Source: an optimization exercise on an open RTL-to-GDS flow (aim: small area, a short achievable clock period and few clock cycles). Production flows keep margins and buffers that such runs may drop.
The RTL was checked by simulation tests, not by an equivalence proof against the original design.
The series may have gaps, and a smaller design here may also do less where the tests do not look.
Power and IR drop assume default switching activity.

**design.v**
```verilog
`timescale 1ns / 1ps
module dff #(parameter WIDTH = 32) (  
    input clk,
	 input en,
	 input rst,
    input [WIDTH-1:0] datain,
    output reg [WIDTH-1:0] dataout
    );
	always@(posedge clk)
	begin
		if(rst)
			dataout <= 0;
		else if(en)
			dataout <= datain;
	end
endmodule
`timescale 1ns / 1ps
module mux #(parameter WIDTH = 32)(
    input sel,
    input [WIDTH-1:0] d0,
    input [WIDTH-1:0] d1,
    output [WIDTH-1:0] out
    );
	assign out = (sel == 1'b1 ? d1 : d0);
endmodule
`timescale 1ns / 1ps
module mux4 #(parameter WIDTH = 32)(
    input [1:0] sel,
    input [WIDTH-1:0] d0,
    input [WIDTH-1:0] d1,
	 input [WIDTH-1:0] d2,
	 input [WIDTH-1:0] d3,
    output reg [WIDTH-1:0] out
    );
	always@(*)
		case(sel)
			2'b00: out=d0;
			2'b01: out=d1;
			2'b10: out=d2;
			2'b11: out=d3;
			default:;
		endcase
endmodule
`timescale 1ns / 1ps
module alu(
    input [31:0] alu_a,
    input [31:0] alu_b,
    input [4:0] alu_op,
    output reg [31:0] alu_out
    );
	always@(*)
		case (alu_op)
			5'd00: alu_out = 0;
			5'd01: alu_out = alu_a + alu_b;
			5'd02: alu_out = alu_a - alu_b;
			5'd03: alu_out = alu_a & alu_b;
			5'd04 : alu_out = alu_a | alu_b;
			5'd05: alu_out = alu_a ^ alu_b;
			5'd06: alu_out = ~(alu_a | alu_b);
			5'd07: alu_out = alu_a + alu_b;
			5'd08: alu_out = alu_a - alu_b;
			5'd09:  
				begin
					if(alu_a[31] == alu_b[31]) alu_out = (alu_a < alu_b) ? 32'b1 : 32'b0;
					else alu_out = (alu_a[31] < alu_b[31]) ? 32'b0 : 32'b1;
				end
			5'd10: alu_out = (alu_a < alu_b) ? 32'b1 : 32'b0;
			5'd11: alu_out = alu_b << alu_a[4:0];
			5'd12: alu_out = alu_b >> alu_a[4:0];
			5'd13: alu_out = $signed(alu_b) >>> alu_a[4:0];
			5'd14: alu_out = alu_b; 
			5'd15: alu_out = alu_b << 16;
			default: alu_out = 0;
		endcase
endmodule
`timescale 1ns / 1ps
module compare(
	 input signed [31:0] a,
	 input signed [31:0] b,
	 output reg [1:0] res
    );
	 always @(*)
		if(a == b) res = 2'b01;
		else if(a < b) res = 2'b00;
		else res = 2'b10;
endmodule
`timescale 1ns / 1ps
module control(
	input clk,rst,
	input [5:0] Op,  
	input [4:0] Rt,  
	input [5:0] Funct, 
	input [1:0] RsCMPRt,
	input [1:0] RsCMPZero,
	output reg [1:0] PCSrc,  
	output reg RegDst, 
	output reg ALUSrcASel, 
	output reg [1:0] ALUSrcBSel,  
	output reg [4:0] ALUControl,
	output reg DMemRead, 
	output reg DMemWrite, 
	output reg DMemtoReg, 
	output reg RegWrite 
    );
	reg [1:0] tmpsrc;
	always @(*)
	begin
	tmpsrc = 2'b00;
	{{PCSrc},{RegDst},{ALUSrcASel},{ALUSrcBSel},{ALUControl},{DMemRead},{DMemWrite},{DMemtoReg},{RegWrite}}={{6'b00_0_0_00},{5'd00},{4'b0000}};
	if(rst) 
		begin
			{{PCSrc},{RegDst},{ALUSrcASel},{ALUSrcBSel},{ALUControl},{DMemRead},{DMemWrite},{DMemtoReg},{RegWrite}}={{6'b00_0_0_00},{5'd00},{4'b0001}};
		end
	else
				case(Op)
					6'b000000:  
						case(Funct)
							6'b000000:  
								{{PCSrc},{RegDst},{ALUSrcASel},{ALUSrcBSel},{ALUControl},{DMemRead},{DMemWrite},{DMemtoReg},{RegWrite}}={{6'b00_1_1_00},{5'd11},{4'b0001}};
							6'b000010:  
								{{PCSrc},{RegDst},{ALUSrcASel},{ALUSrcBSel},{ALUControl},{DMemRead},{DMemWrite},{DMemtoReg},{RegWrite}}={{6'b00_1_1_00},{5'd12},{4'b0001}};
							6'b000011:  
								{{PCSrc},{RegDst},{ALUSrcASel},{ALUSrcBSel},{ALUControl},{DMemRead},{DMemWrite},{DMemtoReg},{RegWrite}}={{6'b00_1_1_00},{5'd13},{4'b0001}};
							6'b000100:  
								{{PCSrc},{RegDst},{ALUSrcASel},{ALUSrcBSel},{ALUControl},{DMemRead},{DMemWrite},{DMemtoReg},{RegWrite}}={{6'b00_1_0_00},{5'd11},{4'b0001}};
							6'b000110:  
								{{PCSrc},{RegDst},{ALUSrcASel},{ALUSrcBSel},{ALUControl},{DMemRead},{DMemWrite},{DMemtoReg},{RegWrite}}={{6'b00_1_0_00},{5'd12},{4'b0001}};
							6'b000111:  
								{{PCSrc},{RegDst},{ALUSrcASel},{ALUSrcBSel},{ALUControl},{DMemRead},{DMemWrite},{DMemtoReg},{RegWrite}}={{6'b00_1_0_00},{5'd13},{4'b0001}};
							6'b001000:  
								{{PCSrc},{RegDst},{ALUSrcASel},{ALUSrcBSel},{ALUControl},{DMemRead},{DMemWrite},{DMemtoReg},{RegWrite}}={{6'b11_0_0_00},{5'd00},{4'b0000}};
							6'b001010:  
								{{PCSrc},{RegDst},{ALUSrcASel},{ALUSrcBSel},{ALUControl},{DMemRead},{DMemWrite},{DMemtoReg},{RegWrite}}={{6'b00_1_0_00},{5'd14},{3'b000},{RsCMPZero[0]}};
							6'b001011:  
								{{PCSrc},{RegDst},{ALUSrcASel},{ALUSrcBSel},{ALUControl},{DMemRead},{DMemWrite},{DMemtoReg},{RegWrite}}={{6'b00_1_0_00},{5'd14},{3'b000},{~RsCMPZero[0]}};
							6'b100000:  
								{{PCSrc},{RegDst},{ALUSrcASel},{ALUSrcBSel},{ALUControl},{DMemRead},{DMemWrite},{DMemtoReg},{RegWrite}}={{6'b00_1_0_00},{5'd01},{4'b0001}};
							6'b100001:  
								{{PCSrc},{RegDst},{ALUSrcASel},{ALUSrcBSel},{ALUControl},{DMemRead},{DMemWrite},{DMemtoReg},{RegWrite}}={{6'b00_1_0_00},{5'd07},{4'b0001}};
							6'b100010:  
								{{PCSrc},{RegDst},{ALUSrcASel},{ALUSrcBSel},{ALUControl},{DMemRead},{DMemWrite},{DMemtoReg},{RegWrite}}={{6'b00_1_0_00},{5'd02},{4'b0001}};
							6'b100011:  
								{{PCSrc},{RegDst},{ALUSrcASel},{ALUSrcBSel},{ALUControl},{DMemRead},{DMemWrite},{DMemtoReg},{RegWrite}}={{6'b00_1_0_00},{5'd02},{4'b0001}};
							6'b100100:  
								{{PCSrc},{RegDst},{ALUSrcASel},{ALUSrcBSel},{ALUControl},{DMemRead},{DMemWrite},{DMemtoReg},{RegWrite}}={{6'b00_1_0_00},{5'd03},{4'b0001}};
							6'b100101:  
								{{PCSrc},{RegDst},{ALUSrcASel},{ALUSrcBSel},{ALUControl},{DMemRead},{DMemWrite},{DMemtoReg},{RegWrite}}={{6'b00_1_0_00},{5'd04},{4'b0001}};
							6'b100110:  
								{{PCSrc},{RegDst},{ALUSrcASel},{ALUSrcBSel},{ALUControl},{DMemRead},{DMemWrite},{DMemtoReg},{RegWrite}}={{6'b00_1_0_00},{5'd05},{4'b0001}};
							6'b100111:  
								{{PCSrc},{RegDst},{ALUSrcASel},{ALUSrcBSel},{ALUControl},{DMemRead},{DMemWrite},{DMemtoReg},{RegWrite}}={{6'b00_1_0_00},{5'd06},{4'b0001}};
							6'b101010:  
								{{PCSrc},{RegDst},{ALUSrcASel},{ALUSrcBSel},{ALUControl},{DMemRead},{DMemWrite},{DMemtoReg},{RegWrite}}={{6'b00_1_0_00},{5'd09},{4'b0001}};
							6'b101011:  
								{{PCSrc},{RegDst},{ALUSrcASel},{ALUSrcBSel},{ALUControl},{DMemRead},{DMemWrite},{DMemtoReg},{RegWrite}}={{6'b00_1_0_00},{5'd10},{4'b0001}};
						endcase
					6'b000001: 
						case(Rt)
							6'b00000:  
							begin
								if(RsCMPZero == 2'b00) tmpsrc = 2'b01; else tmpsrc = 2'b00;
								{{PCSrc},{RegDst},{ALUSrcASel},{ALUSrcBSel},{ALUControl},{DMemRead},{DMemWrite},{DMemtoReg},{RegWrite}}={{tmpsrc},{4'b0_0_00},{5'd00},{4'b0000}};
							end
							6'b00001:  
							begin
								if(RsCMPZero == 2'b10 || RsCMPZero == 2'b01) tmpsrc = 2'b01; else tmpsrc = 2'b00;
								{{PCSrc},{RegDst},{ALUSrcASel},{ALUSrcBSel},{ALUControl},{DMemRead},{DMemWrite},{DMemtoReg},{RegWrite}}={{tmpsrc},{4'b0_0_00},{5'd00},{4'b0000}};
							end
						endcase
					6'b000010:  
						{{PCSrc},{RegDst},{ALUSrcASel},{ALUSrcBSel},{ALUControl},{DMemRead},{DMemWrite},{DMemtoReg},{RegWrite}}={{6'b10_0_0_00},{5'd00},{4'b0000}};
					6'b000100:  
						{{PCSrc},{RegDst},{ALUSrcASel},{ALUSrcBSel},{ALUControl},{DMemRead},{DMemWrite},{DMemtoReg},{RegWrite}}={{{1'b0},{RsCMPRt[0]}},{4'b0_0_00},{5'd00},{4'b0000}};
					6'b000101:  
						{{PCSrc},{RegDst},{ALUSrcASel},{ALUSrcBSel},{ALUControl},{DMemRead},{DMemWrite},{DMemtoReg},{RegWrite}}={{{1'b0},{~RsCMPRt[0]}},{4'b0_0_00},{5'd00},{4'b0000}};
					6'b000110:  
						begin
						if(RsCMPZero == 2'b00 || RsCMPZero == 2'b01) tmpsrc = 2'b01; else tmpsrc = 2'b00;
						{{PCSrc},{RegDst},{ALUSrcASel},{ALUSrcBSel},{ALUControl},{DMemRead},{DMemWrite},{DMemtoReg},{RegWrite}}={{tmpsrc},{4'b0_0_00},{5'd00},{4'b0000}};
						end
					6'b000111:  
						begin
						if(RsCMPZero == 2'b10) tmpsrc = 2'b01; else tmpsrc = 2'b00;
						{{PCSrc},{RegDst},{ALUSrcASel},{ALUSrcBSel},{ALUControl},{DMemRead},{DMemWrite},{DMemtoReg},{RegWrite}}={{tmpsrc},{4'b0_0_00},{5'd00},{4'b0000}};
						end
					6'b001000:  
						{{PCSrc},{RegDst},{ALUSrcASel},{ALUSrcBSel},{ALUControl},{DMemRead},{DMemWrite},{DMemtoReg},{RegWrite}}={{6'b00_0_0_01},{5'd01},{4'b0001}};
					6'b001001:  
						{{PCSrc},{RegDst},{ALUSrcASel},{ALUSrcBSel},{ALUControl},{DMemRead},{DMemWrite},{DMemtoReg},{RegWrite}}={{6'b00_0_0_01},{5'd07},{4'b0001}};
					6'b001010:  
						{{PCSrc},{RegDst},{ALUSrcASel},{ALUSrcBSel},{ALUControl},{DMemRead},{DMemWrite},{DMemtoReg},{RegWrite}}={{6'b00_0_0_01},{5'd09},{4'b0001}};
					6'b001011:  
						{{PCSrc},{RegDst},{ALUSrcASel},{ALUSrcBSel},{ALUControl},{DMemRead},{DMemWrite},{DMemtoReg},{RegWrite}}={{6'b00_0_0_01},{5'd10},{4'b0001}};
					6'b001100:  
						{{PCSrc},{RegDst},{ALUSrcASel},{ALUSrcBSel},{ALUControl},{DMemRead},{DMemWrite},{DMemtoReg},{RegWrite}}={{6'b00_0_0_10},{5'd03},{4'b0001}};
					6'b001101:  
						{{PCSrc},{RegDst},{ALUSrcASel},{ALUSrcBSel},{ALUControl},{DMemRead},{DMemWrite},{DMemtoReg},{RegWrite}}={{6'b00_0_0_10},{5'd04},{4'b0001}};
					6'b001110:  
						{{PCSrc},{RegDst},{ALUSrcASel},{ALUSrcBSel},{ALUControl},{DMemRead},{DMemWrite},{DMemtoReg},{RegWrite}}={{6'b00_0_0_10},{5'd05},{4'b0001}};
					6'b001111:  
						{{PCSrc},{RegDst},{ALUSrcASel},{ALUSrcBSel},{ALUControl},{DMemRead},{DMemWrite},{DMemtoReg},{RegWrite}}={{6'b00_0_0_10},{5'd15},{4'b0001}};
					6'b100011:  
						{{PCSrc},{RegDst},{ALUSrcASel},{ALUSrcBSel},{ALUControl},{DMemRead},{DMemWrite},{DMemtoReg},{RegWrite}}={{6'b00_0_0_01},{5'd01},{4'b1011}};
					6'b101011:  
						{{PCSrc},{RegDst},{ALUSrcASel},{ALUSrcBSel},{ALUControl},{DMemRead},{DMemWrite},{DMemtoReg},{RegWrite}}={{6'b00_0_0_01},{5'd01},{4'b0100}};
					default: ;
				endcase		
	end
endmodule
`timescale 1ns / 1ps
module forward(
	 input [4:0] Rs_EX,
	 input [4:0] Rt_EX,
    input RegWrite_MEM,
	 input RegWrite_WB,
    input [4:0] RegWtaddr_MEM,
	 input [4:0] RegWtaddr_WB,
	 output reg [1:0] RegRdout1Sel_Forward_EX,
	 output reg [1:0] RegRdout2Sel_Forward_EX
    );
	always @(*) begin
		RegRdout1Sel_Forward_EX[0] = RegWrite_WB && (RegWtaddr_WB != 0) && !(RegWrite_MEM && (RegWtaddr_MEM != 0) && (RegWtaddr_MEM == Rs_EX)) && (RegWtaddr_WB == Rs_EX);
		RegRdout1Sel_Forward_EX[1] = RegWrite_MEM && (RegWtaddr_MEM != 0) && (RegWtaddr_MEM == Rs_EX);
		RegRdout2Sel_Forward_EX[0] = RegWrite_WB && (RegWtaddr_WB != 0) && !(RegWrite_MEM && (RegWtaddr_MEM != 0) && (RegWtaddr_MEM == Rt_EX)) && (RegWtaddr_WB == Rt_EX);
		RegRdout2Sel_Forward_EX[1] = RegWrite_MEM && (RegWtaddr_MEM != 0) && (RegWtaddr_MEM == Rt_EX);	
	end
endmodule
`timescale 1ns / 1ps
module hazard( 
	 input [4:0] Rs_ID,
	 input [4:0] Rt_ID, 
	 input [5:0] Op_ID,
	 input [5:0] Funct_ID,
	 input [4:0] RegWtaddr_EX,
	 input DMemRead_EX,
	 input RegWrite_EX,
	 input [4:0] RegWtaddr_MEM,
	 input RegWrite_MEM,
	 output PCEn,
	 output IF_ID_En,
	 output ID_EX_Flush
    );
	wire LoadUse = ((RegWtaddr_EX == Rs_ID) || (RegWtaddr_EX == Rt_ID)) && DMemRead_EX;
	wire RsUsedID = (Op_ID == 6'b000000 && (Funct_ID == 6'b001000 || Funct_ID == 6'b001010 || Funct_ID == 6'b001011))  
	             || (Op_ID == 6'b000001) || (Op_ID[5:2] == 4'b0001);  
	wire RtUsedID = (Op_ID == 6'b000100) || (Op_ID == 6'b000101);  
	wire BusyEX_Rs = RegWrite_EX && (RegWtaddr_EX != 0) && (RegWtaddr_EX == Rs_ID);
	wire BusyEX_Rt = RegWrite_EX && (RegWtaddr_EX != 0) && (RegWtaddr_EX == Rt_ID);
	wire BusyMEM_Rs = RegWrite_MEM && (RegWtaddr_MEM != 0) && (RegWtaddr_MEM == Rs_ID);
	wire BusyMEM_Rt = RegWrite_MEM && (RegWtaddr_MEM != 0) && (RegWtaddr_MEM == Rt_ID);
	wire IDUse = (RsUsedID && (BusyEX_Rs || BusyMEM_Rs)) || (RtUsedID && (BusyEX_Rt || BusyMEM_Rt));
	assign ID_EX_Flush = LoadUse || IDUse;
	assign IF_ID_En = ~ID_EX_Flush;
	assign PCEn = ~ID_EX_Flush;
endmodule
`timescale 1ns / 1ps
module regfile(
	input	clk,
	input rst,
	input [4:0] rAddr1,
	output [31:0] rDout1,
	input [4:0] rAddr2,
	output [31:0] rDout2,
	input [4:0] wAddr,
	input [31:0] wDin,
	input wEna
);
	reg [31:0] data [1:31];
	integer i;
	wire wHit1 = wEna && (wAddr != 0) && (wAddr == rAddr1);
	wire wHit2 = wEna && (wAddr != 0) && (wAddr == rAddr2);
	assign rDout1 = (rAddr1 == 0) ? 32'b0 : wHit1 ? wDin : data[rAddr1];
	assign rDout2 = (rAddr2 == 0) ? 32'b0 : wHit2 ? wDin : data[rAddr2];
	always@(posedge clk)
		if(rst)
		begin
			for(i=1; i<32; i=i+1) data[i]<=0;
		end
		else
		begin
			if(wEna && (wAddr != 0))
				data[wAddr]<=wDin;
		end
endmodule
`timescale 1ns / 1ps
module IFID(
    input clk,
	 input en,
	 input flush,
    input [31:0] PCPlus_in,
	 input [31:0] IMemout_in,
    output [31:0] PCPlus_out,
	 output [31:0] IMemout_out
    );
	 dff dff1(clk,en,flush,PCPlus_in,PCPlus_out);
	 dff dff2(clk,en,flush,IMemout_in,IMemout_out);
endmodule
`timescale 1ns / 1ps
module IDEX(
    input clk,
	 input en,
	 input flush, 
	 input [31:0] PCPlus_in,
    input [31:0] RegRdout1_in,
	 input [31:0] RegRdout2_in,
	 input [31:0] IMMSignExtended_in,
	 input [31:0] IMMZeroExtended_in,
	 input [31:0] ShamtZeroExtended_in,
	 input [4:0] Rs_in,
	 input [4:0] Rt_in,
	 input [4:0] RegWtaddr_in,
	 output [31:0] PCPlus_out,
    output [31:0] RegRdout1_out,
	 output [31:0] RegRdout2_out,
	 output [31:0] IMMSignExtended_out,
	 output [31:0] IMMZeroExtended_out,
	 output [31:0] ShamtZeroExtended_out,
	 output [4:0] Rs_out,
	 output [4:0] Rt_out,
	 output [4:0] RegWtaddr_out,
	 input RegDst_in,
	 input ALUSrcASel_in,
	 input [1:0] ALUSrcBSel_in, 
	 input [4:0] ALUControl_in,
	 input DMemRead_in,
	 input DMemWrite_in,
	 input DMemtoReg_in,
	 input RegWrite_in,
	 output RegDst_out,
	 output ALUSrcASel_out,
	 output [1:0] ALUSrcBSel_out, 
	 output [4:0] ALUControl_out,
	 output DMemRead_out,
	 output DMemWrite_out,
	 output DMemtoReg_out,
	 output RegWrite_out
    );
	 dff dff1(clk,en,flush,PCPlus_in,PCPlus_out);
	 dff dff2(clk,en,flush,RegRdout1_in,RegRdout1_out);
	 dff dff3(clk,en,flush,RegRdout2_in,RegRdout2_out);
	 dff dff4(clk,en,flush,IMMSignExtended_in,IMMSignExtended_out);
	 dff dff5(clk,en,flush,IMMZeroExtended_in,IMMZeroExtended_out);
	 dff dff6(clk,en,flush,ShamtZeroExtended_in,ShamtZeroExtended_out);
	 dff #(5) dff7(clk,en,flush,Rs_in,Rs_out);
	 dff #(5) dff8(clk,en,flush,Rt_in,Rt_out);
	 dff #(5) dff9(clk,en,flush,RegWtaddr_in,RegWtaddr_out);
	 dff #(1) dff10(clk,en,flush,RegDst_in,RegDst_out);
	 dff #(1) dff11(clk,en,flush,ALUSrcASel_in,ALUSrcASel_out);
	 dff #(2) dff12(clk,en,flush,ALUSrcBSel_in,ALUSrcBSel_out);	 
	 dff #(5) dff13(clk,en,flush,ALUControl_in,ALUControl_out);	 
	 dff #(1) dff14(clk,en,flush,DMemRead_in,DMemRead_out);
	 dff #(1) dff15(clk,en,flush,DMemWrite_in,DMemWrite_out);
	 dff #(1) dff16(clk,en,flush,DMemtoReg_in,DMemtoReg_out);
	 dff #(1) dff17(clk,en,flush,RegWrite_in,RegWrite_out);	 
endmodule
`timescale 1ns / 1ps
module EXMEM(
    input clk,
	 input en,
	 input flush,
	 input [31:0] ALUResult_in,
	 input [31:0] DMemin_in,
	 input [4:0] RegWtaddr_in,
	 output [31:0] ALUResult_out,
	 output [31:0] DMemin_out,
	 output [4:0] RegWtaddr_out,
	 input DMemRead_in,
	 input DMemWrite_in,
	 input DMemtoReg_in,
	 input RegWrite_in,
	 output DMemRead_out,
	 output DMemWrite_out,
	 output DMemtoReg_out,
	 output RegWrite_out
    );
	 dff dff1(clk,en,flush,ALUResult_in,ALUResult_out);
	 dff dff2(clk,en,flush,DMemin_in,DMemin_out);
	 dff #(5) dff3(clk,en,flush,RegWtaddr_in,RegWtaddr_out);
	 dff #(1) dff14(clk,en,flush,DMemRead_in,DMemRead_out);
	 dff #(1) dff15(clk,en,flush,DMemWrite_in,DMemWrite_out);
	 dff #(1) dff16(clk,en,flush,DMemtoReg_in,DMemtoReg_out);
	 dff #(1) dff17(clk,en,flush,RegWrite_in,RegWrite_out);
endmodule
`timescale 1ns / 1ps
module MEMWB(
    input clk,
	 input en,
	 input flush,
	 input [31:0] ALUResult_in,
	 input [31:0] DMemout_in,
	 input [4:0] RegWtaddr_in,
	 output [31:0] ALUResult_out,
	 output [31:0] DMemout_out,
	 output [4:0] RegWtaddr_out,
	 input DMemtoReg_in,
	 input RegWrite_in,
	 output DMemtoReg_out,
	 output RegWrite_out
    );
	 dff dff1(clk,en,flush,ALUResult_in,ALUResult_out);
	 dff dff2(clk,en,flush,DMemout_in,DMemout_out);
	 dff #(5) dff3(clk,en,flush,RegWtaddr_in,RegWtaddr_out);
	 dff #(1) dff16(clk,en,flush,DMemtoReg_in,DMemtoReg_out);
	 dff #(1) dff17(clk,en,flush,RegWrite_in,RegWrite_out);
endmodule
`timescale 1ns / 1ps
module mips_core(
	input clk,
	input rst,
	output [31:0] imem_addr,
	input [31:0] imem_rdata,
	output [31:0] dmem_addr,
	output [31:0] dmem_wdata,
	output dmem_we,
	input [31:0] dmem_rdata
	);
	wire ALUSrcASel_ID;
	wire ALUSrcASel_EX;
	wire [1:0] ALUSrcBSel_ID;
	wire [1:0] ALUSrcBSel_EX;
	wire [31:0] ALUSrcA_EX;
	wire [31:0] ALUSrcB_EX;
	wire [4:0] ALUControl_ID;
	wire [4:0] ALUControl_EX;
	wire [31:0] ALUResult_EX;
	wire [31:0] ALUResult_MEM;
	wire [31:0] ALUResult_WB;
	wire [1:0] RsCMPZero;
	wire [1:0] RsCMPRt;
	wire [31:0] IMMSignExtended_ID;
	wire [31:0] IMMSignExtended_EX;
	wire [31:0] IMMZeroExtended_ID;
	wire [31:0] IMMZeroExtended_EX;
	wire [31:0] ShamtZeroExtended_ID;
	wire [31:0] ShamtZeroExtended_EX;
	wire [1:0] RegRdout1Sel_Forward_EX;
	wire [1:0] RegRdout2Sel_Forward_EX;
	wire [31:0] RegRdout1_Forward_EX;
	wire [31:0] RegRdout2_Forward_EX;
	wire [4:0] RegRdaddr1_ID;
	wire [31:0] RegRdout1_ID;
	wire [31:0] RegRdout1_EX;
	wire [4:0] RegRdaddr2_ID;
	wire [31:0] RegRdout2_ID;
	wire [31:0] RegRdout2_EX;
	wire [4:0] RegWtaddr_ID;
	wire [4:0] RegWtaddr_EX;
	wire [4:0] RegWtaddr_MEM;
	wire [4:0] RegWtaddr_WB;
	wire [31:0] RegWtin_WB;
	wire RegWrite_ID;
	wire RegWrite_EX;
	wire RegWrite_MEM;
	wire RegWrite_WB;
	wire RegDst_ID;
	wire RegDst_EX;
	wire [31:0] IMemout;
	wire [31:0] DMemaddr_MEM;
	wire [31:0] DMemin_MEM;
	wire DMemRead_ID;
	wire DMemRead_EX;
	wire DMemRead_MEM;
	wire [31:0] DMemout_MEM;
	wire [31:0] DMemout_WB;
	wire DMemWrite_ID;
	wire DMemWrite_EX;
	wire DMemWrite_MEM;
	wire DMemtoReg_ID;
	wire DMemtoReg_EX;
	wire DMemtoReg_MEM;
	wire DMemtoReg_WB;
	wire [31:0] PC;
	wire [31:0] PCPlus_IF;
	wire [31:0] PCPlus_ID;
	wire [31:0] PCPlus_EX;
	wire [31:0] nextPC;
	wire PCEn;
	wire [1:0] PCSrc_ID; 
	wire IF_ID_En;
	wire IF_ID_Flush;
	wire ID_EX_Flush;
	wire [31:0] PCJump_ID;
	wire [31:0] PCJR_ID;
	wire [31:0] PCBranch_ID;
	wire [31:0] Instr;
	wire [5:0] Funct;
	wire [4:0] Shamt;
	wire [15:0] IMM16;
	wire [4:0] Rd;
	wire [4:0] Rt;
	wire [4:0] Rs;
	wire [5:0] Op;
	wire [4:0] Rt_EX;
	wire [4:0] Rs_EX;
	wire [25:0] JumpIMM;
	wire [31:0] IMMSignExtendedShiftLeft2;
	mux4 MUXPC(
		.sel(PCSrc_ID),
		.d0(PCPlus_IF),
		.d1(PCBranch_ID),
		.d2(PCJump_ID),
		.d3(PCJR_ID),
		.out(nextPC)
	);
	dff DFFPC(
		.clk(clk),
		.en(PCEn),
		.rst(rst),
		.datain(nextPC),
		.dataout(PC)
	);
	alu ALUPCPlus(PC,32'd4,5'd01,PCPlus_IF);
	assign imem_addr = PC;
	assign IMemout = imem_rdata;
	IFID IFID(
		.clk(clk),
		.en(IF_ID_En),
		.flush(IF_ID_Flush || rst),
		.PCPlus_in(PCPlus_IF),
		.IMemout_in(IMemout),
		.PCPlus_out(PCPlus_ID),
		.IMemout_out(Instr)
	);
	assign JumpIMM = Instr[25:0];
	assign Funct = Instr[5:0];
	assign Shamt = Instr[10:6];
	assign IMM16 = Instr[15:0];
	assign Rd = Instr[15:11];
	assign Rt = Instr[20:16];
	assign Rs = Instr[25:21];
	assign Op = Instr[31:26];
	control control(
		.clk(clk),
		.rst(rst),
		.Op(Op),
		.Rt(Rt),
		.Funct(Funct),
		.RsCMPRt(RsCMPRt),
		.RsCMPZero(RsCMPZero),
		.PCSrc(PCSrc_ID),
		.RegDst(RegDst_ID),
		.ALUSrcASel(ALUSrcASel_ID),
		.ALUSrcBSel(ALUSrcBSel_ID),
		.ALUControl(ALUControl_ID),
		.DMemRead(DMemRead_ID),
		.DMemWrite(DMemWrite_ID),
		.DMemtoReg(DMemtoReg_ID),
		.RegWrite(RegWrite_ID)
	);
	assign RegRdaddr1_ID = Rs;
	assign RegRdaddr2_ID = Rt;
	mux #(5) MUXRegWtaddr(RegDst_ID,Rt,Rd,RegWtaddr_ID);
	assign ShamtZeroExtended_ID = {{27{1'b0}},Shamt};
	assign IMMSignExtended_ID = {{16{IMM16[15]}},IMM16};
	assign IMMZeroExtended_ID = {{16{1'b0}},IMM16};
	assign IMMSignExtendedShiftLeft2 = IMMSignExtended_ID << 2;
	alu BranchALU(PCPlus_ID,IMMSignExtendedShiftLeft2,5'd01,PCBranch_ID);
	assign PCJump_ID = {{PCPlus_ID[31:28]},{{2'b00,JumpIMM}<<2}};
	assign PCJR_ID = RegRdout1_ID;
	assign IF_ID_Flush = (PCSrc_ID != 2'b00) && !ID_EX_Flush;
	regfile regfile(clk,rst,RegRdaddr1_ID,RegRdout1_ID,RegRdaddr2_ID,RegRdout2_ID,RegWtaddr_WB,RegWtin_WB,RegWrite_WB);
	compare compare1(RegRdout1_ID,RegRdout2_ID,RsCMPRt); 
	compare compare2(RegRdout1_ID,32'd0,RsCMPZero); 
	hazard hazard(Rs,Rt,Op,Funct,RegWtaddr_EX,DMemRead_EX,RegWrite_EX,RegWtaddr_MEM,RegWrite_MEM,PCEn,IF_ID_En,ID_EX_Flush);
	IDEX IDEX(
		.clk(clk),
		.en(1'b1),
		.flush(ID_EX_Flush || rst),
		.PCPlus_in(PCPlus_ID),
		.RegRdout1_in(RegRdout1_ID),
		.RegRdout2_in(RegRdout2_ID),
		.IMMSignExtended_in(IMMSignExtended_ID),
		.IMMZeroExtended_in(IMMZeroExtended_ID),
		.ShamtZeroExtended_in(ShamtZeroExtended_ID),
		.Rs_in(Rs),
		.Rt_in(Rt),
		.RegWtaddr_in(RegWtaddr_ID),
		.PCPlus_out(PCPlus_EX),
		.RegRdout1_out(RegRdout1_EX),
		.RegRdout2_out(RegRdout2_EX),
		.IMMSignExtended_out(IMMSignExtended_EX),
		.IMMZeroExtended_out(IMMZeroExtended_EX),
		.ShamtZeroExtended_out(ShamtZeroExtended_EX),
		.Rs_out(Rs_EX),
		.Rt_out(Rt_EX),
		.RegWtaddr_out(RegWtaddr_EX),
		.RegDst_in(RegDst_ID),
		.ALUSrcASel_in(ALUSrcASel_ID),
		.ALUSrcBSel_in(ALUSrcBSel_ID),
		.ALUControl_in(ALUControl_ID),
		.DMemRead_in(DMemRead_ID),
		.DMemWrite_in(DMemWrite_ID),
		.DMemtoReg_in(DMemtoReg_ID),
		.RegWrite_in(RegWrite_ID),
		.RegDst_out(RegDst_EX),
		.ALUSrcASel_out(ALUSrcASel_EX),
		.ALUSrcBSel_out(ALUSrcBSel_EX),
		.ALUControl_out(ALUControl_EX),
		.DMemRead_out(DMemRead_EX),
		.DMemWrite_out(DMemWrite_EX),
		.DMemtoReg_out(DMemtoReg_EX),
		.RegWrite_out(RegWrite_EX)
	);
	forward forward(Rs_EX,Rt_EX,RegWrite_MEM,RegWrite_WB,RegWtaddr_MEM,RegWtaddr_WB,RegRdout1Sel_Forward_EX,RegRdout2Sel_Forward_EX);
	mux4 MUXRegRdout1FW(RegRdout1Sel_Forward_EX,RegRdout1_EX,RegWtin_WB,ALUResult_MEM,32'd0,RegRdout1_Forward_EX); 
	mux4 MUXRegRdout2FW(RegRdout2Sel_Forward_EX,RegRdout2_EX,RegWtin_WB,ALUResult_MEM,32'd0,RegRdout2_Forward_EX); 
	mux MUXALUSrcA(ALUSrcASel_EX,RegRdout1_Forward_EX,ShamtZeroExtended_EX,ALUSrcA_EX);
	mux4 MUXALUSrcB(ALUSrcBSel_EX,RegRdout2_Forward_EX,IMMSignExtended_EX,IMMZeroExtended_EX,32'd0,ALUSrcB_EX);
	alu alu(ALUSrcA_EX,ALUSrcB_EX,ALUControl_EX,ALUResult_EX);
	EXMEM EXMEM(
		.clk(clk),
		.en(1'b1),
		.flush(rst),
		.ALUResult_in(ALUResult_EX),
		.DMemin_in(RegRdout2_Forward_EX),
		.RegWtaddr_in(RegWtaddr_EX),
		.ALUResult_out(ALUResult_MEM),
		.DMemin_out(DMemin_MEM),
		.RegWtaddr_out(RegWtaddr_MEM),
		.DMemRead_in(DMemRead_EX),
		.DMemWrite_in(DMemWrite_EX),
		.DMemtoReg_in(DMemtoReg_EX),
		.RegWrite_in(RegWrite_EX),
		.DMemRead_out(DMemRead_MEM),
		.DMemWrite_out(DMemWrite_MEM),
		.DMemtoReg_out(DMemtoReg_MEM),
		.RegWrite_out(RegWrite_MEM)
	);
	assign DMemaddr_MEM = ALUResult_MEM;
	assign dmem_addr = DMemaddr_MEM;
	assign dmem_wdata = DMemin_MEM;
	assign dmem_we = DMemWrite_MEM;
	assign DMemout_MEM = dmem_rdata;
	MEMWB MEMWB(
		.clk(clk),
		.en(1'b1),
		.flush(rst),
		.ALUResult_in(ALUResult_MEM),
		.DMemout_in(DMemout_MEM),
		.RegWtaddr_in(RegWtaddr_MEM),
		.ALUResult_out(ALUResult_WB),
		.DMemout_out(DMemout_WB),
		.RegWtaddr_out(RegWtaddr_WB),
		.DMemtoReg_in(DMemtoReg_MEM),
		.RegWrite_in(RegWrite_MEM),
		.DMemtoReg_out(DMemtoReg_WB),
		.RegWrite_out(RegWrite_WB)
	);
	mux MUXDMemtoReg(DMemtoReg_WB,ALUResult_WB,DMemout_WB,RegWtin_WB);
endmodule
```
**run.sh**
```bash
#!/bin/bash
# synth_recipe.tcl (not shown) runs the flow's synth.tcl, then flattens the netlist and writes it again
# the make line also repeats each setting of config.mk as NAME=value (left out here)
make -C /OpenROAD-flow-scripts/flow DESIGN_CONFIG=/design/flow/config.mk WORK_HOME=/design/flow/orfs CLKGATE_MAP_FILE= SYNTH_SCRIPT=/design/flow/synth_recipe.tcl finish
```
**config.mk**
```make
export PLATFORM = sky130hd
export DESIGN_NAME = mips_core
export DESIGN_NICKNAME = mips_core
export VERILOG_FILES = /design/flow/design.v
export SDC_FILE = /design/flow/constraint.sdc
export NUM_CORES = 4
export LEC_CHECK = 0
export CAP_MARGIN = 20
export CORE_MARGIN = 2
export CORE_UTILIZATION = 45
export PLACE_DENSITY = 0.6
export SLEW_MARGIN = 20
```
**constraint.sdc**
```tcl
create_clock -name core_clock -period 8.0 [get_ports {clk}]
set_input_delay 1.6000 -clock core_clock [delete_from_list [all_inputs] [get_ports {clk}]]
set_output_delay 1.6000 -clock core_clock [all_outputs]
set_load 0.01 [all_outputs]
```
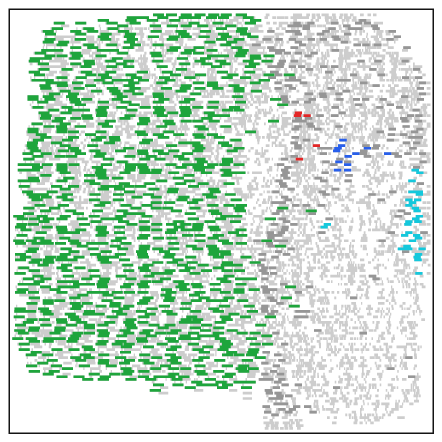
Run 1: sequential cells grouped by signal name
Scale: 1 px per um. Other sequential cells in the stronger gray, the rest of the logic in the fainter gray.
color	netlist name	placed flops
blue	IDEX.dff5.dataout	12
red	IDEX.dff8.dataout	5
green	regfile.data	1024
cyan	EXMEM.dff2.dataout	32
sequential power: 8.18 mW
Sequential cell area: 37900 um2
sequential portion of the cell area: 42.6%
utilization after layout: 51.0%

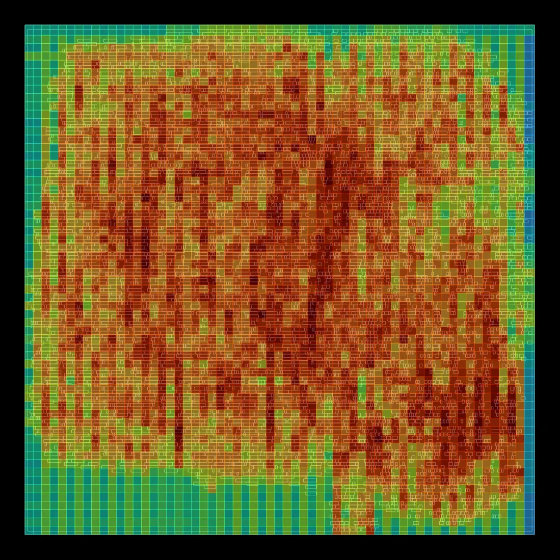
Run 1: routing congestion map
GRT Overall Usage: 37.6%
GRT busiest layer: met2

==> key figures, run 1 <==
Outcome
  • Status: complete, no violations

Global routing
  • Vias in the first global route: 62.4k
  • GRT Residual Overflow: 0
  • First-pass GRT wire length: 478 mm
  • Initial antenna violation count: 17
  • Pin count of the biggest net entering global routing: 76

Drt
  • Final wirelength: 343 mm
  • Vias per std cell: 6.83
  • Vias: 65.3k
  • DRC Markers: 0
  • Routed wire per std cell: 35.9 um
  • Initial DRC count: 10.7k
  • Drt first pass iters: 7
  • Post-DRT Antenna Nets: 0

Synth
  • Area leader, netlist: edfxtp_1
  • Asr flop ratio synth: 0%
  • Post-synth EDFFs: 1024
  • Synth top area cells: edfxtp_1, mux4_2, dfxtp_1
  • Synth Flop Type: edfxtp_1
  • Sequential cell area fraction in the yosys report: 48.0%
  • Commonest cells in the netlist: nor2_1, edfxtp_1, mux4_2
  • Netlist cell types: 110
  • Post-synthesis area per instance: 11.1 um2
  • Most common cell in the netlist: nor2_1
  • Yosys warning total: 10
  • Synth Instances: 7112
  • Synth Cell Area: 78800 um2
  • Flop and latch count out of synthesis: 1378
  • Synth top area share: 39.0%

Timing
  • Slew Limit Headroom: 10.3%
  • Clock Skews: 40.2 ps
  • Setup_tns: 0 ps
  • Final period utilization: 89.9%
  • Fmax: 139 MHz
  • Slew Limit Fails: 0
  • Worst-case hold slack: 480 ps
  • Final min period: 7190 ps
  • Worst Slack Setup Final: 805 ps
  • Final Setup Violations: 0
  • Endpoints failing hold: 0
  • RSZ-0062 raised after global routing: false

Place
  • GP Congestion: 1.02
  • DP HPWL: 232 mm
  • DP Worst Slack: 1100 ps
  • Placed Instances: 9273
  • PortBufs: 162

Setup path
  • Critical Path Sink Type: register
  • Reg2Reg Setup Slack: 810 ps
  • Critical path type: register to register
  • Largest fanout on the critical path: 13
  • Critical Path AT: 7890 ps
  • CP bufs+invs: 1
  • CP Launch Type: register
  • Cell repeated most along the worst path: a221oi_1
  • Critical Path RT: 8700 ps
  • Slowest cell on the critical path: o21ai_1
  • Top Family by Delay on Critical Path: compound AO/OA/AOI/OAI gates
  • Critical path depth in cells: 21
  • FF-to-FF path depth: 21
  • CP Launch Point: MEMWB.dff3.dataout[2]$_SDFF_PP0_
  • CP max stage delay: 890 ps
  • Worst R2R Start: MEMWB.dff3.dataout[2]$_SDFF_PP0_
  • CP Cell Sequence: or3_1, o21a_1, a31oi_1, o31ai_1, mux2i_1, o21ai_1, ha_1, o21ba_2, o21ai_0, a21oi_1, o21bai_1, a311oi_1, o31ai_1, a211o_1, a221oi_1, a221oi_1, a221oi_1, buf_4, nor3_1, o41ai_1, o211ai_1

Pwr
  • Leak: 31.0 nW
  • Tot Pwr: 19.0 mW
  • PD cells: 214 nW/um2
  • Maximum vdd drop: 0.000216 V

Clock tree
  • Clk pin slew, worst setup/hold paths: 60 ps
  • CTS tree: built
  • Hold-fix buffers, CTS: 0
  • Post_cts resized: 0
  • Setup Buffers After CTS: 0
  • Clock Tree Buf Depth: 3
  • # H-tree levels: 4
  • Clock sink count: 1378
  • CTS root buf: clkbuf_16
  • CTS buffer count: 155

Floorplanning
  • Die area: 179000 um2
  • Core Area: 174000 um2
  • DIE WIDTH: 422 um
  • Cell Rows: 153
  • Die H: 422 um
  • Starting Density: 45.3%
  • I/O Pins: 163

Job
  • Max-Cap Viols: 0

Min path
  • Hold_sp: EXMEM.dff16.dataout$_SDFF_PP0_
  • Worst Hold Class: register to register
  • WHS Path Cells: 1

Final layout
  • Layout cells sized above 1: 17.5%
  • FILL cells: 15.3k
  • Post-route cell area: 88800 um2
  • Area Overhead vs Synth: 12.7%
  • NumNets Final: 7307
  • Commonest cells after routing, fill and taps aside: nor2_1, edfxtp_1, mux4_2
  • Commonest non-fill, non-tap cell in the layout: nor2_1
Testbench counts for the RTL of run 1, summed over its fixed seeds: cycles 60,506.
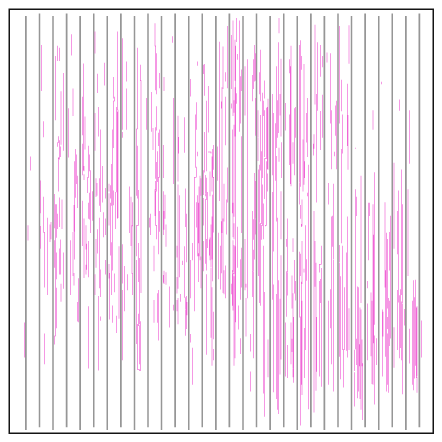
Run 1: met4 routing
Scale: 1 px per um. Supply wires on this layer in gray.
longest straight run	276 um
nets with wire on the layer	315
wire length on this layer	25.0 mm
share of all routed wire	7.3%

==> run 1: metal layers <==
| metal | vias to the layer above | global-route usage (%) | routed length [um] |
|---|---|---|---|
| met5 | - | 0 | 77 |
| met1 | 32500 | 47.3 | 121000 |
| met2 | 5034 | 57.6 | 154000 |
| met4 | 10 | 23.1 | 25000 |
| li1 | 26600 | - | - |
| met3 | 1108 | 10.5 | 43000 |
==> run 1: power breakdown <==
group          total [mW]  switching, mW  internal [mW]
logic                3.43           2.23           1.20
clock network        7.42           3.22           4.20
registers            8.18          0.255           7.92
==> run 1: area by class of cell <==
cell class,count,area (um2),area share [%]
well taps,2325,2910,3.28
diodes,6,15.0,0.0169
multi-input cells,4936,38100,42.9
clock inverters,86,931,1.05
flip-flops and latches,1378,37900,42.6
repair buffers,466,4110,4.63
inverters,168,632,0.712
clock buffers,195,4260,4.80
==> run 1: final timing paths <==
kind / to
min: MEMWB.dff16.dataout$_SDFF_PP0_
min reg2reg: MEMWB.dff16.dataout$_SDFF_PP0_
max: EXMEM.dff1.dataout[31]$_SDFF_PP0_
max reg2reg: EXMEM.dff1.dataout[31]$_SDFF_PP0_
==> run 1: state kept, by name (all words and copies together), names as in the netlist, 2 cells and up, named ones only <==
signal and count:
DFFPC.dataout 32, EXMEM.dff1.dataout 32, EXMEM.dff2.dataout 32, EXMEM.dff3.dataout 5, IDEX.dff12.dataout 2, IDEX.dff13.dataout 4, IDEX.dff2.dataout 32, IDEX.dff3.dataout 32
IDEX.dff5.dataout 12, IDEX.dff6.dataout 4, IDEX.dff7.dataout 5, IDEX.dff8.dataout 5, IDEX.dff9.dataout 5, IFID.dff1.dataout 32, IFID.dff2.dataout 32, MEMWB.dff1.dataout 32
MEMWB.dff2.dataout 32, MEMWB.dff3.dataout 5, regfile.data 1024
==> run 1: logic make-up (layout without fill, tap and decap cells) <==
| group | count (synthesis) | in the layout | synth area share, % |
|---|---|---|---|
| AND/OR/NAND/NOR | 2519 | 2519 | 13.9 |
| flip-flops | 1378 | 1378 | 48.0 |
| AO/OA/AOI/OAI | 1362 | 1362 | 11.8 |
| buffers and inverters | 829 | 915 | 4.77 |
| multiplexers | 768 | 768 | 18.0 |
| adder cells (fa/ha/maj) | 137 | 137 | 2.20 |
| XOR/XNOR | 118 | 118 | 1.31 |
| other | 1 | 38 | 0.00476 |
## Run 2: files that changed since run 1, shown whole
==> design.v <==
`timescale 1ns / 1ps
module regfile(
	input clk,
	input rst,
	input [4:0] ra1,
	output [31:0] rd1,
	input [4:0] ra2,
	output [31:0] rd2,
	input we,
	input [4:0] wa,
	input [31:0] wd
);
	reg [31:0] r [1:31];
	wire [31:0] wdat = wd & {32{~rst}};
	genvar g;
	generate
		for (g = 1; g < 32; g = g + 1) begin : regs
			always @(posedge clk)
				if (rst || (we && wa == g))
					r[g] <= wdat;
		end
	endgenerate
	reg [31:0] o1, o2;
	integer i;
	always @(*) begin
		o1 = 32'b0;
		o2 = 32'b0;
		for (i = 1; i < 32; i = i + 1) begin
			o1 = o1 | ({32{ra1 == i}} & r[i]);
			o2 = o2 | ({32{ra2 == i}} & r[i]);
		end
	end
	assign rd1 = o1;
	assign rd2 = o2;
endmodule
`timescale 1ns / 1ps
module mips_core(
	input clk,
	input rst,
	output [31:0] imem_addr,
	input [31:0] imem_rdata,
	output [31:0] dmem_addr,
	output [31:0] dmem_wdata,
	output dmem_we,
	input [31:0] dmem_rdata
	);
	reg [9:0] pc;
	reg        e_we, e_ld, e_st, e_br;
	reg [4:0]  e_rd;
	reg [31:0] e_a, e_b, e_sd;
	reg        e_sadd, e_sslt, e_slog, e_ssh, e_sb;
	reg        e_sub, e_uns, e_shr, e_sha;
	reg [1:0]  e_lop;
	reg        e_mov, e_movn;
	reg [1:0]  e_bt;      
	reg        e_binv, e_pred;
	reg [9:0]  e_alt;
	reg        m_we, m_ld, m_st;
	reg [4:0]  m_rd;
	reg [31:0] m_res, m_sd;
	wire [31:0] ins = imem_rdata;
	wire [5:0] op = ins[31:26];
	wire [5:0] fn = ins[5:0];
	wire [4:0] rs = ins[25:21];
	wire [4:0] rt = ins[20:16];
	wire [4:0] rd = ins[15:11];
	wire [4:0] sh = ins[10:6];
	wire [15:0] imm = ins[15:0];
	wire d_r      = (op == 6'h00);
	wire d_jr     = d_r && (fn == 6'h08);
	wire d_mov    = d_r && (fn[5:1] == 5'b00101);
	wire d_shimm  = d_r && (fn[5:2] == 4'b0000);
	wire d_shift  = d_r && (fn[5:3] == 3'b000);
	wire d_addsub = d_r && (fn[5:2] == 4'b1000);
	wire d_logic  = d_r && (fn[5:2] == 4'b1001);
	wire d_slt    = d_r && (fn[5:1] == 5'b10101);
	wire d_regimm = (op == 6'h01);
	wire d_j      = (op == 6'h02);
	wire d_bcmp   = (op[5:1] == 5'b00010);
	wire d_bz     = (op[5:1] == 5'b00011);
	wire d_br     = d_regimm | d_bcmp | d_bz;
	wire d_immop  = (op[5:3] == 3'b001);
	wire d_addi   = (op[5:1] == 5'b00100);
	wire d_slti   = (op[5:1] == 5'b00101);
	wire d_logi   = (op[5:2] == 4'b0011) && (op[1:0] != 2'b11);
	wire d_lui    = (op == 6'h0F);
	wire d_lw     = (op == 6'h23);
	wire d_sw     = (op == 6'h2B);
	wire [4:0] d_rd = d_r ? rd : rt;
	wire d_we = ((d_r && !d_jr) || d_immop || d_lw) && (d_rd != 5'd0);
	wire d_use_rs = !(d_j || d_shimm || d_lui);
	wire d_use_rt = d_r || d_bcmp || d_sw;
	wire [31:0] rf1, rf2;
	wire [31:0] m_val = m_ld ? dmem_rdata : m_res;
	wire [31:0] alu;
	wire e_wr;
	regfile regfile(
		.clk(clk), .rst(rst),
		.ra1(rs), .rd1(rf1),
		.ra2(rt), .rd2(rf2),
		.we(m_we), .wa(m_rd), .wd(m_val)
	);
	wire e_hit1 = e_wr && (e_rd == rs);
	wire e_hit2 = e_wr && (e_rd == rt);
	wire m_hit1 = m_we && (m_rd == rs);
	wire m_hit2 = m_we && (m_rd == rt);
	wire [31:0] rs_m = m_hit1 ? m_val : rf1;
	wire [31:0] rt_m = m_hit2 ? m_val : rf2;
	wire [31:0] rs_val = e_hit1 ? alu : rs_m;
	wire [31:0] rt_val = e_hit2 ? alu : rt_m;
	wire stall = e_we && (
		(e_ld && ((d_use_rs && e_rd == rs) || (d_use_rt && e_rd == rt))) ||
		(d_jr && e_rd == rs));
	wire [31:0] immext = d_lui ? {imm, 16'b0} :
	                     d_logi ? {16'b0, imm} : {{16{imm[15]}}, imm};
	wire d_useimm = d_immop || d_lw || d_sw;
	wire [31:0] d_a = d_shimm ? {27'b0, sh} : rs_val;
	wire [31:0] d_b = d_useimm ? immext : rt_val;
	wire [9:0] pc_inc = pc + 10'd1;
	wire [9:0] target = pc_inc + imm[9:0];
	wire d_pred = (imm[15] && !(op == 6'h05 && rs == rt)) || (op == 6'h04 && rs == rt);
	wire mispredict;
	reg [9:0] pc_next;
	always @(*) begin
		if (mispredict) pc_next = e_alt;
		else if (stall) pc_next = pc;
		else if (d_j) pc_next = ins[9:0];
		else if (d_jr) pc_next = rs_m[11:2];
		else if (d_br && d_pred) pc_next = target;
		else pc_next = pc_inc;
	end
	always @(posedge clk) begin
		if (rst) pc <= 10'd0;
		else pc <= pc_next;
	end
	wire kill = rst || mispredict || stall;
	always @(posedge clk) begin
		if (kill) begin
			e_we <= 1'b0;
			e_ld <= 1'b0;
			e_st <= 1'b0;
			e_br <= 1'b0;
		end else begin
			e_we <= d_we;
			e_ld <= d_lw;
			e_st <= d_sw;
			e_br <= d_br;
		end
		e_rd   <= d_rd;
		e_a    <= d_a;
		e_b    <= d_b;
		e_sd   <= rt_val;
		e_sadd <= d_addsub || d_addi || d_lw || d_sw;
		e_sslt <= d_slt || d_slti;
		e_slog <= d_logic || d_logi;
		e_ssh  <= d_shift;
		e_sb   <= d_mov || d_lui;
		e_sub  <= d_r ? fn[1] : (d_immop && op[1]);
		e_uns  <= d_r ? fn[0] : op[0];
		e_lop  <= d_r ? fn[1:0] : op[1:0];
		e_shr  <= fn[1];
		e_sha  <= fn[0];
		e_mov  <= d_mov;
		e_movn <= fn[0];
		e_bt   <= d_bcmp ? 2'd0 : d_bz ? 2'd1 : 2'd2;
		e_binv <= d_regimm ? rt[0] : op[0];
		e_pred <= d_pred;
		e_alt  <= d_pred ? pc_inc : target;
	end
	wire [31:0] bx = e_sub ? ~e_b : e_b;
	wire [32:0] sum = {1'b0, e_a} + {1'b0, bx} + {32'b0, e_sub};
	wire lt = e_uns ? ~sum[32] : ((e_a[31] ^ e_b[31]) ? e_a[31] : sum[31]);
	reg [31:0] lg;
	always @(*)
		case (e_lop)
			2'b00: lg = e_a & e_b;
			2'b01: lg = e_a | e_b;
			2'b10: lg = e_a ^ e_b;
			default: lg = ~(e_a | e_b);
		endcase
	wire [31:0] shl = e_b << e_a[4:0];
	wire [63:0] shx = {{32{e_sha & e_b[31]}}, e_b} >> e_a[4:0];
	wire [31:0] shv = e_shr ? shx[31:0] : shl;
	assign alu = ({32{e_sadd}} & sum[31:0]) |
	             ({32{e_sslt}} & {31'b0, lt}) |
	             ({32{e_slog}} & lg) |
	             ({32{e_ssh}}  & shv) |
	             ({32{e_sb}}   & e_b);
	wire a_zero = (e_a == 32'b0);
	wire a_neg = e_a[31];
	wire eq = (e_a == e_b);
	wire cond = (e_bt == 2'd0) ? eq : (e_bt == 2'd1) ? (a_neg | a_zero) : a_neg;
	wire taken = cond ^ e_binv;
	assign mispredict = e_br && (taken != e_pred);
	assign e_wr = e_we && (!e_mov || (a_zero ^ e_movn));
	always @(posedge clk) begin
		if (rst) begin
			m_we <= 1'b0;
			m_ld <= 1'b0;
			m_st <= 1'b0;
		end else begin
			m_we <= e_wr;
			m_ld <= e_ld;
			m_st <= e_st;
		end
		m_rd  <= e_rd;
		m_res <= alu;
		m_sd  <= e_sd;
	end
	assign imem_addr = {20'b0, pc, 2'b00};
	assign dmem_addr = m_res;
	assign dmem_wdata = m_sd;
	assign dmem_we = m_st;
endmodule
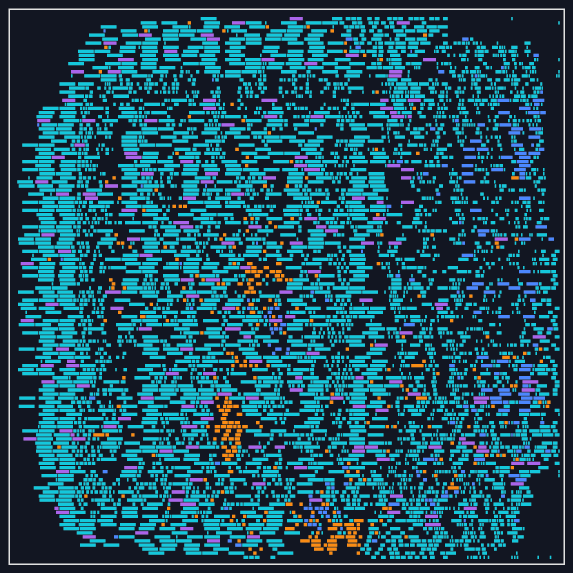
Run 2: drive-strength map
Scale: 1.5 px per um.
color	size	cells	share
cyan	drive 1 or less	4691	87%
purple	drive 6 and up	171	3.2%
orange	drive 3 to 4	312	5.8%
blue	drive 2	195	3.6%
Area Overhead vs Synth: 14.5%
nonclk buf count: 369
Worst Slack Setup Final: 2170 ps

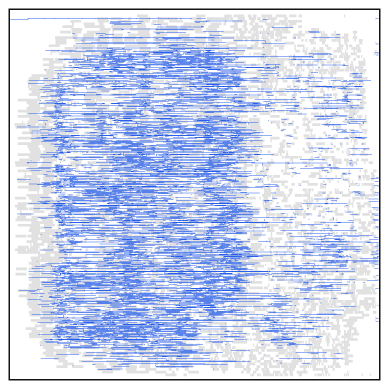
Run 2: signal wires on met3
Scale: 1 px per um.
main direction	horizontal
wire length on this layer	51.1 mm
nets with wire on the layer	1273
longest straight run	208 um
GRT met3 Usage: 19.6%
Vias: 54.9k
final wirelength: 320 mm

==> run 2 against run 1 <==
Effect of this change: die area fell by 24%; critical path depth decreased by 11; fmax increased by 23%; largest cell class is now flip-flops and latches; clock-buffer cell count is 29 lower; highest routed layer unchanged; power is 10% lower.
==> key figures, run 2 <==
Setup path
  • FF-to-FF path depth: 7 (was 21)
  • Critical Path RT: 8710 ps (was 8700 ps)
  • Critical path type: input pin to register (was register to register)
  • Worst R2R Start: e_a[0]$_DFF_P_ (was MEMWB.dff3.dataout[2]$_SDFF_PP0_)
  • CP Launch Type: input pin (was register)
  • CP Launch Point: imem_rdata[19] (was MEMWB.dff3.dataout[2]$_SDFF_PP0_)
  • Largest fanout on the critical path: 22 (was 13)
  • Reg2Reg Setup Slack: 3040 ps (was 810 ps)
  • Worst R2R End: e_sd[20]$_DFF_P_ (was EXMEM.dff1.dataout[31]$_SDFF_PP0_)
  • Critical Path Sink Type: register (unchanged)
  • Crit path to: e_b[28]$_DFF_P_ (was EXMEM.dff1.dataout[31]$_SDFF_PP0_)
  • Critical Path AT: 6540 ps (was 7890 ps)

Synth
  • Synth Area in Compound Gates: 19.1% (was 11.8%)
  • Flop and latch count out of synthesis: 1204 (was 1378)
  • Simple-gate share of the synthesized area: 12.4% (was 13.9%)
  • Most common cell in the netlist: edfxtp_1 (was nor2_1)
  • Synth top area cells: edfxtp_1, a22oi_1, dfxtp_1 (was edfxtp_1, mux4_2, dfxtp_1)
  • Netlist cell types: 100 (was 110)
  • Area leader, netlist: edfxtp_1 (unchanged)
  • Synth top area share: 49.7% (was 39.0%)
  • Post-synthesis area per instance: 11.6 um2 (was 11.1 um2)
  • Post-Synth Adder-Cell Area: 2.28% (was 2.20%)
  • XOR/XNOR Fraction of Synth Area: 1.32% (was 1.31%)
  • Asr flop ratio synth: 0% (unchanged)
  • Mux contribution to synthesized area: 4.20% (was 18.0%)
  • Synth Cell Area: 59900 um2 (was 78800 um2)
  • Commonest cells in the netlist: edfxtp_1, a22oi_1, nand2_1 (was nor2_1, edfxtp_1, mux4_2)
  • Synth Instances: 5177 (was 7112)
  • Largest family of logic cells by synthesized area: compound AO/OA/AOI/OAI gates (was multiplexers)
  • Synth Flop Type: edfxtp_1 (unchanged)
  • Sequential cell area fraction in the yosys report: 56.8% (was 48.0%)
  • Post-synth EDFFs: 992 (was 1024)
  • Yosys warning total: 3 (was 10)

Global routing
  • GRT Overall Usage: 45.8% (was 37.6%)
  • GRT Residual Overflow: 0 (unchanged)
  • Pin count of the biggest net entering global routing: 58 (was 76)
  • First-pass GRT wire length: 427 mm (was 478 mm)
  • Vias in the first global route: 50.9k (was 62.4k)
  • Initial antenna violation count: 10 (was 17)

Pwr
  • PD cells: 249 nW/um2 (was 214 nW/um2)
  • Tot Pwr: 17.1 mW (was 19.0 mW)
  • Maximum vdd drop: 0.000220 V (was 0.000216 V)
  • Leak: 25.9 nW (was 31.0 nW)

Floorplanning
  • Starting Density: 45.5% (was 45.3%)
  • Core Area: 132000 um2 (was 174000 um2)
  • Die H: 369 um (was 422 um)
  • DIE WIDTH: 369 um (was 422 um)
  • I/O Pins: 163 (unchanged)
  • Die area: 136000 um2 (was 179000 um2)
  • Cell Rows: 133 (was 153)

Place
  • Placed Area: 64100 um2 (was 83600 um2)
  • PortBufs: 140 (was 162)
  • GP Congestion: 1.03 (was 1.02)
  • DP HPWL: 203 mm (was 232 mm)

Drt
  • Post-DRT Antenna Nets: 0 (unchanged)
  • Drt first pass iters: 13 (was 7)
  • Routed wire per std cell: 44.8 um (was 35.9 um)
  • Vias per std cell: 7.69 (was 6.83)
  • DRC Markers: 0 (unchanged)
  • Initial DRC count: 12.4k (was 10.7k)

Clock tree
  • Clock sink count: 1204 (was 1378)
  • Setup Buffers After CTS: 0 (unchanged)
  • Hold-fix buffers, CTS: 0 (unchanged)
  • Clk pin slew, worst setup/hold paths: 60 ps (about the same)
  • Skew-Pair Late Insertion Delay: 800 ps (was 850 ps)
  • Post_cts resized: 0 (unchanged)
  • CTS root buf: clkbuf_16 (unchanged)
  • # H-tree levels: 4 (unchanged)
  • CTS buffer count: 130 (was 155)
  • CTS tree: built (unchanged)
  • Clock Tree Buf Depth: 3 (unchanged)

Final layout
  • Layout cells sized above 1: 12.6% (was 17.5%)
  • Utilization after layout: 52.1% (was 51.0%)
  • Post-route cell area: 68600 um2 (was 88800 um2)
  • Commonest non-fill, non-tap cell in the layout: edfxtp_1 (was nor2_1)
  • Max FFs per register: 992 (was 1024)
  • FILL cells: 11.5k (was 15.3k)
  • Commonest cells after routing, fill and taps aside: edfxtp_1, a22oi_1, nand2_1 (was nor2_1, edfxtp_1, mux4_2)
  • NumNets Final: 5440 (was 7307)
  • Biggest register: regfile.r (was regfile.data)

Job
  • Max-Cap Viols: 0 (unchanged)

Timing
  • Final Setup Violations: 0 (unchanged)
  • Slew Limit Headroom: 10.9% (was 10.3%)
  • Final period utilization: 72.9% (was 89.9%)
  • Final min period: 5830 ps (was 7190 ps)
  • Endpoints failing hold: 0 (unchanged)
  • Slew Limit Fails: 0 (unchanged)
  • Worst-Margin Slew: 1330 ps (about the same)
  • Clock Skews: 53.7 ps (was 40.2 ps)
  • Fmax: 171 MHz (was 139 MHz)
  • Worst-case hold slack: 325 ps (was 480 ps)
  • Setup_tns: 0 ps (unchanged)
  • RSZ-0062 raised after global routing: false (unchanged)

Min path
  • Worst Hold Class: register to register (unchanged)

Outcome
  • Status: complete, no violations (unchanged)
Testbench counts for the RTL of run 2, summed over its fixed seeds: cycles 45,553.
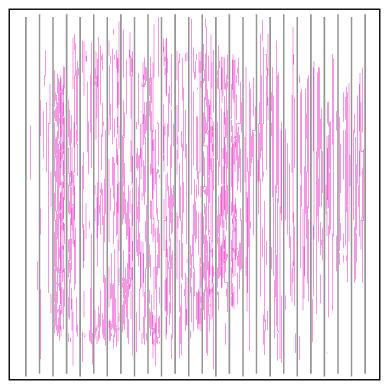
Run 2: met4 routing
Scale: 1 px per um. Supply wires on this layer in gray.
longest straight run	195 um
share of all routed wire	10%

[run 2: layout make-up]
class	instances	area [um2]	share of cell area (%)
clock inverter	69	796	1.16
timing repair buffer	369	3220	4.70
clock buffer	166	3540	5.16
sequential	1204	34000	49.6
tap	1755	2200	3.20
antenna	14	35.0	0.0510
multi-input combinational	3442	24400	35.5
inverter	119	447	0.651
[run 2: cell families after synthesis]
kind of cell | count (synthesis)
XOR/XNOR | 90
flip-flops | 1204
multiplexers | 173
other | 1
AND/OR/NAND/NOR | 1505
buffers and inverters | 552
AO/OA/AOI/OAI | 1544
adder cells (fa/ha/maj) | 108
[run 2: worst min-delay path by stage]
stage                      from          endpoint  slack [ps]  cells after the start
2_1_floorplan   e_sd[0]$_DFF_P_   m_sd[0]$_DFF_P_         310                      0
3_3_place_gp    e_sd[5]$_DFF_P_   m_sd[5]$_DFF_P_         310                      0
3_5_place_dp   e_sd[10]$_DFF_P_  m_sd[10]$_DFF_P_         310                      0
4_1_cts         e_sd[9]$_DFF_P_   m_sd[9]$_DFF_P_         320                      0
5_1_grt        e_sd[23]$_DFF_P_  m_sd[23]$_DFF_P_         330                      0
6_report        e_sd[4]$_DFF_P_   m_sd[4]$_DFF_P_         320                      0
[run 2: stage by stage]
step,worst slack [ps],std cells
floorplan,4200,5198
global placement,1920,6883
detailed placement,1850,6883
CTS,2680,7118
global route,2200,7124
finish,2170,7138
[run 2: critical path, cell delays in order]
cell             delay, ps
clkdlybuf4s50_1        860
nor3b_2               1000
and2_2                1090
buf_4                  410
a22oi_1                140
nand4_1                150
nor4_1                  70
a32oi_1                880
nor2_1                  70
a221oi_1               230
[run 2: per-layer routing]
metal  track usage [%]  vias up  share of wire, %  routed length (um)
li1                  -    20600                 -                   -
met1              53.9    26500                33              105000
met2              66.0     5995                41              132000
met3              19.6     1795                16               51100
met4              35.0        4                10               32000
met5                 0        -            0.0066                  21
[run 2: where the power goes]
group	internal [mW]	switching (mW)	leakage (nW)	total [mW]
Combinational	0.984	2.07	11.8	3.05
Clock	3.53	2.70	2.10	6.23
Sequential	7.28	0.500	12.0	7.79
Total	11.8	5.27	25.9	17.1
==> run 3: a larger rewrite; changed files in full <==
removed: run.sh
==> design.v <==
`timescale 1ns / 1ps
module regfile(
	input clk,
	input rst,
	input [4:0] ra1,
	output [31:0] rd1,
	input [4:0] ra2,
	output [31:0] rd2,
	input we,
	input [4:0] wa,
	input [31:0] wd
);
	reg [31:0] r [1:31];
	wire [31:0] wdat = wd & {32{~rst}};
	genvar g;
	generate
		for (g = 1; g < 32; g = g + 1) begin : regs
			always @(posedge clk)
				if (rst || (we && wa == g))
					r[g] <= wdat;
		end
	endgenerate
	reg [31:0] o1, o2;
	integer i;
	always @(*) begin
		o1 = 32'b0;
		o2 = 32'b0;
		for (i = 1; i < 32; i = i + 1) begin
			o1 = o1 | ({32{ra1 == i}} & r[i]);
			o2 = o2 | ({32{ra2 == i}} & r[i]);
		end
	end
	assign rd1 = o1;
	assign rd2 = o2;
endmodule
`timescale 1ns / 1ps
module mips_core(
	input clk,
	input rst,
	output [31:0] imem_addr,
	input [31:0] imem_rdata,
	output [31:0] dmem_addr,
	output [31:0] dmem_wdata,
	output dmem_we,
	input [31:0] dmem_rdata
	);
	reg [9:0] pc;
	reg        e_we, e_ld, e_st;
	reg [4:0]  e_rd;
	reg [31:0] e_a, e_b, e_sd;
	reg        e_sadd, e_sslt, e_slog, e_ssh, e_sb;
	reg        e_sub, e_uns, e_shr, e_sha;
	reg [1:0]  e_lop;
	reg        e_mov, e_movn;
	reg        e_jr, e_j;
	reg        e_bcmp, e_bz, e_bs, e_bne, e_bgtz, e_bgez;
	reg [9:0]  e_tgt;     
	reg        m_we, m_ld, m_st;
	reg [4:0]  m_rd;
	reg [31:0] m_res, m_sd;
	wire [31:0] ins = imem_rdata;
	wire [5:0] op = ins[31:26];
	wire [5:0] fn = ins[5:0];
	wire [4:0] rs = ins[25:21];
	wire [4:0] rt = ins[20:16];
	wire [4:0] rd = ins[15:11];
	wire [4:0] sh = ins[10:6];
	wire [15:0] imm = ins[15:0];
	wire d_r      = (op == 6'h00);
	wire d_jr     = d_r && (fn == 6'h08);
	wire d_mov    = d_r && (fn[5:1] == 5'b00101);
	wire d_shimm  = d_r && (fn[5:2] == 4'b0000);
	wire d_shift  = d_r && (fn[5:3] == 3'b000);
	wire d_addsub = d_r && (fn[5:2] == 4'b1000);
	wire d_logic  = d_r && (fn[5:2] == 4'b1001);
	wire d_slt    = d_r && (fn[5:1] == 5'b10101);
	wire d_regimm = (op == 6'h01);
	wire d_j      = (op == 6'h02);
	wire d_bcmp   = (op[5:1] == 5'b00010);
	wire d_bz     = (op[5:1] == 5'b00011);
	wire d_immop  = (op[5:3] == 3'b001);
	wire d_addi   = (op[5:1] == 5'b00100);
	wire d_slti   = (op[5:1] == 5'b00101);
	wire d_logi   = (op[5:2] == 4'b0011) && (op[1:0] != 2'b11);
	wire d_lui    = (op == 6'h0F);
	wire d_lw     = (op == 6'h23);
	wire d_sw     = (op == 6'h2B);
	wire [4:0] d_rd = d_r ? rd : rt;
	wire d_we = ((d_r && !d_jr) || d_immop || d_lw) && (d_rd != 5'd0);
	wire d_use_rs = !(d_j || d_shimm || d_lui);
	wire d_use_rt = d_r || d_bcmp || d_sw;
	wire [31:0] rf1, rf2;
	wire [31:0] m_val = m_ld ? dmem_rdata : m_res;
	wire [31:0] alu;
	wire e_wr;
	regfile regfile(
		.clk(clk), .rst(rst),
		.ra1(rs), .rd1(rf1),
		.ra2(rt), .rd2(rf2),
		.we(m_we), .wa(m_rd), .wd(m_val)
	);
	wire e_hit1 = e_wr && (e_rd == rs);
	wire e_hit2 = e_wr && (e_rd == rt);
	wire m_hit1 = m_we && (m_rd == rs);
	wire m_hit2 = m_we && (m_rd == rt);
	wire [31:0] rs_m = m_hit1 ? m_val : rf1;
	wire [31:0] rt_m = m_hit2 ? m_val : rf2;
	wire [31:0] rs_val = e_hit1 ? alu : rs_m;
	wire [31:0] rt_val = e_hit2 ? alu : rt_m;
	wire stall = e_we && e_ld &&
		((d_use_rs && e_rd == rs) || (d_use_rt && e_rd == rt));
	wire [31:0] immext = d_lui ? {imm, 16'b0} :
	                     d_logi ? {16'b0, imm} : {{16{imm[15]}}, imm};
	wire d_useimm = d_immop || d_lw || d_sw;
	wire [31:0] d_a = d_shimm ? {27'b0, sh} : d_bcmp ? (rs_val ^ rt_val) : rs_val;
	wire [31:0] d_b = d_useimm ? immext : rt_val;
	wire [9:0] fpc, fpc_inc;
	always @(posedge clk) begin
		if (rst) pc <= 10'd0;
		else pc <= stall ? fpc : fpc_inc;
	end
	wire kill = rst || stall;
	always @(posedge clk) begin
		if (kill) begin
			e_we <= 1'b0;
			e_ld <= 1'b0;
			e_st <= 1'b0;
			e_j  <= 1'b0;
			e_jr <= 1'b0;
			{e_bcmp, e_bz, e_bs} <= 3'b0;
		end else begin
			e_we <= d_we;
			e_ld <= d_lw;
			e_st <= d_sw;
			e_j  <= d_j;
			e_jr <= d_jr;
			e_bcmp <= d_bcmp;
			e_bz   <= d_bz;
			e_bs   <= d_regimm;
		end
		e_bne  <= op[0];
		e_bgtz <= op[0];
		e_bgez <= rt[0];
		e_rd   <= d_rd;
		e_a    <= d_a;
		e_b    <= d_b;
		e_sd   <= rt_val;
		e_sadd <= d_addsub || d_addi || d_lw || d_sw;
		e_sslt <= d_slt || d_slti;
		e_slog <= d_logic || d_logi;
		e_ssh  <= d_shift;
		e_sb   <= d_mov || d_lui;
		e_sub  <= d_r ? fn[1] : (d_immop && op[1]);
		e_uns  <= d_r ? fn[0] : op[0];
		e_lop  <= d_r ? fn[1:0] : op[1:0];
		e_shr  <= fn[1];
		e_sha  <= fn[0];
		e_mov  <= d_mov;
		e_movn <= fn[0];
		e_tgt  <= d_j ? ins[9:0] : fpc + (imm[9:0] + 10'd1);
	end
	wire [31:0] bx = e_sub ? ~e_b : e_b;
	wire [32:0] sum = {1'b0, e_a} + {1'b0, bx} + {32'b0, e_sub};
	wire lt = e_uns ? ~sum[32] : ((e_a[31] ^ e_b[31]) ? e_a[31] : sum[31]);
	reg [31:0] lg;
	always @(*)
		case (e_lop)
			2'b00: lg = e_a & e_b;
			2'b01: lg = e_a | e_b;
			2'b10: lg = e_a ^ e_b;
			default: lg = ~(e_a | e_b);
		endcase
	wire [31:0] shl = e_b << e_a[4:0];
	wire [63:0] shx = {{32{e_sha & e_b[31]}}, e_b} >> e_a[4:0];
	wire [31:0] shv = e_shr ? shx[31:0] : shl;
	assign alu = ({32{e_sadd}} & sum[31:0]) |
	             ({32{e_sslt}} & {31'b0, lt}) |
	             ({32{e_slog}} & lg) |
	             ({32{e_ssh}}  & shv) |
	             ({32{e_sb}}   & e_b);
	wire a_zero = (e_a == 32'b0);
	wire a_neg = e_a[31];
	wire a_lez = a_neg | a_zero;
	function [9:0] pick;
		input [9:0] p, t, r;
		begin
			if (e_bcmp)    pick = (a_zero ^ e_bne) ? t : p;
			else if (e_bz) pick = (a_lez ^ e_bgtz) ? t : p;
			else if (e_bs) pick = (a_neg ^ e_bgez) ? t : p;
			else if (e_jr) pick = r;
			else if (e_j)  pick = t;
			else           pick = p;
		end
	endfunction
	assign fpc = pick(pc, e_tgt, e_a[11:2]);
	assign fpc_inc = pick(pc + 10'd1, e_tgt + 10'd1, e_a[11:2] + 10'd1);
	assign e_wr = e_we && (!e_mov || (a_zero ^ e_movn));
	always @(posedge clk) begin
		if (rst) begin
			m_we <= 1'b0;
			m_ld <= 1'b0;
			m_st <= 1'b0;
		end else begin
			m_we <= e_wr;
			m_ld <= e_ld;
			m_st <= e_st;
		end
		m_rd  <= e_rd;
		m_res <= alu;
		m_sd  <= e_sd;
	end
	assign imem_addr = {20'b0, fpc, 2'b00};
	assign dmem_addr = m_res;
	assign dmem_wdata = m_sd;
	assign dmem_we = m_st;
endmodule
==> flow/run.sh <==
#!/bin/bash
# The standard layout, except that the port buffers are plain buf_4 cells
# instead of the delay buffers the resizer picks by default.
set -euo pipefail
export BUFFER_PORTS_ARGS="-buffer_cell sky130_fd_sc_hd__buf_4"
bash standard.sh > standard.log 2>&1
==> standard.sh <==
#!/bin/bash
# synth_recipe.tcl (not shown) runs the flow's synth.tcl, then flattens the netlist and writes it again
# the make line also repeats each setting of config.mk as NAME=value (left out here)
make -C /OpenROAD-flow-scripts/flow DESIGN_CONFIG=/design/flow/config.mk WORK_HOME=/design/flow/orfs CLKGATE_MAP_FILE= SYNTH_SCRIPT=/design/flow/synth_recipe.tcl "${@:-finish}"
==> config.mk <==
export PLATFORM = sky130hd
export DESIGN_NAME = mips_core
export DESIGN_NICKNAME = mips_core
export VERILOG_FILES = /design/flow/design.v
export SDC_FILE = /design/flow/constraint.sdc
export NUM_CORES = 4
export LEC_CHECK = 0
export ABC_CLOCK_PERIOD_IN_PS = 3500
export CAP_MARGIN = 20
export CORE_MARGIN = 2
export CORE_UTILIZATION = 60
export PLACE_DENSITY = 0.7
export SETUP_SLACK_MARGIN = 3.8
export SLEW_MARGIN = 20
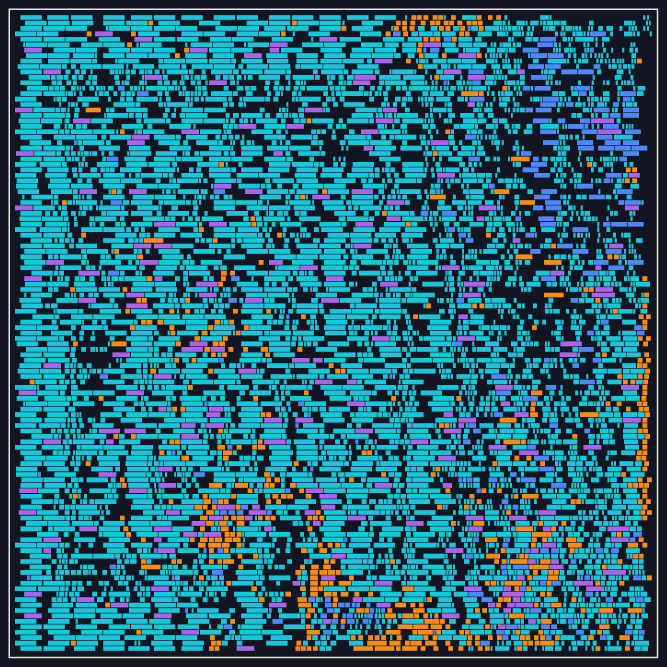
Run 3: drive-strength map
Scale: 2 px per um.
color	size	cells	share
orange	drive 3 to 4	549	9.8%
purple	drive 6 and up	204	3.6%
cyan	drive 1 or less	4622	82%
blue	drive 2	242	4.3%
post-route cell area: 70500 um2
nonclk buf count: 460
Area Overhead vs Synth: 15.1%
Worst Slack Setup Final: 2930 ps

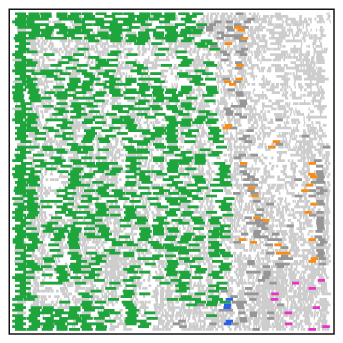
Run 3: sequential cells grouped by signal name
Scale: 1 px per um. Other sequential cells in the stronger gray, the rest of the logic in the fainter gray.
color	netlist name	placed flops
green	regfile.r	992
blue	e_rd	5
magenta	pc	10
orange	e_sd	32

==> run 3 against run 2 <==
Effect of this change: fmax is 15% higher; area after synthesis is 2.1% higher; cell area is 2.6% higher; highest routed layer unchanged; sequential share of layout area is 1.2 points lower; via count is 4.4% higher; synthesized cell count is 3.8% higher; final cell count is 1.8% lower; utilization is 17 points higher; power is 0.52% lower; die area is 23% lower; first-iteration DRC count is 18% higher.
==> key figures, run 3 <==
Outcome
  • Status: complete, no violations (unchanged)

Synth
  • Synth Area in Compound Gates: 20.0% (was 19.1%)
  • Mux contribution to synthesized area: 5.44% (was 4.20%)
  • Synth Instances: 5376 (was 5177)
  • Simple-gate share of the synthesized area: 10.9% (was 12.4%)
  • Post-Synth Adder-Cell Area: 2.29% (was 2.28%)
  • Largest family of logic cells by synthesized area: compound AO/OA/AOI/OAI gates (unchanged)
  • Post-synth EDFFs: 992 (unchanged)
  • Netlist cell types: 100 (unchanged)
  • Synth Flop Type: edfxtp_1 (unchanged)
  • XOR/XNOR Fraction of Synth Area: 1.64% (was 1.32%)
  • Yosys warning total: 3 (unchanged)
  • Synth top area cells: edfxtp_1, a22oi_1, dfxtp_1 (unchanged)
  • Synth top area share: 48.7% (was 49.7%)
  • Post-synthesis area per instance: 11.4 um2 (was 11.6 um2)
  • Synth Cell Area: 61200 um2 (was 59900 um2)
  • Flop and latch count out of synthesis: 1206 (was 1204)
  • Sequential cell area fraction in the yosys report: 55.7% (was 56.8%)

Pwr
  • Switch share: 30.6% (was 30.9%)
  • PD cells: 241 nW/um2 (was 249 nW/um2)
  • Logic pwr share: 19.4% (was 17.9%)
  • Maximum vdd drop: 0.000212 V (was 0.000220 V)
  • Leak: 26.9 nW (was 25.9 nW)
  • Seq pwr share: 46.1% (was 45.6%)

Setup path
  • Largest fanout on the critical path: 5 (was 22)
  • Critical Path RT: 6400 ps (was 8710 ps)
  • CP bufs+invs: 7 (was 2)
  • Slowest cell on the critical path: dfxtp_2 (was and2_2)
  • Critical path type: register to output port (was input pin to register)
  • Critical Path Sink Type: output port (was register)

Clock tree
  • Skew-Pair Late Insertion Delay: 770 ps (was 800 ps)
  • Hold-fix buffers, CTS: 0 (unchanged)
  • Clock Tree Buf Depth: 3 (unchanged)
  • Clock sink count: 1206 (was 1204)
  • # H-tree levels: 3 (was 4)

Floorplanning
  • Die area: 105000 um2 (was 136000 um2)
  • Core Area: 101000 um2 (was 132000 um2)
  • Die H: 323 um (was 369 um)
  • Cell Rows: 117 (was 133)
  • DIE WIDTH: 323 um (was 369 um)
  • I/O Pins: 163 (unchanged)
  • Starting Density: 60.3% (was 45.5%)

Timing
  • Final Setup Violations: 0 (unchanged)
  • Endpoints failing hold: 0 (unchanged)
  • RSZ-0062 raised after global routing: true (was false)
  • Slew Limit Headroom: 12.2% (was 10.9%)
  • Worst-Margin Slew: 1280 ps (was 1330 ps)

Place
  • GP Congestion: 1.05 (was 1.03)
  • PortBufs: 140 (unchanged)
  • DP HPWL: 180 mm (was 203 mm)

Job
  • Max-Cap Viols: 0 (unchanged)

Drt
  • Met3 WL: 55.5 mm (was 51.1 mm)
  • Final wirelength: 299 mm (was 320 mm)
  • Top Layer Used: met5 (unchanged)
  • Metal-1 WL: 90.4 mm (was 105 mm)
  • DRC Markers: 0 (unchanged)
  • Met2 routed WL: 117 mm (was 132 mm)
  • Post-DRT Antenna Nets: 0 (unchanged)
  • Vias: 57.3k (was 54.9k)
  • Vias per std cell: 8.17 (was 7.69)

Global routing
  • GRT busiest layer: met2 (unchanged)
  • Initial antenna violation count: 21 (was 10)
  • Vias in the first global route: 52.2k (was 50.9k)

Final layout
  • Max FFs per register: 992 (unchanged)
  • Commonest cells after routing, fill and taps aside: edfxtp_1, a22oi_1, nand2_1 (unchanged)
Testbench counts for the RTL of run 3, summed over its fixed seeds: cycles 41,921.
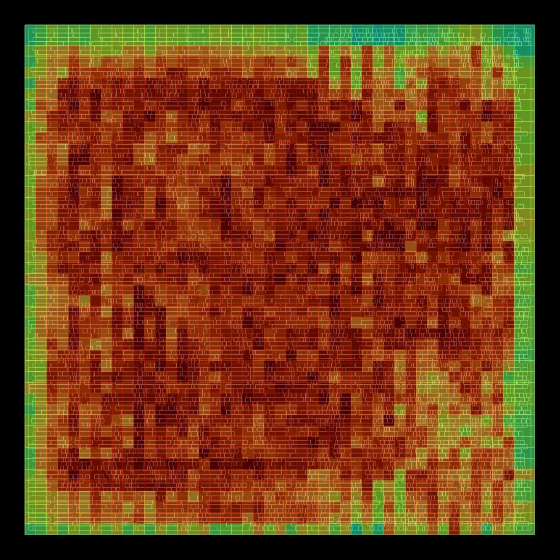
Run 3: routing congestion map
met2 usage: 76.6%
GR Util met1: 64.0%
GRT met3 Usage: 29.1%
Routed wire per std cell: 42.7 um
GRT Overall Usage: 56.1%

## run 3: cell types whose count changed after synthesis, sizes merged, moves of 40 or more
cell	change
clkbuf	+45
a22oi	+124
a211oi	+54
nor2	+63
nand3	-45
nor3	+51
mux2i	+69
a221oi	-40
and3	-82
## run 3: cells by family after synthesis
group	Yosys count
xor gates and xnor gates	114
DFF	1206
and+or+nand+nor	1440
buffers and inverters	589
AOI/OAI and AO/OA	1668
adders and majority gates	111
other	1
muxes	247
## run 3: final timing paths
| kind | from | end | slack [ps] | cells past startpoint |
|---|---|---|---|---|
| worst max-delay path | e_a[3]$_DFF_P_ | imem_addr[9] | 2930 | 15 |
| worst min-delay path | e_sd[1]$_DFF_P_ | m_sd[1]$_DFF_P_ | 330 | 0 |
| worst max register to register | e_a[3]$_DFF_P_ | e_tgt[9]$_DFF_P_ | 3430 | 27 |
| worst min register to register | e_sd[1]$_DFF_P_ | m_sd[1]$_DFF_P_ | 330 | 0 |
## run 3: timing repair
| item | 4_1_cts | 5_1_grt |
|---|---|---|
| setup endpoints to repair | 121 | 82 |
| buffers inserted | 69 | 38 |
| pin swaps | 39 | 34 |
| endpoints found under the hold margin | 0 | 0 |
| gates cloned | 6 | 0 |
| resized for setup | 119 | 94 |
## run 3: area by class of cell
class                   instances  area [um2]  share of cell area, %
clock buffers                 149        3210                   4.56
well taps                    1368        1710                   2.43
flip-flops and latches       1206       34100                   48.4
multi-input cells            3603       26100                   37.1
clock inverters                67         783                   1.11
diodes                         27        67.6                 0.0959
repair buffers                460        3930                   5.58
inverters                     132         514                  0.730
## run 3: power groups by stage
| stage | clock [mW] | sequential [mW] | combinational [mW] |
|---|---|---|---|
| final | 5.87 | 7.82 | 3.29 |
| after global routing | 6.04 | 7.83 | 3.40 |
| after CTS | 5.80 | 7.78 | 3.04 |
| after detailed placement | 0 | 7.91 | 2.84 |
| after global placement | 0 | 7.91 | 2.81 |
| after floorplan | 0 | 7.62 | 1.92 |
## run 3: stage by stage
stage / util (%) / cells / area, um2 / power [mW] / setup slack (ps)
final: 69.4 / 7012 / 70500 / 17.0 / 2930
after global routing: 69.4 / 6992 / 70400 / 17.3 / 2870
after CTS: 68.6 / 6947 / 69600 / 16.6 / 3060
after detailed placement: 63.4 / 6656 / 64300 / 10.7 / 2200
after global placement: 63.4 / 6655 / 64300 / 10.7 / 2100
after floorplan: - / 5397 / 61400 / 9.54 / 3680
--- run 4 (changed files replaced; the others as in run 3) ---
==> design.v <==
`timescale 1ns / 1ps
module regfile(
	input clk,
	input rst,
	input [4:0] ra1,
	output [31:0] rd1,
	input [4:0] ra2,
	output [31:0] rd2,
	input we,
	input [4:0] wa,
	input [31:0] wd
);
	reg [31:0] r [1:31];
	wire [31:0] wdat = wd & {32{~rst}};
	genvar g;
	generate
		for (g = 1; g < 32; g = g + 1) begin : regs
			always @(posedge clk)
				if (rst || (we && wa == g))
					r[g] <= wdat;
		end
	endgenerate
	reg [31:0] o1, o2;
	integer i;
	always @(*) begin
		o1 = 32'b0;
		o2 = 32'b0;
		for (i = 1; i < 32; i = i + 1) begin
			o1 = o1 | ({32{ra1 == i}} & r[i]);
			o2 = o2 | ({32{ra2 == i}} & r[i]);
		end
	end
	assign rd1 = o1;
	assign rd2 = o2;
endmodule
`timescale 1ns / 1ps
module mips_core(
	input clk,
	input rst,
	output [31:0] imem_addr,
	input [31:0] imem_rdata,
	output [31:0] dmem_addr,
	output [31:0] dmem_wdata,
	output dmem_we,
	input [31:0] dmem_rdata
	);
	reg        e_we, e_ld, e_st;
	reg [4:0]  e_rd;
	reg [31:0] e_a, e_b, e_sd;
	reg        e_sadd, e_sslt, e_slog, e_ssh, e_sb;
	reg        e_sub, e_uns, e_shr, e_sha;
	reg [1:0]  e_lop;
	reg        e_mov, e_movn;
	reg [9:0]  e_t0, e_t1;
	reg        e_cz, e_cn;    
	reg [7:0]  e_cg;          
	reg        e_cs;          
	reg        m_we, m_ld, m_st;
	reg [4:0]  m_rd;
	reg [31:0] m_res, m_sd;
	wire [31:0] ins = imem_rdata;
	wire [5:0] op = ins[31:26];
	wire [5:0] fn = ins[5:0];
	wire [4:0] rs = ins[25:21];
	wire [4:0] rt = ins[20:16];
	wire [4:0] rd = ins[15:11];
	wire [4:0] sh = ins[10:6];
	wire [15:0] imm = ins[15:0];
	wire d_r      = (op == 6'h00);
	wire d_jr     = d_r && (fn == 6'h08);
	wire d_mov    = d_r && (fn[5:1] == 5'b00101);
	wire d_shimm  = d_r && (fn[5:2] == 4'b0000);
	wire d_shift  = d_r && (fn[5:3] == 3'b000);
	wire d_addsub = d_r && (fn[5:2] == 4'b1000);
	wire d_logic  = d_r && (fn[5:2] == 4'b1001);
	wire d_slt    = d_r && (fn[5:1] == 5'b10101);
	wire d_regimm = (op == 6'h01);
	wire d_j      = (op == 6'h02);
	wire d_bcmp   = (op[5:1] == 5'b00010);
	wire d_bz     = (op[5:1] == 5'b00011);
	wire d_immop  = (op[5:3] == 3'b001);
	wire d_addi   = (op[5:1] == 5'b00100);
	wire d_slti   = (op[5:1] == 5'b00101);
	wire d_logi   = (op[5:2] == 4'b0011) && (op[1:0] != 2'b11);
	wire d_lui    = (op == 6'h0F);
	wire d_lw     = (op == 6'h23);
	wire d_sw     = (op == 6'h2B);
	wire [4:0] d_rd = d_r ? rd : rt;
	wire d_we = ((d_r && !d_jr) || d_immop || d_lw) && (d_rd != 5'd0);
	wire d_use_rs = !(d_j || d_shimm || d_lui);
	wire d_use_rt = d_r || d_bcmp || d_sw;
	wire [31:0] rf1, rf2;
	wire [31:0] m_val = m_ld ? dmem_rdata : m_res;
	wire [31:0] alu;
	wire e_wr;
	regfile regfile(
		.clk(clk), .rst(rst),
		.ra1(rs), .rd1(rf1),
		.ra2(rt), .rd2(rf2),
		.we(m_we), .wa(m_rd), .wd(m_val)
	);
	wire e_hit1 = e_wr && (e_rd == rs);
	wire e_hit2 = e_wr && (e_rd == rt);
	wire m_hit1 = m_we && (m_rd == rs);
	wire m_hit2 = m_we && (m_rd == rt);
	wire [31:0] rs_m = m_hit1 ? m_val : rf1;
	wire [31:0] rt_m = m_hit2 ? m_val : rf2;
	wire [31:0] rs_val = e_hit1 ? alu : rs_m;
	wire [31:0] rt_val = e_hit2 ? alu : rt_m;
	wire stall = e_we && e_ld &&
		((d_use_rs && e_rd == rs) || (d_use_rt && e_rd == rt));
	wire [31:0] immext = d_lui ? {imm, 16'b0} :
	                     d_logi ? {16'b0, imm} : {{16{imm[15]}}, imm};
	wire d_useimm = d_immop || d_lw || d_sw;
	wire [31:0] d_a = d_shimm ? {27'b0, sh} : rs_val;
	wire [31:0] d_c = d_bcmp ? (rs_val ^ rt_val) : rs_val;
	wire [7:0] d_cg;
	genvar gi;
	generate
		for (gi = 0; gi < 8; gi = gi + 1) begin : cgroup
			assign d_cg[gi] = ~|d_c[4*gi+3:4*gi];
		end
	endgenerate
	wire d_sub = (d_addsub && fn[1]) || d_slt || d_slti;
	wire [31:0] d_b = (d_useimm ? immext : rt_val) ^ {32{d_sub}};
	wire [9:0] fpc;
	wire cond;
	wire [9:0] d_off = imm[9:0] + 10'd1;
	wire [9:0] fnext = cond ? e_t1 + 10'd1 : e_t0 + 10'd1;
	wire [9:0] ftgt = cond ? e_t1 + d_off : e_t0 + d_off;
	wire d_inv = d_regimm ? rt[0] : op[0];
	reg [9:0] d_t0, d_t1;
	always @(*) begin
		d_t0 = fnext;
		d_t1 = fnext;
		if (rst) begin
			d_t0 = 10'd0;
			d_t1 = 10'd0;
		end else if (stall) begin
			d_t0 = fpc;
			d_t1 = fpc;
		end else if (d_j) begin
			d_t0 = ins[9:0];
			d_t1 = ins[9:0];
		end else if (d_jr) begin
			d_t0 = rs_val[11:2];
			d_t1 = rs_val[11:2];
		end else if (d_bcmp || d_bz || d_regimm) begin
			if (d_inv) d_t0 = ftgt;
			else d_t1 = ftgt;
		end
	end
	wire kill = rst || stall;
	always @(posedge clk) begin
		if (kill) begin
			e_we <= 1'b0;
			e_ld <= 1'b0;
			e_st <= 1'b0;
			e_cz <= 1'b0;
			e_cn <= 1'b0;
		end else begin
			e_we <= d_we;
			e_ld <= d_lw;
			e_st <= d_sw;
			e_cz <= d_bcmp || d_bz;
			e_cn <= d_bz || d_regimm;
		end
		e_t0   <= d_t0;
		e_t1   <= d_t1;
		e_cg   <= d_cg;
		e_cs   <= d_c[31];
		e_rd   <= d_rd;
		e_a    <= d_a;
		e_b    <= d_b;
		e_sd   <= rt_val;
		e_sadd <= d_addsub || d_addi || d_lw || d_sw;
		e_sslt <= d_slt || d_slti;
		e_slog <= d_logic || d_logi;
		e_ssh  <= d_shift;
		e_sb   <= d_mov || d_lui;
		e_sub  <= d_sub;
		e_uns  <= d_r ? fn[0] : op[0];
		e_lop  <= d_r ? fn[1:0] : op[1:0];
		e_shr  <= fn[1];
		e_sha  <= fn[0];
		e_mov  <= d_mov;
		e_movn <= fn[0];
	end
	wire [32:0] sum = {1'b0, e_a} + {1'b0, e_b} + {32'b0, e_sub};
	wire lt = e_uns ? ~sum[32] : ((e_a[31] == e_b[31]) ? e_a[31] : sum[31]);
	reg [31:0] lg;
	always @(*)
		case (e_lop)
			2'b00: lg = e_a & e_b;
			2'b01: lg = e_a | e_b;
			2'b10: lg = e_a ^ e_b;
			default: lg = ~(e_a | e_b);
		endcase
	function [31:0] rev;
		input [31:0] x;
		integer k;
		for (k = 0; k < 32; k = k + 1) rev[k] = x[31 - k];
	endfunction
	wire [31:0] shin = e_shr ? e_b : rev(e_b);
	wire [31:0] shout = $signed({e_shr & e_sha & e_b[31], shin}) >>> e_a[4:0];
	wire [31:0] shv = e_shr ? shout : rev(shout);
	assign alu = ({32{e_sadd}} & sum[31:0]) |
	             ({32{e_sslt}} & {31'b0, lt}) |
	             ({32{e_slog}} & lg) |
	             ({32{e_ssh}}  & shv) |
	             ({32{e_sb}}   & e_b);
	wire a_zero = (e_a == 32'b0);      
	assign cond = (e_cz && (&e_cg)) || (e_cn && e_cs);
	assign fpc = cond ? e_t1 : e_t0;
	assign e_wr = e_we && (!e_mov || (a_zero ^ e_movn));
	always @(posedge clk) begin
		if (rst) begin
			m_we <= 1'b0;
			m_ld <= 1'b0;
			m_st <= 1'b0;
		end else begin
			m_we <= e_wr;
			m_ld <= e_ld;
			m_st <= e_st;
		end
		m_rd  <= e_rd;
		m_res <= alu;
		m_sd  <= e_sd;
	end
	assign imem_addr = {20'b0, fpc, 2'b00};
	assign dmem_addr = m_res;
	assign dmem_wdata = m_sd;
	assign dmem_we = m_st;
endmodule
==> config.mk <==
export PLATFORM = sky130hd
export DESIGN_NAME = mips_core
export DESIGN_NICKNAME = mips_core
export VERILOG_FILES = /design/flow/design.v
export SDC_FILE = /design/flow/constraint.sdc
export NUM_CORES = 4
export LEC_CHECK = 0
export CAP_MARGIN = 20
export CORE_MARGIN = 2
export CORE_UTILIZATION = 50
export PLACE_DENSITY = 0.6
export SETUP_SLACK_MARGIN = 4.3
export SLEW_MARGIN = 20
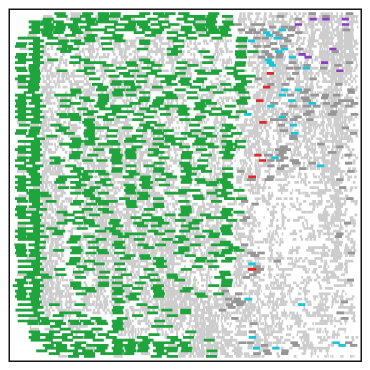
Run 4: sequential cells grouped by signal name
Scale: 1 px per um. Other sequential cells in the stronger gray, the rest of the logic in the fainter gray.
color	netlist name	placed flops
green	regfile.r	992
purple	e_t1	10
red	e_cg	8
cyan	e_sd	32
not colored	168
Sequential cell area: 34300 um2
utilization after layout: 64.8%
sequential portion of the cell area: 44.3%
sequential power: 7.84 mW

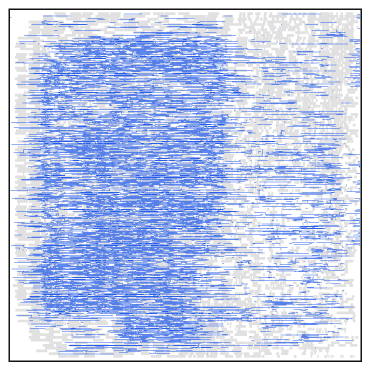
Run 4: signal wires on met3
Scale: 1 px per um.
longest straight run	284 um
share of all routed wire	18%
main direction	horizontal

==> run 4 against run 3 <==
Effect of this change: the layout now fails its checks (max-capacitance violations, max-slew violations); power grew 5.7%; combinational power grew 19%; clock skew shrank 8.0 ps; critical endpoint is now e_cg[1]$_DFF_P_; sequential power is essentially flat; die area grew 17%; fmax grew 25%; area after synthesis shrank 1.9%; cell area grew 9.9%; sequential share of layout area shrank 4.2 points; via count grew 5.5%; hold slack lost 2.3 ps; sequential cell count grew 4.
==> key figures, run 4 <==
Final layout
  • Commonest cells after routing, fill and taps aside: edfxtp_1, a22oi_1, buf_4 (was edfxtp_1, a22oi_1, nand2_1)
  • Commonest non-fill, non-tap cell in the layout: edfxtp_1 (unchanged)
  • Area Overhead vs Synth: 29.0% (was 15.1%)
  • Biggest register: regfile.r (unchanged)
  • Multi-input logic area: 27700 um2 (was 26100 um2)
  • Layout cells sized above 1: 30.5% (was 17.7%)
  • FILL cells: 9108 (was 7337)
  • NumNets Final: 5966 (was 5698)
  • Max FFs per register: 992 (unchanged)

Setup path
  • Critical Path RT: 8710 ps (was 6400 ps)
  • Largest fanout on the critical path: 13 (was 5)
  • CP Launch Type: register (unchanged)
  • Critical Path AT: 4770 ps (was 3470 ps)
  • Critical Path Sink Type: register (was output port)
  • Critical path type: register to register (was register to output port)

Job
  • Max-Cap Viols: 1 (was 0)

Synth
  • Commonest cells in the netlist: edfxtp_1, a22oi_1, nand2_1 (unchanged)
  • Post-synthesis area per instance: 11.5 um2 (was 11.4 um2)
  • Netlist cell types: 102 (was 100)
  • Synth top area cells: edfxtp_1, a22oi_1, dfxtp_1 (unchanged)
  • Flop and latch count out of synthesis: 1210 (was 1206)
  • Post-synth EDFFs: 992 (unchanged)
  • Synth top area share: 49.6% (was 48.7%)
  • Synth Flop Type: edfxtp_1 (unchanged)
  • Synth Cell Area: 60000 um2 (was 61200 um2)
  • Asr flop ratio synth: 0% (unchanged)
  • Sequential cell area fraction in the yosys report: 56.9% (was 55.7%)
  • Synth Instances: 5202 (was 5376)
  • Yosys warning total: 3 (unchanged)
  • Most common cell in the netlist: edfxtp_1 (unchanged)
  • Area leader, netlist: edfxtp_1 (unchanged)

Outcome
  • Status: complete, but fails checks (was complete, no violations)
  • SO Faults: max-capacitance violations, max-slew violations

Floorplanning
  • Cell Rows: 127 (was 117)
  • Die area: 123000 um2 (was 105000 um2)
  • Core Area: 119000 um2 (was 101000 um2)
  • Die H: 350 um (was 323 um)
  • Starting Density: 50.2% (was 60.3%)
  • I/O Pins: 163 (unchanged)
  • DIE WIDTH: 350 um (was 323 um)

Drt
  • Final wirelength: 353 mm (was 299 mm)
  • Vias per std cell: 7.99 (was 8.17)
  • Drt first pass iters: 17 (was 22)
  • Post-DRT Antenna Nets: 0 (unchanged)
  • Vias: 60.4k (was 57.3k)
  • Initial DRC count: 14.7k (about the same)
  • DRC Markers: 0 (unchanged)

Place
  • DP Worst Slack: 1530 ps (was 2200 ps)
  • DP HPWL: 201 mm (was 180 mm)
  • GP Congestion: 1.11 (was 1.05)
  • PortBufs: 140 (unchanged)

Global routing
  • First-pass GRT wire length: 462 mm (was 403 mm)
  • Vias in the first global route: 54.7k (was 52.2k)
  • Initial antenna violation count: 25 (was 21)
  • GRT Residual Overflow: 0 (unchanged)
  • Pin count of the biggest net entering global routing: 70 (was 49)
  • GRT met3 Usage: 32.2% (was 29.1%)
  • GRT busiest layer: met2 (unchanged)

Clock tree
  • Clk pin slew, worst setup/hold paths: 60 ps (was 70 ps)
  • Skew-Pair Late Insertion Delay: 810 ps (was 770 ps)
  • # H-tree levels: 4 (was 3)
  • CTS root buf: clkbuf_16 (unchanged)
  • CTS tree: built (unchanged)
  • Clock Tree Buf Depth: 3 (unchanged)
  • Clock sink count: 1210 (was 1206)
  • CTS buffer count: 131 (was 118)

Timing
  • Slew Limit Fails: 4 (was 0)
  • Slew Limit Headroom: -4.10% (was 12.2%)
  • RSZ-0062 raised after global routing: true (unchanged)
  • Clock Skews: 32.8 ps (was 40.7 ps)
  • Final min period: 4070 ps (was 5070 ps)
  • Worst-Margin Slew: 1520 ps (was 1280 ps)
  • Endpoints failing hold: 0 (unchanged)
  • Worst Slack Setup Final: 3930 ps (was 2930 ps)
  • Final Setup Violations: 0 (unchanged)
  • Setup_tns: 0 ps (unchanged)
  • Final period utilization: 50.8% (was 63.4%)
  • Fmax: 246 MHz (was 197 MHz)

Pwr
  • Maximum vdd drop: 0.000239 V (was 0.000212 V)
  • Leak: 29.9 nW (was 26.9 nW)
  • PD cells: 232 nW/um2 (was 241 nW/um2)

Min path
  • Worst Hold Class: register to register (unchanged)
Testbench counts for the RTL of run 4, summed over its fixed seeds: cycles 41,921.
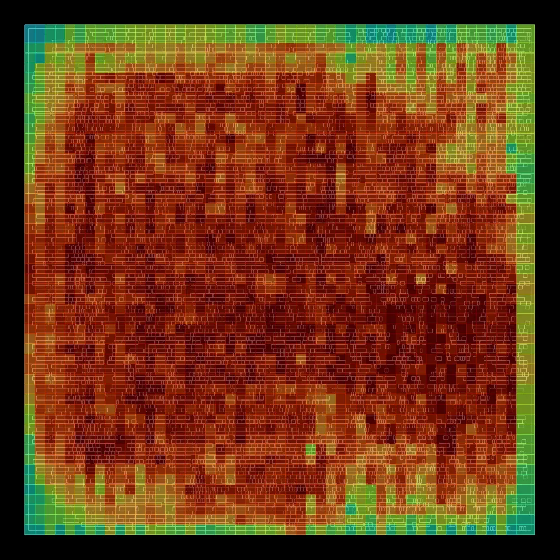
Run 4: routing congestion map
GRT Overall Usage: 55.8%
Routed wire per std cell: 46.7 um
met2 usage: 76.2%
GR Util met1: 59.4%

## run 4: cell type report
class	count	share of cell area (%)
diodes	23	0.0744
repair buffers	873	11.1
well taps	1612	2.61
flip-flops and latches	1210	44.3
inverters	134	0.679
clock inverters	67	0.868
multi-input cells	3471	35.8
clock buffers	171	4.63
## run 4: where the power goes
part | switching [mW] | internal, mW
sequential | 0.502 | 7.34
clock | 2.71 | 3.50
combinational | 2.49 | 1.42
total | 5.70 | 12.3
## run 4: repair_timing
action,4_1_cts,5_1_grt
resized for setup,560,365
hold endpoints to repair,0,0
setup endpoints to repair,166,254
hold buffers,0,0
cloned,27,6
pin swaps,109,183
buffers inserted,354,126
## run 4: kinds of logic after synthesis
family	synth area share, %
AO/OA/AOI/OAI	18.7
AND/OR/NAND/NOR	12.3
XOR/XNOR	1.60
flip-flops	56.9
other	0.00625
buffers and inverters	3.84
multiplexers	4.95
adder cells (fa/ha/maj)	1.68
## run 4: path summary, 6_finish.rpt
kind	startpoint	endpoint	slack (ps)	cells after the start
setup / recovery	e_shr$_DFF_P_	e_cg[1]$_DFF_P_	3930	13
hold / removal	e_sd[28]$_DFF_P_	m_sd[28]$_DFF_P_	320	0
setup reg to reg	e_shr$_DFF_P_	e_cg[1]$_DFF_P_	3930	13
hold reg to reg	e_sd[28]$_DFF_P_	m_sd[28]$_DFF_P_	320	0
## run 4: metrics by stage
| stage | instance area (um2) | std cells | power, mW | hold WS (ps) |
|---|---|---|---|---|
| floorplan | 61400 | 5223 | 9.35 | 310 |
| global placement | 64200 | 6786 | 10.8 | 313 |
| detailed placement | 64200 | 6786 | 10.8 | 312 |
| CTS | 74300 | 7405 | 17.3 | 322 |
| global route | 77400 | 7540 | 18.2 | 330 |
| finish | 77400 | 7561 | 18.0 | 324 |
## run 4: metal layers
metal / part of all wire [%] / vias up
li1: - / 21800
met1: 30 / 28600
met2: 39 / 7259
met3: 18 / 2718
met4: 13 / 32
met5: 0.29 / -
## run 4: worst max-delay path, cell delays in order, from the launching register on
cell       delay (ps)
dfxtp_4           430
buf_4             150
bufbuf_16         270
nand3_2           270
o32a_1            280
and2_2            270
o211ai_1          920
a31oi_4           290
mux2i_4           370
buf_4             180
nand4_1           130
o31ai_2           100
a22oi_1           100
a21oi_1           190
==> run 5: changes to the inputs <==
==> flow/run.sh (replaced) <==
#!/bin/bash
# The standard layout with two changes:
#  - the port buffers are plain buf_4 cells instead of the delay buffers the
#    resizer picks by default;
#  - clock tree synthesis clusters up to 24 flip-flops per leaf buffer and
#    inserts no dummy loads (the tree stays balanced; fewer, equal buffers).
set -euo pipefail
export BUFFER_PORTS_ARGS="-buffer_cell sky130_fd_sc_hd__buf_4"
export CTS_ARGS="-sink_clustering_enable -repair_clock_nets -dont_use_dummy_load -sink_clustering_size 24 -sink_clustering_max_diameter 80 -buf_list sky130_fd_sc_hd__clkbuf_16"
bash standard.sh > standard.log 2>&1
--- a/config.mk
+++ b/config.mk
@@ -8,6 +8,6 @@
 export CAP_MARGIN = 20
 export CORE_MARGIN = 2
-export CORE_UTILIZATION = 50
-export PLACE_DENSITY = 0.6
+export CORE_UTILIZATION = 45
+export PLACE_DENSITY = 0.55
 export SETUP_SLACK_MARGIN = 4.3
 export SLEW_MARGIN = 20
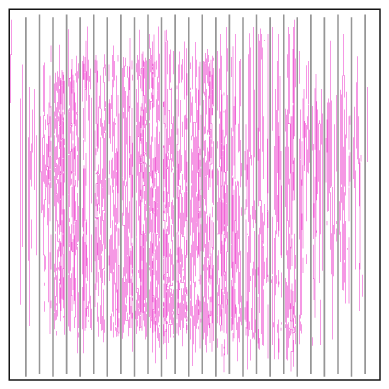
Run 5: met4 routing
Scale: 1 px per um. Supply wires on this layer in gray.
main direction	vertical
nets with wire on the layer	631
wire length on this layer	44.5 mm
longest straight run	239 um
share of all routed wire	12%
Vias: 59.8k
final wirelength: 360 mm

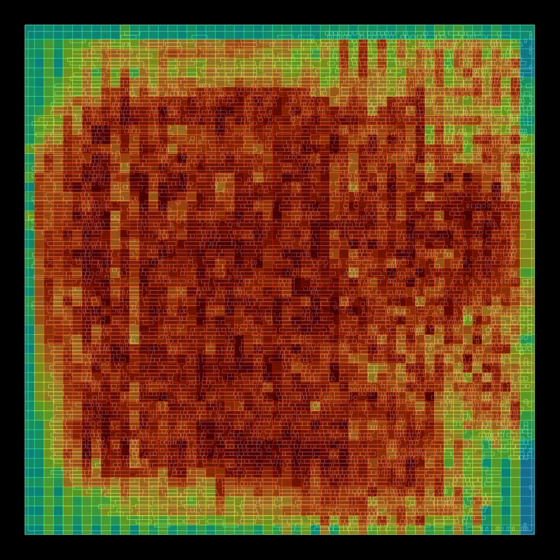
Run 5: routing congestion map
GRT met3 Usage: 26.5%
GR Util met1: 57.1%
Routed wire per std cell: 47.5 um
GRT Overall Usage: 51.0%
met2 usage: 69.3%

==> run 5 against run 4 <==
Effect of this change: the run now finishes clean; non-clock buffer count rose by 28; sequential cell count did not move; largest cell class unchanged; cell area fell by 1.7%; clock skew rose by 81 ps; critical path depth did not move; routed wire length rose by 2.0%; sequential power barely moved; global-route usage fell by 4.8 points.
==> key figures, run 5 <==
Min path
  • Worst Hold Class: register to register (unchanged)

Clock tree
  • Clock Tree Buf Depth: 3 (unchanged)
  • CTS buffer count: 73 (was 131)
  • # H-tree levels: 3 (was 4)
  • Clock sink count: 1210 (unchanged)
  • CTS root buf: clkbuf_16 (unchanged)
  • Skew-Pair Late Insertion Delay: 780 ps (was 810 ps)
  • CTS tree: built (unchanged)
  • Clk pin slew, worst setup/hold paths: 90 ps (was 60 ps)

Setup path
  • Slowest cell on the critical path: and2_4 (was o211ai_1)
  • CP max stage delay: 420 ps (was 920 ps)
  • Critical Path AT: 4760 ps (was 4770 ps)
  • Top Family by Delay on Critical Path: simple AND/OR/NAND/NOR gates (was compound AO/OA/AOI/OAI gates)
  • Largest fanout on the critical path: 14 (was 13)
  • CP bufs+invs: 2 (was 3)
  • Critical Path Sink Type: register (unchanged)
  • CP Launch Type: input pin (was register)
  • CP Cell Sequence: buf_12, nor2b_4, and2_4, buf_6, a22o_1, a221oi_1, nand3_1, nor4_2, a32oi_2, mux2i_4, or3_1, a211oi_1, o32a_1 (was buf_4, bufbuf_16, nand3_2, o32a_1, and2_2, o211ai_1, a31oi_4, mux2i_4, buf_4, nand4_1, o31ai_2, a22oi_1, a21oi_1)
  • Critical path type: input pin to register (was register to register)
  • Critical Path RT: 8680 ps (was 8710 ps)

Final layout
  • Area Overhead vs Synth: 26.9% (was 29.0%)
  • FILL cells: 10.8k (was 9108)
  • Layout cells sized above 1: 30.2% (was 30.5%)
  • Max FFs per register: 992 (unchanged)
  • Multi-input logic area: 27900 um2 (was 27700 um2)
  • Commonest cells after routing, fill and taps aside: edfxtp_1, a22oi_1, buf_4 (unchanged)
  • Commonest non-fill, non-tap cell in the layout: edfxtp_1 (unchanged)
  • Utilization after layout: 57.7% (was 64.8%)
  • NumNets Final: 5937 (was 5966)
  • Biggest register: regfile.r (unchanged)
  • Sequential cell area: 34200 um2 (was 34300 um2)

Pwr
  • Maximum vdd drop: 0.000150 V (was 0.000239 V)
  • Leak: 29.1 nW (was 29.9 nW)
  • PD cells: 201 nW/um2 (was 232 nW/um2)

Drt
  • Post-DRT Antenna Nets: 0 (unchanged)
  • Initial DRC count: 13.7k (was 14.7k)
  • Drt first pass iters: 14 (was 17)
  • Vias per std cell: 7.89 (was 7.99)
  • DRC Markers: 0 (unchanged)

Synth
  • Post-synth EDFFs: 992 (unchanged)
  • Asr flop ratio synth: 0% (unchanged)
  • Synth Cell Area: 60000 um2 (unchanged)
  • Synth top area share: 49.6% (unchanged)
  • Commonest cells in the netlist: edfxtp_1, a22oi_1, nand2_1 (unchanged)
  • Synth top area cells: edfxtp_1, a22oi_1, dfxtp_1 (unchanged)
  • Flop and latch count out of synthesis: 1210 (unchanged)
  • Post-synthesis area per instance: 11.5 um2 (unchanged)
  • Most common cell in the netlist: edfxtp_1 (unchanged)
  • Synth Flop Type: edfxtp_1 (unchanged)
  • Synth Instances: 5202 (unchanged)
  • Sequential cell area fraction in the yosys report: 56.9% (unchanged)
  • Area leader, netlist: edfxtp_1 (unchanged)
  • Yosys warning total: 3 (unchanged)
  • Netlist cell types: 102 (unchanged)

Global routing
  • Pin count of the biggest net entering global routing: 55 (was 70)
  • First-pass GRT wire length: 471 mm (was 462 mm)
  • Vias in the first global route: 54.1k (was 54.7k)
  • GRT Residual Overflow: 0 (unchanged)
  • Initial antenna violation count: 33 (was 25)

Floorplanning
  • Cell Rows: 133 (was 127)
  • Die H: 369 um (was 350 um)
  • Starting Density: 45.5% (was 50.2%)
  • Die area: 136000 um2 (was 123000 um2)
  • I/O Pins: 163 (unchanged)
  • Core Area: 132000 um2 (was 119000 um2)
  • DIE WIDTH: 369 um (was 350 um)

Place
  • DP HPWL: 208 mm (was 201 mm)
  • GP Congestion: 1.06 (was 1.11)
  • PortBufs: 140 (unchanged)

Job
  • Max-Cap Viols: 0 (was 1)

Timing
  • Final period utilization: 51.0% (was 50.8%)
  • Final min period: 4080 ps (was 4070 ps)
  • Endpoints failing hold: 0 (unchanged)
  • RSZ-0062 raised after global routing: true (unchanged)
  • Setup_tns: 0 ps (unchanged)
  • Fmax: 245 MHz (was 246 MHz)
  • Slew Limit Fails: 0 (was 4)
  • Final Setup Violations: 0 (unchanged)
  • Clock Skews: 114 ps (was 32.8 ps)
  • Worst-Margin Slew: 1350 ps (was 1520 ps)
  • Slew Limit Headroom: 7.56% (was -4.10%)

Outcome
  • Status: complete, no violations (was complete, but fails checks)
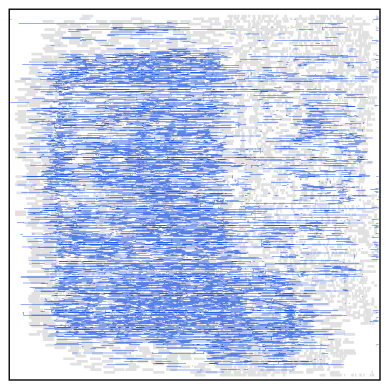
Run 5: signal wires on met3
Scale: 1 px per um.
nets with wire on the layer	1644
wire length on this layer	60.5 mm
longest straight run	180 um
share of all routed wire	17%
main direction	horizontal

## run 5: logic make-up after synthesis
kind of cell               count (synthesis)  synth area share [%]
DFF                                     1210                  56.9
muxes                                    213                  4.95
xor gates and xnor gates                 109                  1.60
buffers and inverters                    561                  3.84
and+or+nand+nor                         1496                  12.3
adders and majority gates                 79                  1.68
AOI/OAI and AO/OA                       1533                  18.7
other                                      1               0.00625
## run 5: area by class of cell
class / count / share of cell area [%]
Antenna cell: 34 / 0.112
Timing Repair inverter: 1 / 0.00657
Timing Repair Buffer: 901 / 12.3
Inverter: 134 / 0.684
Tap cell: 1755 / 2.88
Sequential cell: 1210 / 45.0
Clock buffer: 73 / 2.40
Multi-Input combinational cell: 3471 / 36.6
## run 5: path summary, 6_finish.rpt
path	start	endpoint	slack, ps	cells after the start
setup / recovery	imem_rdata[17]	e_cg[3]$_DFF_P_	3920	13
hold / removal	e_sd[19]$_DFF_P_	m_sd[19]$_DFF_P_	320	0
setup reg to reg	e_a[1]$_DFF_P_	e_cg[2]$_DFF_P_	4030	13
hold reg to reg	e_sd[19]$_DFF_P_	m_sd[19]$_DFF_P_	320	0
## run 5: stage by stage
step                instance area, um2  hold WS [ps]  cells  setup slack, ps  total power, mW
global placement                 64300           313   6904             2140             10.7
CTS                              73500           317   7418             4010             14.8
global route                     76000           314   7548             3970             15.5
detailed placement               64300           313   6905             2120             10.7
floorplan                        61400           310   5223             3890             9.35
finish                           76100           320   7579             3920             15.3
## run 5: what timing repair did
| item | CTS | global route |
|---|---|---|
| buffers inserted | 409 | 115 |
| cloned | 31 | 9 |
| resized for setup | 711 | 280 |
| endpoints found under the setup margin | 293 | 123 |
| hold buffers | 0 | 0 |
| pin swaps | 205 | 168 |
## run 5: report_power, final
| part | total [mW] | internal [mW] | switching [mW] |
|---|---|---|---|
| Clock | 3.77 | 1.62 | 2.15 |
| Combinational | 3.69 | 1.36 | 2.33 |
| Sequential | 7.83 | 7.33 | 0.506 |
| Total | 15.3 | 10.3 | 4.99 |
## run 5: per-layer routing
metal / GRT usage [%] / wire length (um) / up-vias
li1: - / - / 21600
met1: 57.1 / 113000 / 28600
met2: 69.3 / 141000 / 6988
met3: 26.5 / 60500 / 2457
met4: 45.6 / 44500 / 36
met5: 7.91 / 1500 / -
==> run 6: changes to the inputs <==
--- a/config.mk
+++ b/config.mk
@@ -6,8 +6,9 @@
 export NUM_CORES = 4
 export LEC_CHECK = 0
-export CAP_MARGIN = 20
+export ABC_AREA = 1
+export CAP_MARGIN = 40
 export CORE_MARGIN = 2
 export CORE_UTILIZATION = 45
 export PLACE_DENSITY = 0.55
 export SETUP_SLACK_MARGIN = 4.3
-export SLEW_MARGIN = 20
+export SLEW_MARGIN = 40
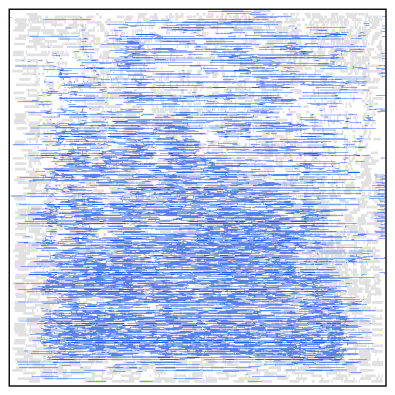
Run 6: signal wires on met3
Scale: 1 px per um.
share of all routed wire	18%
wire length on this layer	68.8 mm
longest straight run	190 um
nets with wire on the layer	1324
main direction	horizontal

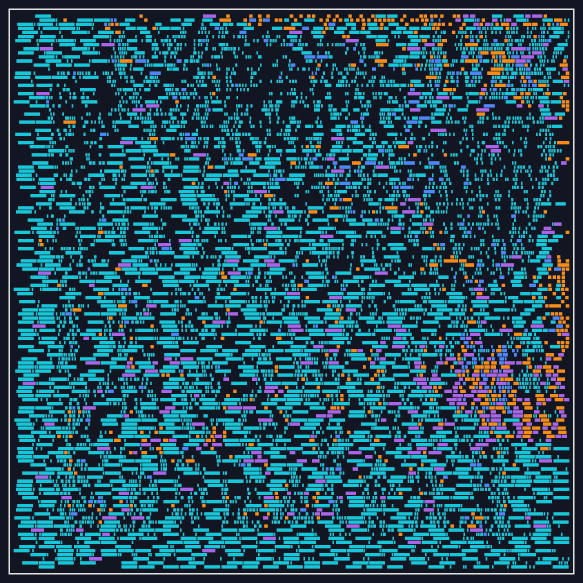
Run 6: drive-strength map
Scale: 1.5 px per um.
color	size	cells	share
blue	drive 2	278	3.8%
purple	drive 6 and up	294	4.0%
orange	drive 3 to 4	517	7.1%
cyan	drive 1 or less	6183	85%

==> run 6 against run 5 <==
Effect of this change: sequential power fell by 2%; cell area fell by 4.7%; setup slack got worse by 130 ps; routed wire length rose by 5.2%; die area rose by 3.4%; first-iteration DRC count rose by 5.8%; largest power group unchanged; sequential share of layout area rose by 2.1 points.
==> key figures, run 6 <==
Clock tree
  • CTS root buf: clkbuf_16 (unchanged)
  • Clock Tree Buf Depth: 3 (unchanged)
  • # H-tree levels: 3 (unchanged)
  • Skew-Pair Late Insertion Delay: 760 ps (was 780 ps)
  • Hold-fix buffers, CTS: 0 (unchanged)
  • CTS buffer count: 75 (was 73)
  • Clk pin slew, worst setup/hold paths: 100 ps (was 90 ps)
  • Clock sink count: 1210 (unchanged)
  • CTS tree: built (unchanged)

Global routing
  • First-pass GRT wire length: 491 mm (was 471 mm)
  • Vias in the first global route: 55.9k (was 54.1k)
  • GRT Residual Overflow: 0 (unchanged)
  • Initial antenna violation count: 55 (was 33)
  • GRT Overall Usage: 51.7% (was 51.0%)
  • Pin count of the biggest net entering global routing: 65 (was 55)

Pwr
  • Maximum vdd drop: 0.000202 V (was 0.000150 V)
  • Psw: 4.90 mW (was 4.99 mW)
  • Clock power share: 26.4% (was 24.7%)
  • Seq pwr share: 52.0% (was 51.2%)
  • Leak: 29.3 nW (was 29.1 nW)
  • Switch share: 33.4% (was 32.6%)
  • Int Pwr: 9.79 mW (was 10.3 mW)
  • PD cells: 202 nW/um2 (was 201 nW/um2)
  • Logic pwr share: 21.6% (was 24.1%)

Final layout
  • FILL cells: 12.7k (was 10.8k)
  • Commonest cells after routing, fill and taps aside: nand2_1, edfxtp_1, inv_1 (was edfxtp_1, a22oi_1, buf_4)
  • Max FFs per register: 992 (unchanged)
  • NumNets Final: 7419 (was 5937)
  • Biggest register: regfile.r (unchanged)
  • Number of non-filler instances in the completed layout: 9117 (was 7579)
  • Area Overhead vs Synth: 16.9% (was 26.9%)
  • Utilization after layout: 52.9% (was 57.7%)
  • Post-route cell area: 72500 um2 (was 76100 um2)
  • Commonest non-fill, non-tap cell in the layout: nand2_1 (was edfxtp_1)
  • Layout cells sized above 1: 15.0% (was 30.2%)

Place
  • GP Congestion: 1.04 (was 1.06)
  • PortBufs: 140 (unchanged)
  • Placed Area: 66100 um2 (was 64300 um2)
  • Placed Instances: 8807 (was 6905)
  • DP HPWL: 239 mm (was 208 mm)

Timing
  • Setup_tns: 0 ps (unchanged)
  • Slew Limit Headroom: 36.4% (was 7.56%)
  • Slew Limit Fails: 0 (unchanged)
  • Final min period: 4210 ps (was 4080 ps)
  • Endpoints failing hold: 0 (unchanged)
  • RSZ-0062 raised after global routing: true (unchanged)
  • Final period utilization: 52.6% (was 51.0%)
  • Clock Skews: 107 ps (was 114 ps)
  • Fmax: 237 MHz (was 245 MHz)
  • Worst-Margin Slew: 927 ps (was 1350 ps)
  • Final Setup Violations: 0 (unchanged)

Drt
  • Drt first pass iters: 14 (unchanged)
  • Initial DRC count: 14.5k (was 13.7k)
  • Vias per std cell: 7.02 (was 7.89)
  • Post-DRT Antenna Nets: 0 (unchanged)
  • Routed wire per std cell: 41.6 um (was 47.5 um)
  • DRC Markers: 0 (unchanged)
  • Vias: 64.0k (was 59.8k)
  • Final wirelength: 379 mm (was 360 mm)

Min path
  • Worst Hold Class: register to register (unchanged)

Setup path
  • Worst R2R Start: e_cg[3]$_DFF_P_ (was e_a[1]$_DFF_P_)
  • Reg2Reg Setup Slack: 4030 ps (about the same)
  • Crit path to: imem_addr[11] (was e_cg[3]$_DFF_P_)
  • FF-to-FF path depth: 26 (was 13)
  • Critical Path RT: 6400 ps (was 8680 ps)
  • Worst R2R End: e_t0[8]$_SDFF_PP0_ (was e_cg[2]$_DFF_P_)
  • Critical path type: register to output port (was input pin to register)
  • CP Launch Point: e_cg[3]$_DFF_P_ (was imem_rdata[17])
  • Critical Path Sink Type: output port (was register)
  • Critical Path AT: 2610 ps (was 4760 ps)
  • Largest fanout on the critical path: 5 (was 14)
  • CP Launch Type: register (was input pin)

Floorplanning
  • I/O Pins: 163 (unchanged)
  • Die H: 375 um (was 369 um)
  • Cell Rows: 136 (was 133)
  • Starting Density: 45.2% (was 45.5%)
  • Die area: 141000 um2 (was 136000 um2)
  • DIE WIDTH: 375 um (was 369 um)
  • Core Area: 137000 um2 (was 132000 um2)

Synth
  • Synth top area cells: edfxtp_1, nand2_1, dfxtp_1 (was edfxtp_1, a22oi_1, dfxtp_1)
  • Synth Flop Type: edfxtp_1 (unchanged)
  • Area leader, netlist: edfxtp_1 (unchanged)
  • Netlist cell types: 63 (was 102)
  • Post-synth EDFFs: 992 (unchanged)
  • Yosys warning total: 3 (unchanged)
  • Mux contribution to synthesized area: 0.516% (was 4.95%)
  • Most common cell in the netlist: nand2_1 (was edfxtp_1)
  • Synth Cell Area: 62100 um2 (was 60000 um2)
  • Synth top area share: 48.0% (was 49.6%)
  • Synth Area in Compound Gates: 12.0% (was 18.7%)
  • XOR/XNOR Fraction of Synth Area: 0.903% (was 1.60%)
  • Asr flop ratio synth: 0% (unchanged)
  • Flop and latch count out of synthesis: 1210 (unchanged)
  • Synth Instances: 6968 (was 5202)
  • Post-Synth Adder-Cell Area: 1.63% (was 1.68%)
  • Commonest cells in the netlist: nand2_1, edfxtp_1, inv_1 (was edfxtp_1, a22oi_1, nand2_1)
  • Largest family of logic cells by synthesized area: simple AND/OR/NAND/NOR gates (was compound AO/OA/AOI/OAI gates)
  • Simple-gate share of the synthesized area: 21.0% (was 12.3%)
  • Sequential cell area fraction in the yosys report: 55.0% (was 56.9%)
  • Post-synthesis area per instance: 8.91 um2 (was 11.5 um2)

Job
  • Max-Cap Viols: 0 (unchanged)

Outcome
  • Status: complete, no violations (unchanged)
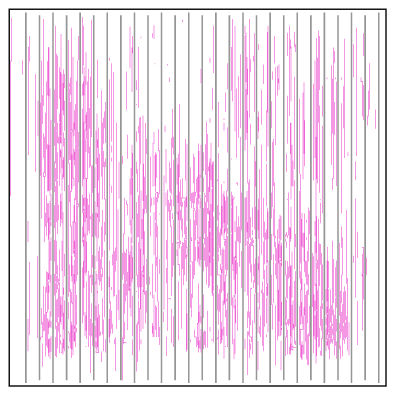
Run 6: met4 routing
Scale: 1 px per um. Supply wires on this layer in gray.
share of all routed wire	9.2%
main direction	vertical
wire length on this layer	34.7 mm
nets with wire on the layer	472

[run 6: layout make-up]
cell class	instances	area [um2]	share of cell area, %
tap	1794	2240	3.09
sequential	1210	34200	47.1
clock buffer	75	1880	2.59
inverter	998	4020	5.54
timing repair buffer	531	5580	7.70
antenna	51	128	0.176
multi-input combinational	4458	24500	33.8
[run 6: worst max-delay path, cell delays in order (launching register included)]
cell	delay, ps
dfxtp_2	370
nand4_1	460
o31ai_4	360
buf_6	200
buf_12	150
nand2_4	50
o21ai_4	60
inv_2	80
buf_6	120
[run 6: routing by layer]
layer | track usage, % | routed length [um] | vias up
met1 | 65.9 | 132000 | 30400
met3 | 25.1 | 68800 | 2017
met4 | 35.2 | 34700 | 46
met2 | 68.2 | 143000 | 7045
met5 | 1.37 | 758 | -
li1 | - | - | 24500
[run 6: how the worst min path moves through the flow]
stage / start / endpoint / cells after the start
floorplan: e_sd[0]$_DFF_P_ / m_sd[0]$_DFF_P_ / 0
global placement: e_sd[9]$_DFF_P_ / m_sd[9]$_DFF_P_ / 0
finish: e_sd[3]$_DFF_P_ / m_sd[3]$_DFF_P_ / 0
CTS: e_sd[9]$_DFF_P_ / m_sd[9]$_DFF_P_ / 0
global route: e_sd[9]$_DFF_P_ / m_sd[9]$_DFF_P_ / 0
detailed placement: e_sd[25]$_DFF_P_ / m_sd[25]$_DFF_P_ / 0
[run 6: repair_timing]
item,in CTS,in global routing
endpoints found under the hold margin,0,0
endpoints found under the setup margin,138,87
pin swaps,17,65
resized for setup,337,371
setup buffers,48,126
gates cloned,3,7
[run 6: stage by stage]
stage / power [mW] / setup WS (ps) / hold WS, ps
finish: 14.7 / 3790 / 331
global route: 14.9 / 3840 / 335
CTS: 14.3 / 3940 / 330
detailed placement: 10.5 / 2730 / 315
global placement: 10.5 / 2720 / 310
floorplan: 9.17 / 4310 / 310
[run 6: power groups by stage]
stage	logic [mW]	registers [mW]	clock network (mW)
final	3.17	7.64	3.88
after CTS	2.87	7.60	3.81
after global placement	2.78	7.74	0
after floorplan	1.57	7.60	0
after detailed placement	2.80	7.74	0
after global routing	3.27	7.66	4.00
[run 6: cell families after synthesis]
logic type	count (synthesis)
and+or+nand+nor	3080
AOI/OAI and AO/OA	1180
muxes	32
other	1
adders and majority gates	79
buffers and inverters	1322
DFF	1210
xor gates and xnor gates	64

==> re-timing with driven ports <==
No port has a modelled driver above. Below, the same layouts with a new extraction and two added sets of constraints.
Step 1 assumes that a clkbuf_16 drives the clock port and a buf_2 every other input.
Step 2, shift: input delay + t, output delay - t, t = (earliest + latest rising clock arrival at the registers) / 2. This alone moves slack from input paths to output paths.
Slacks: ideal ports / drivers / drivers and shift; pairs: ideal ports / drivers.
run | shift t [ns] | slack for setup (ns) | pins driven straight from the clock port
run 1 | 0.924 | 0.805 / 0.805 / 0.805 | 1
run 2 | 0.867 | 2.166 / 2.225 / 1.358 | 1
run 3 | 0.827 | 2.930 / 2.854 / 2.760 | 1
run 4 | 0.875 | 3.934 / 3.895 / 3.081 | 1
run 5 | 0.818 | 3.919 / 3.930 / 3.112 | 1
run 6 | 0.784 | 3.789 / 3.708 / 3.396 | 1
The setup slack of run 4, which loses most, moves by -0.039 ns with the drivers and by -0.853 ns with both steps.
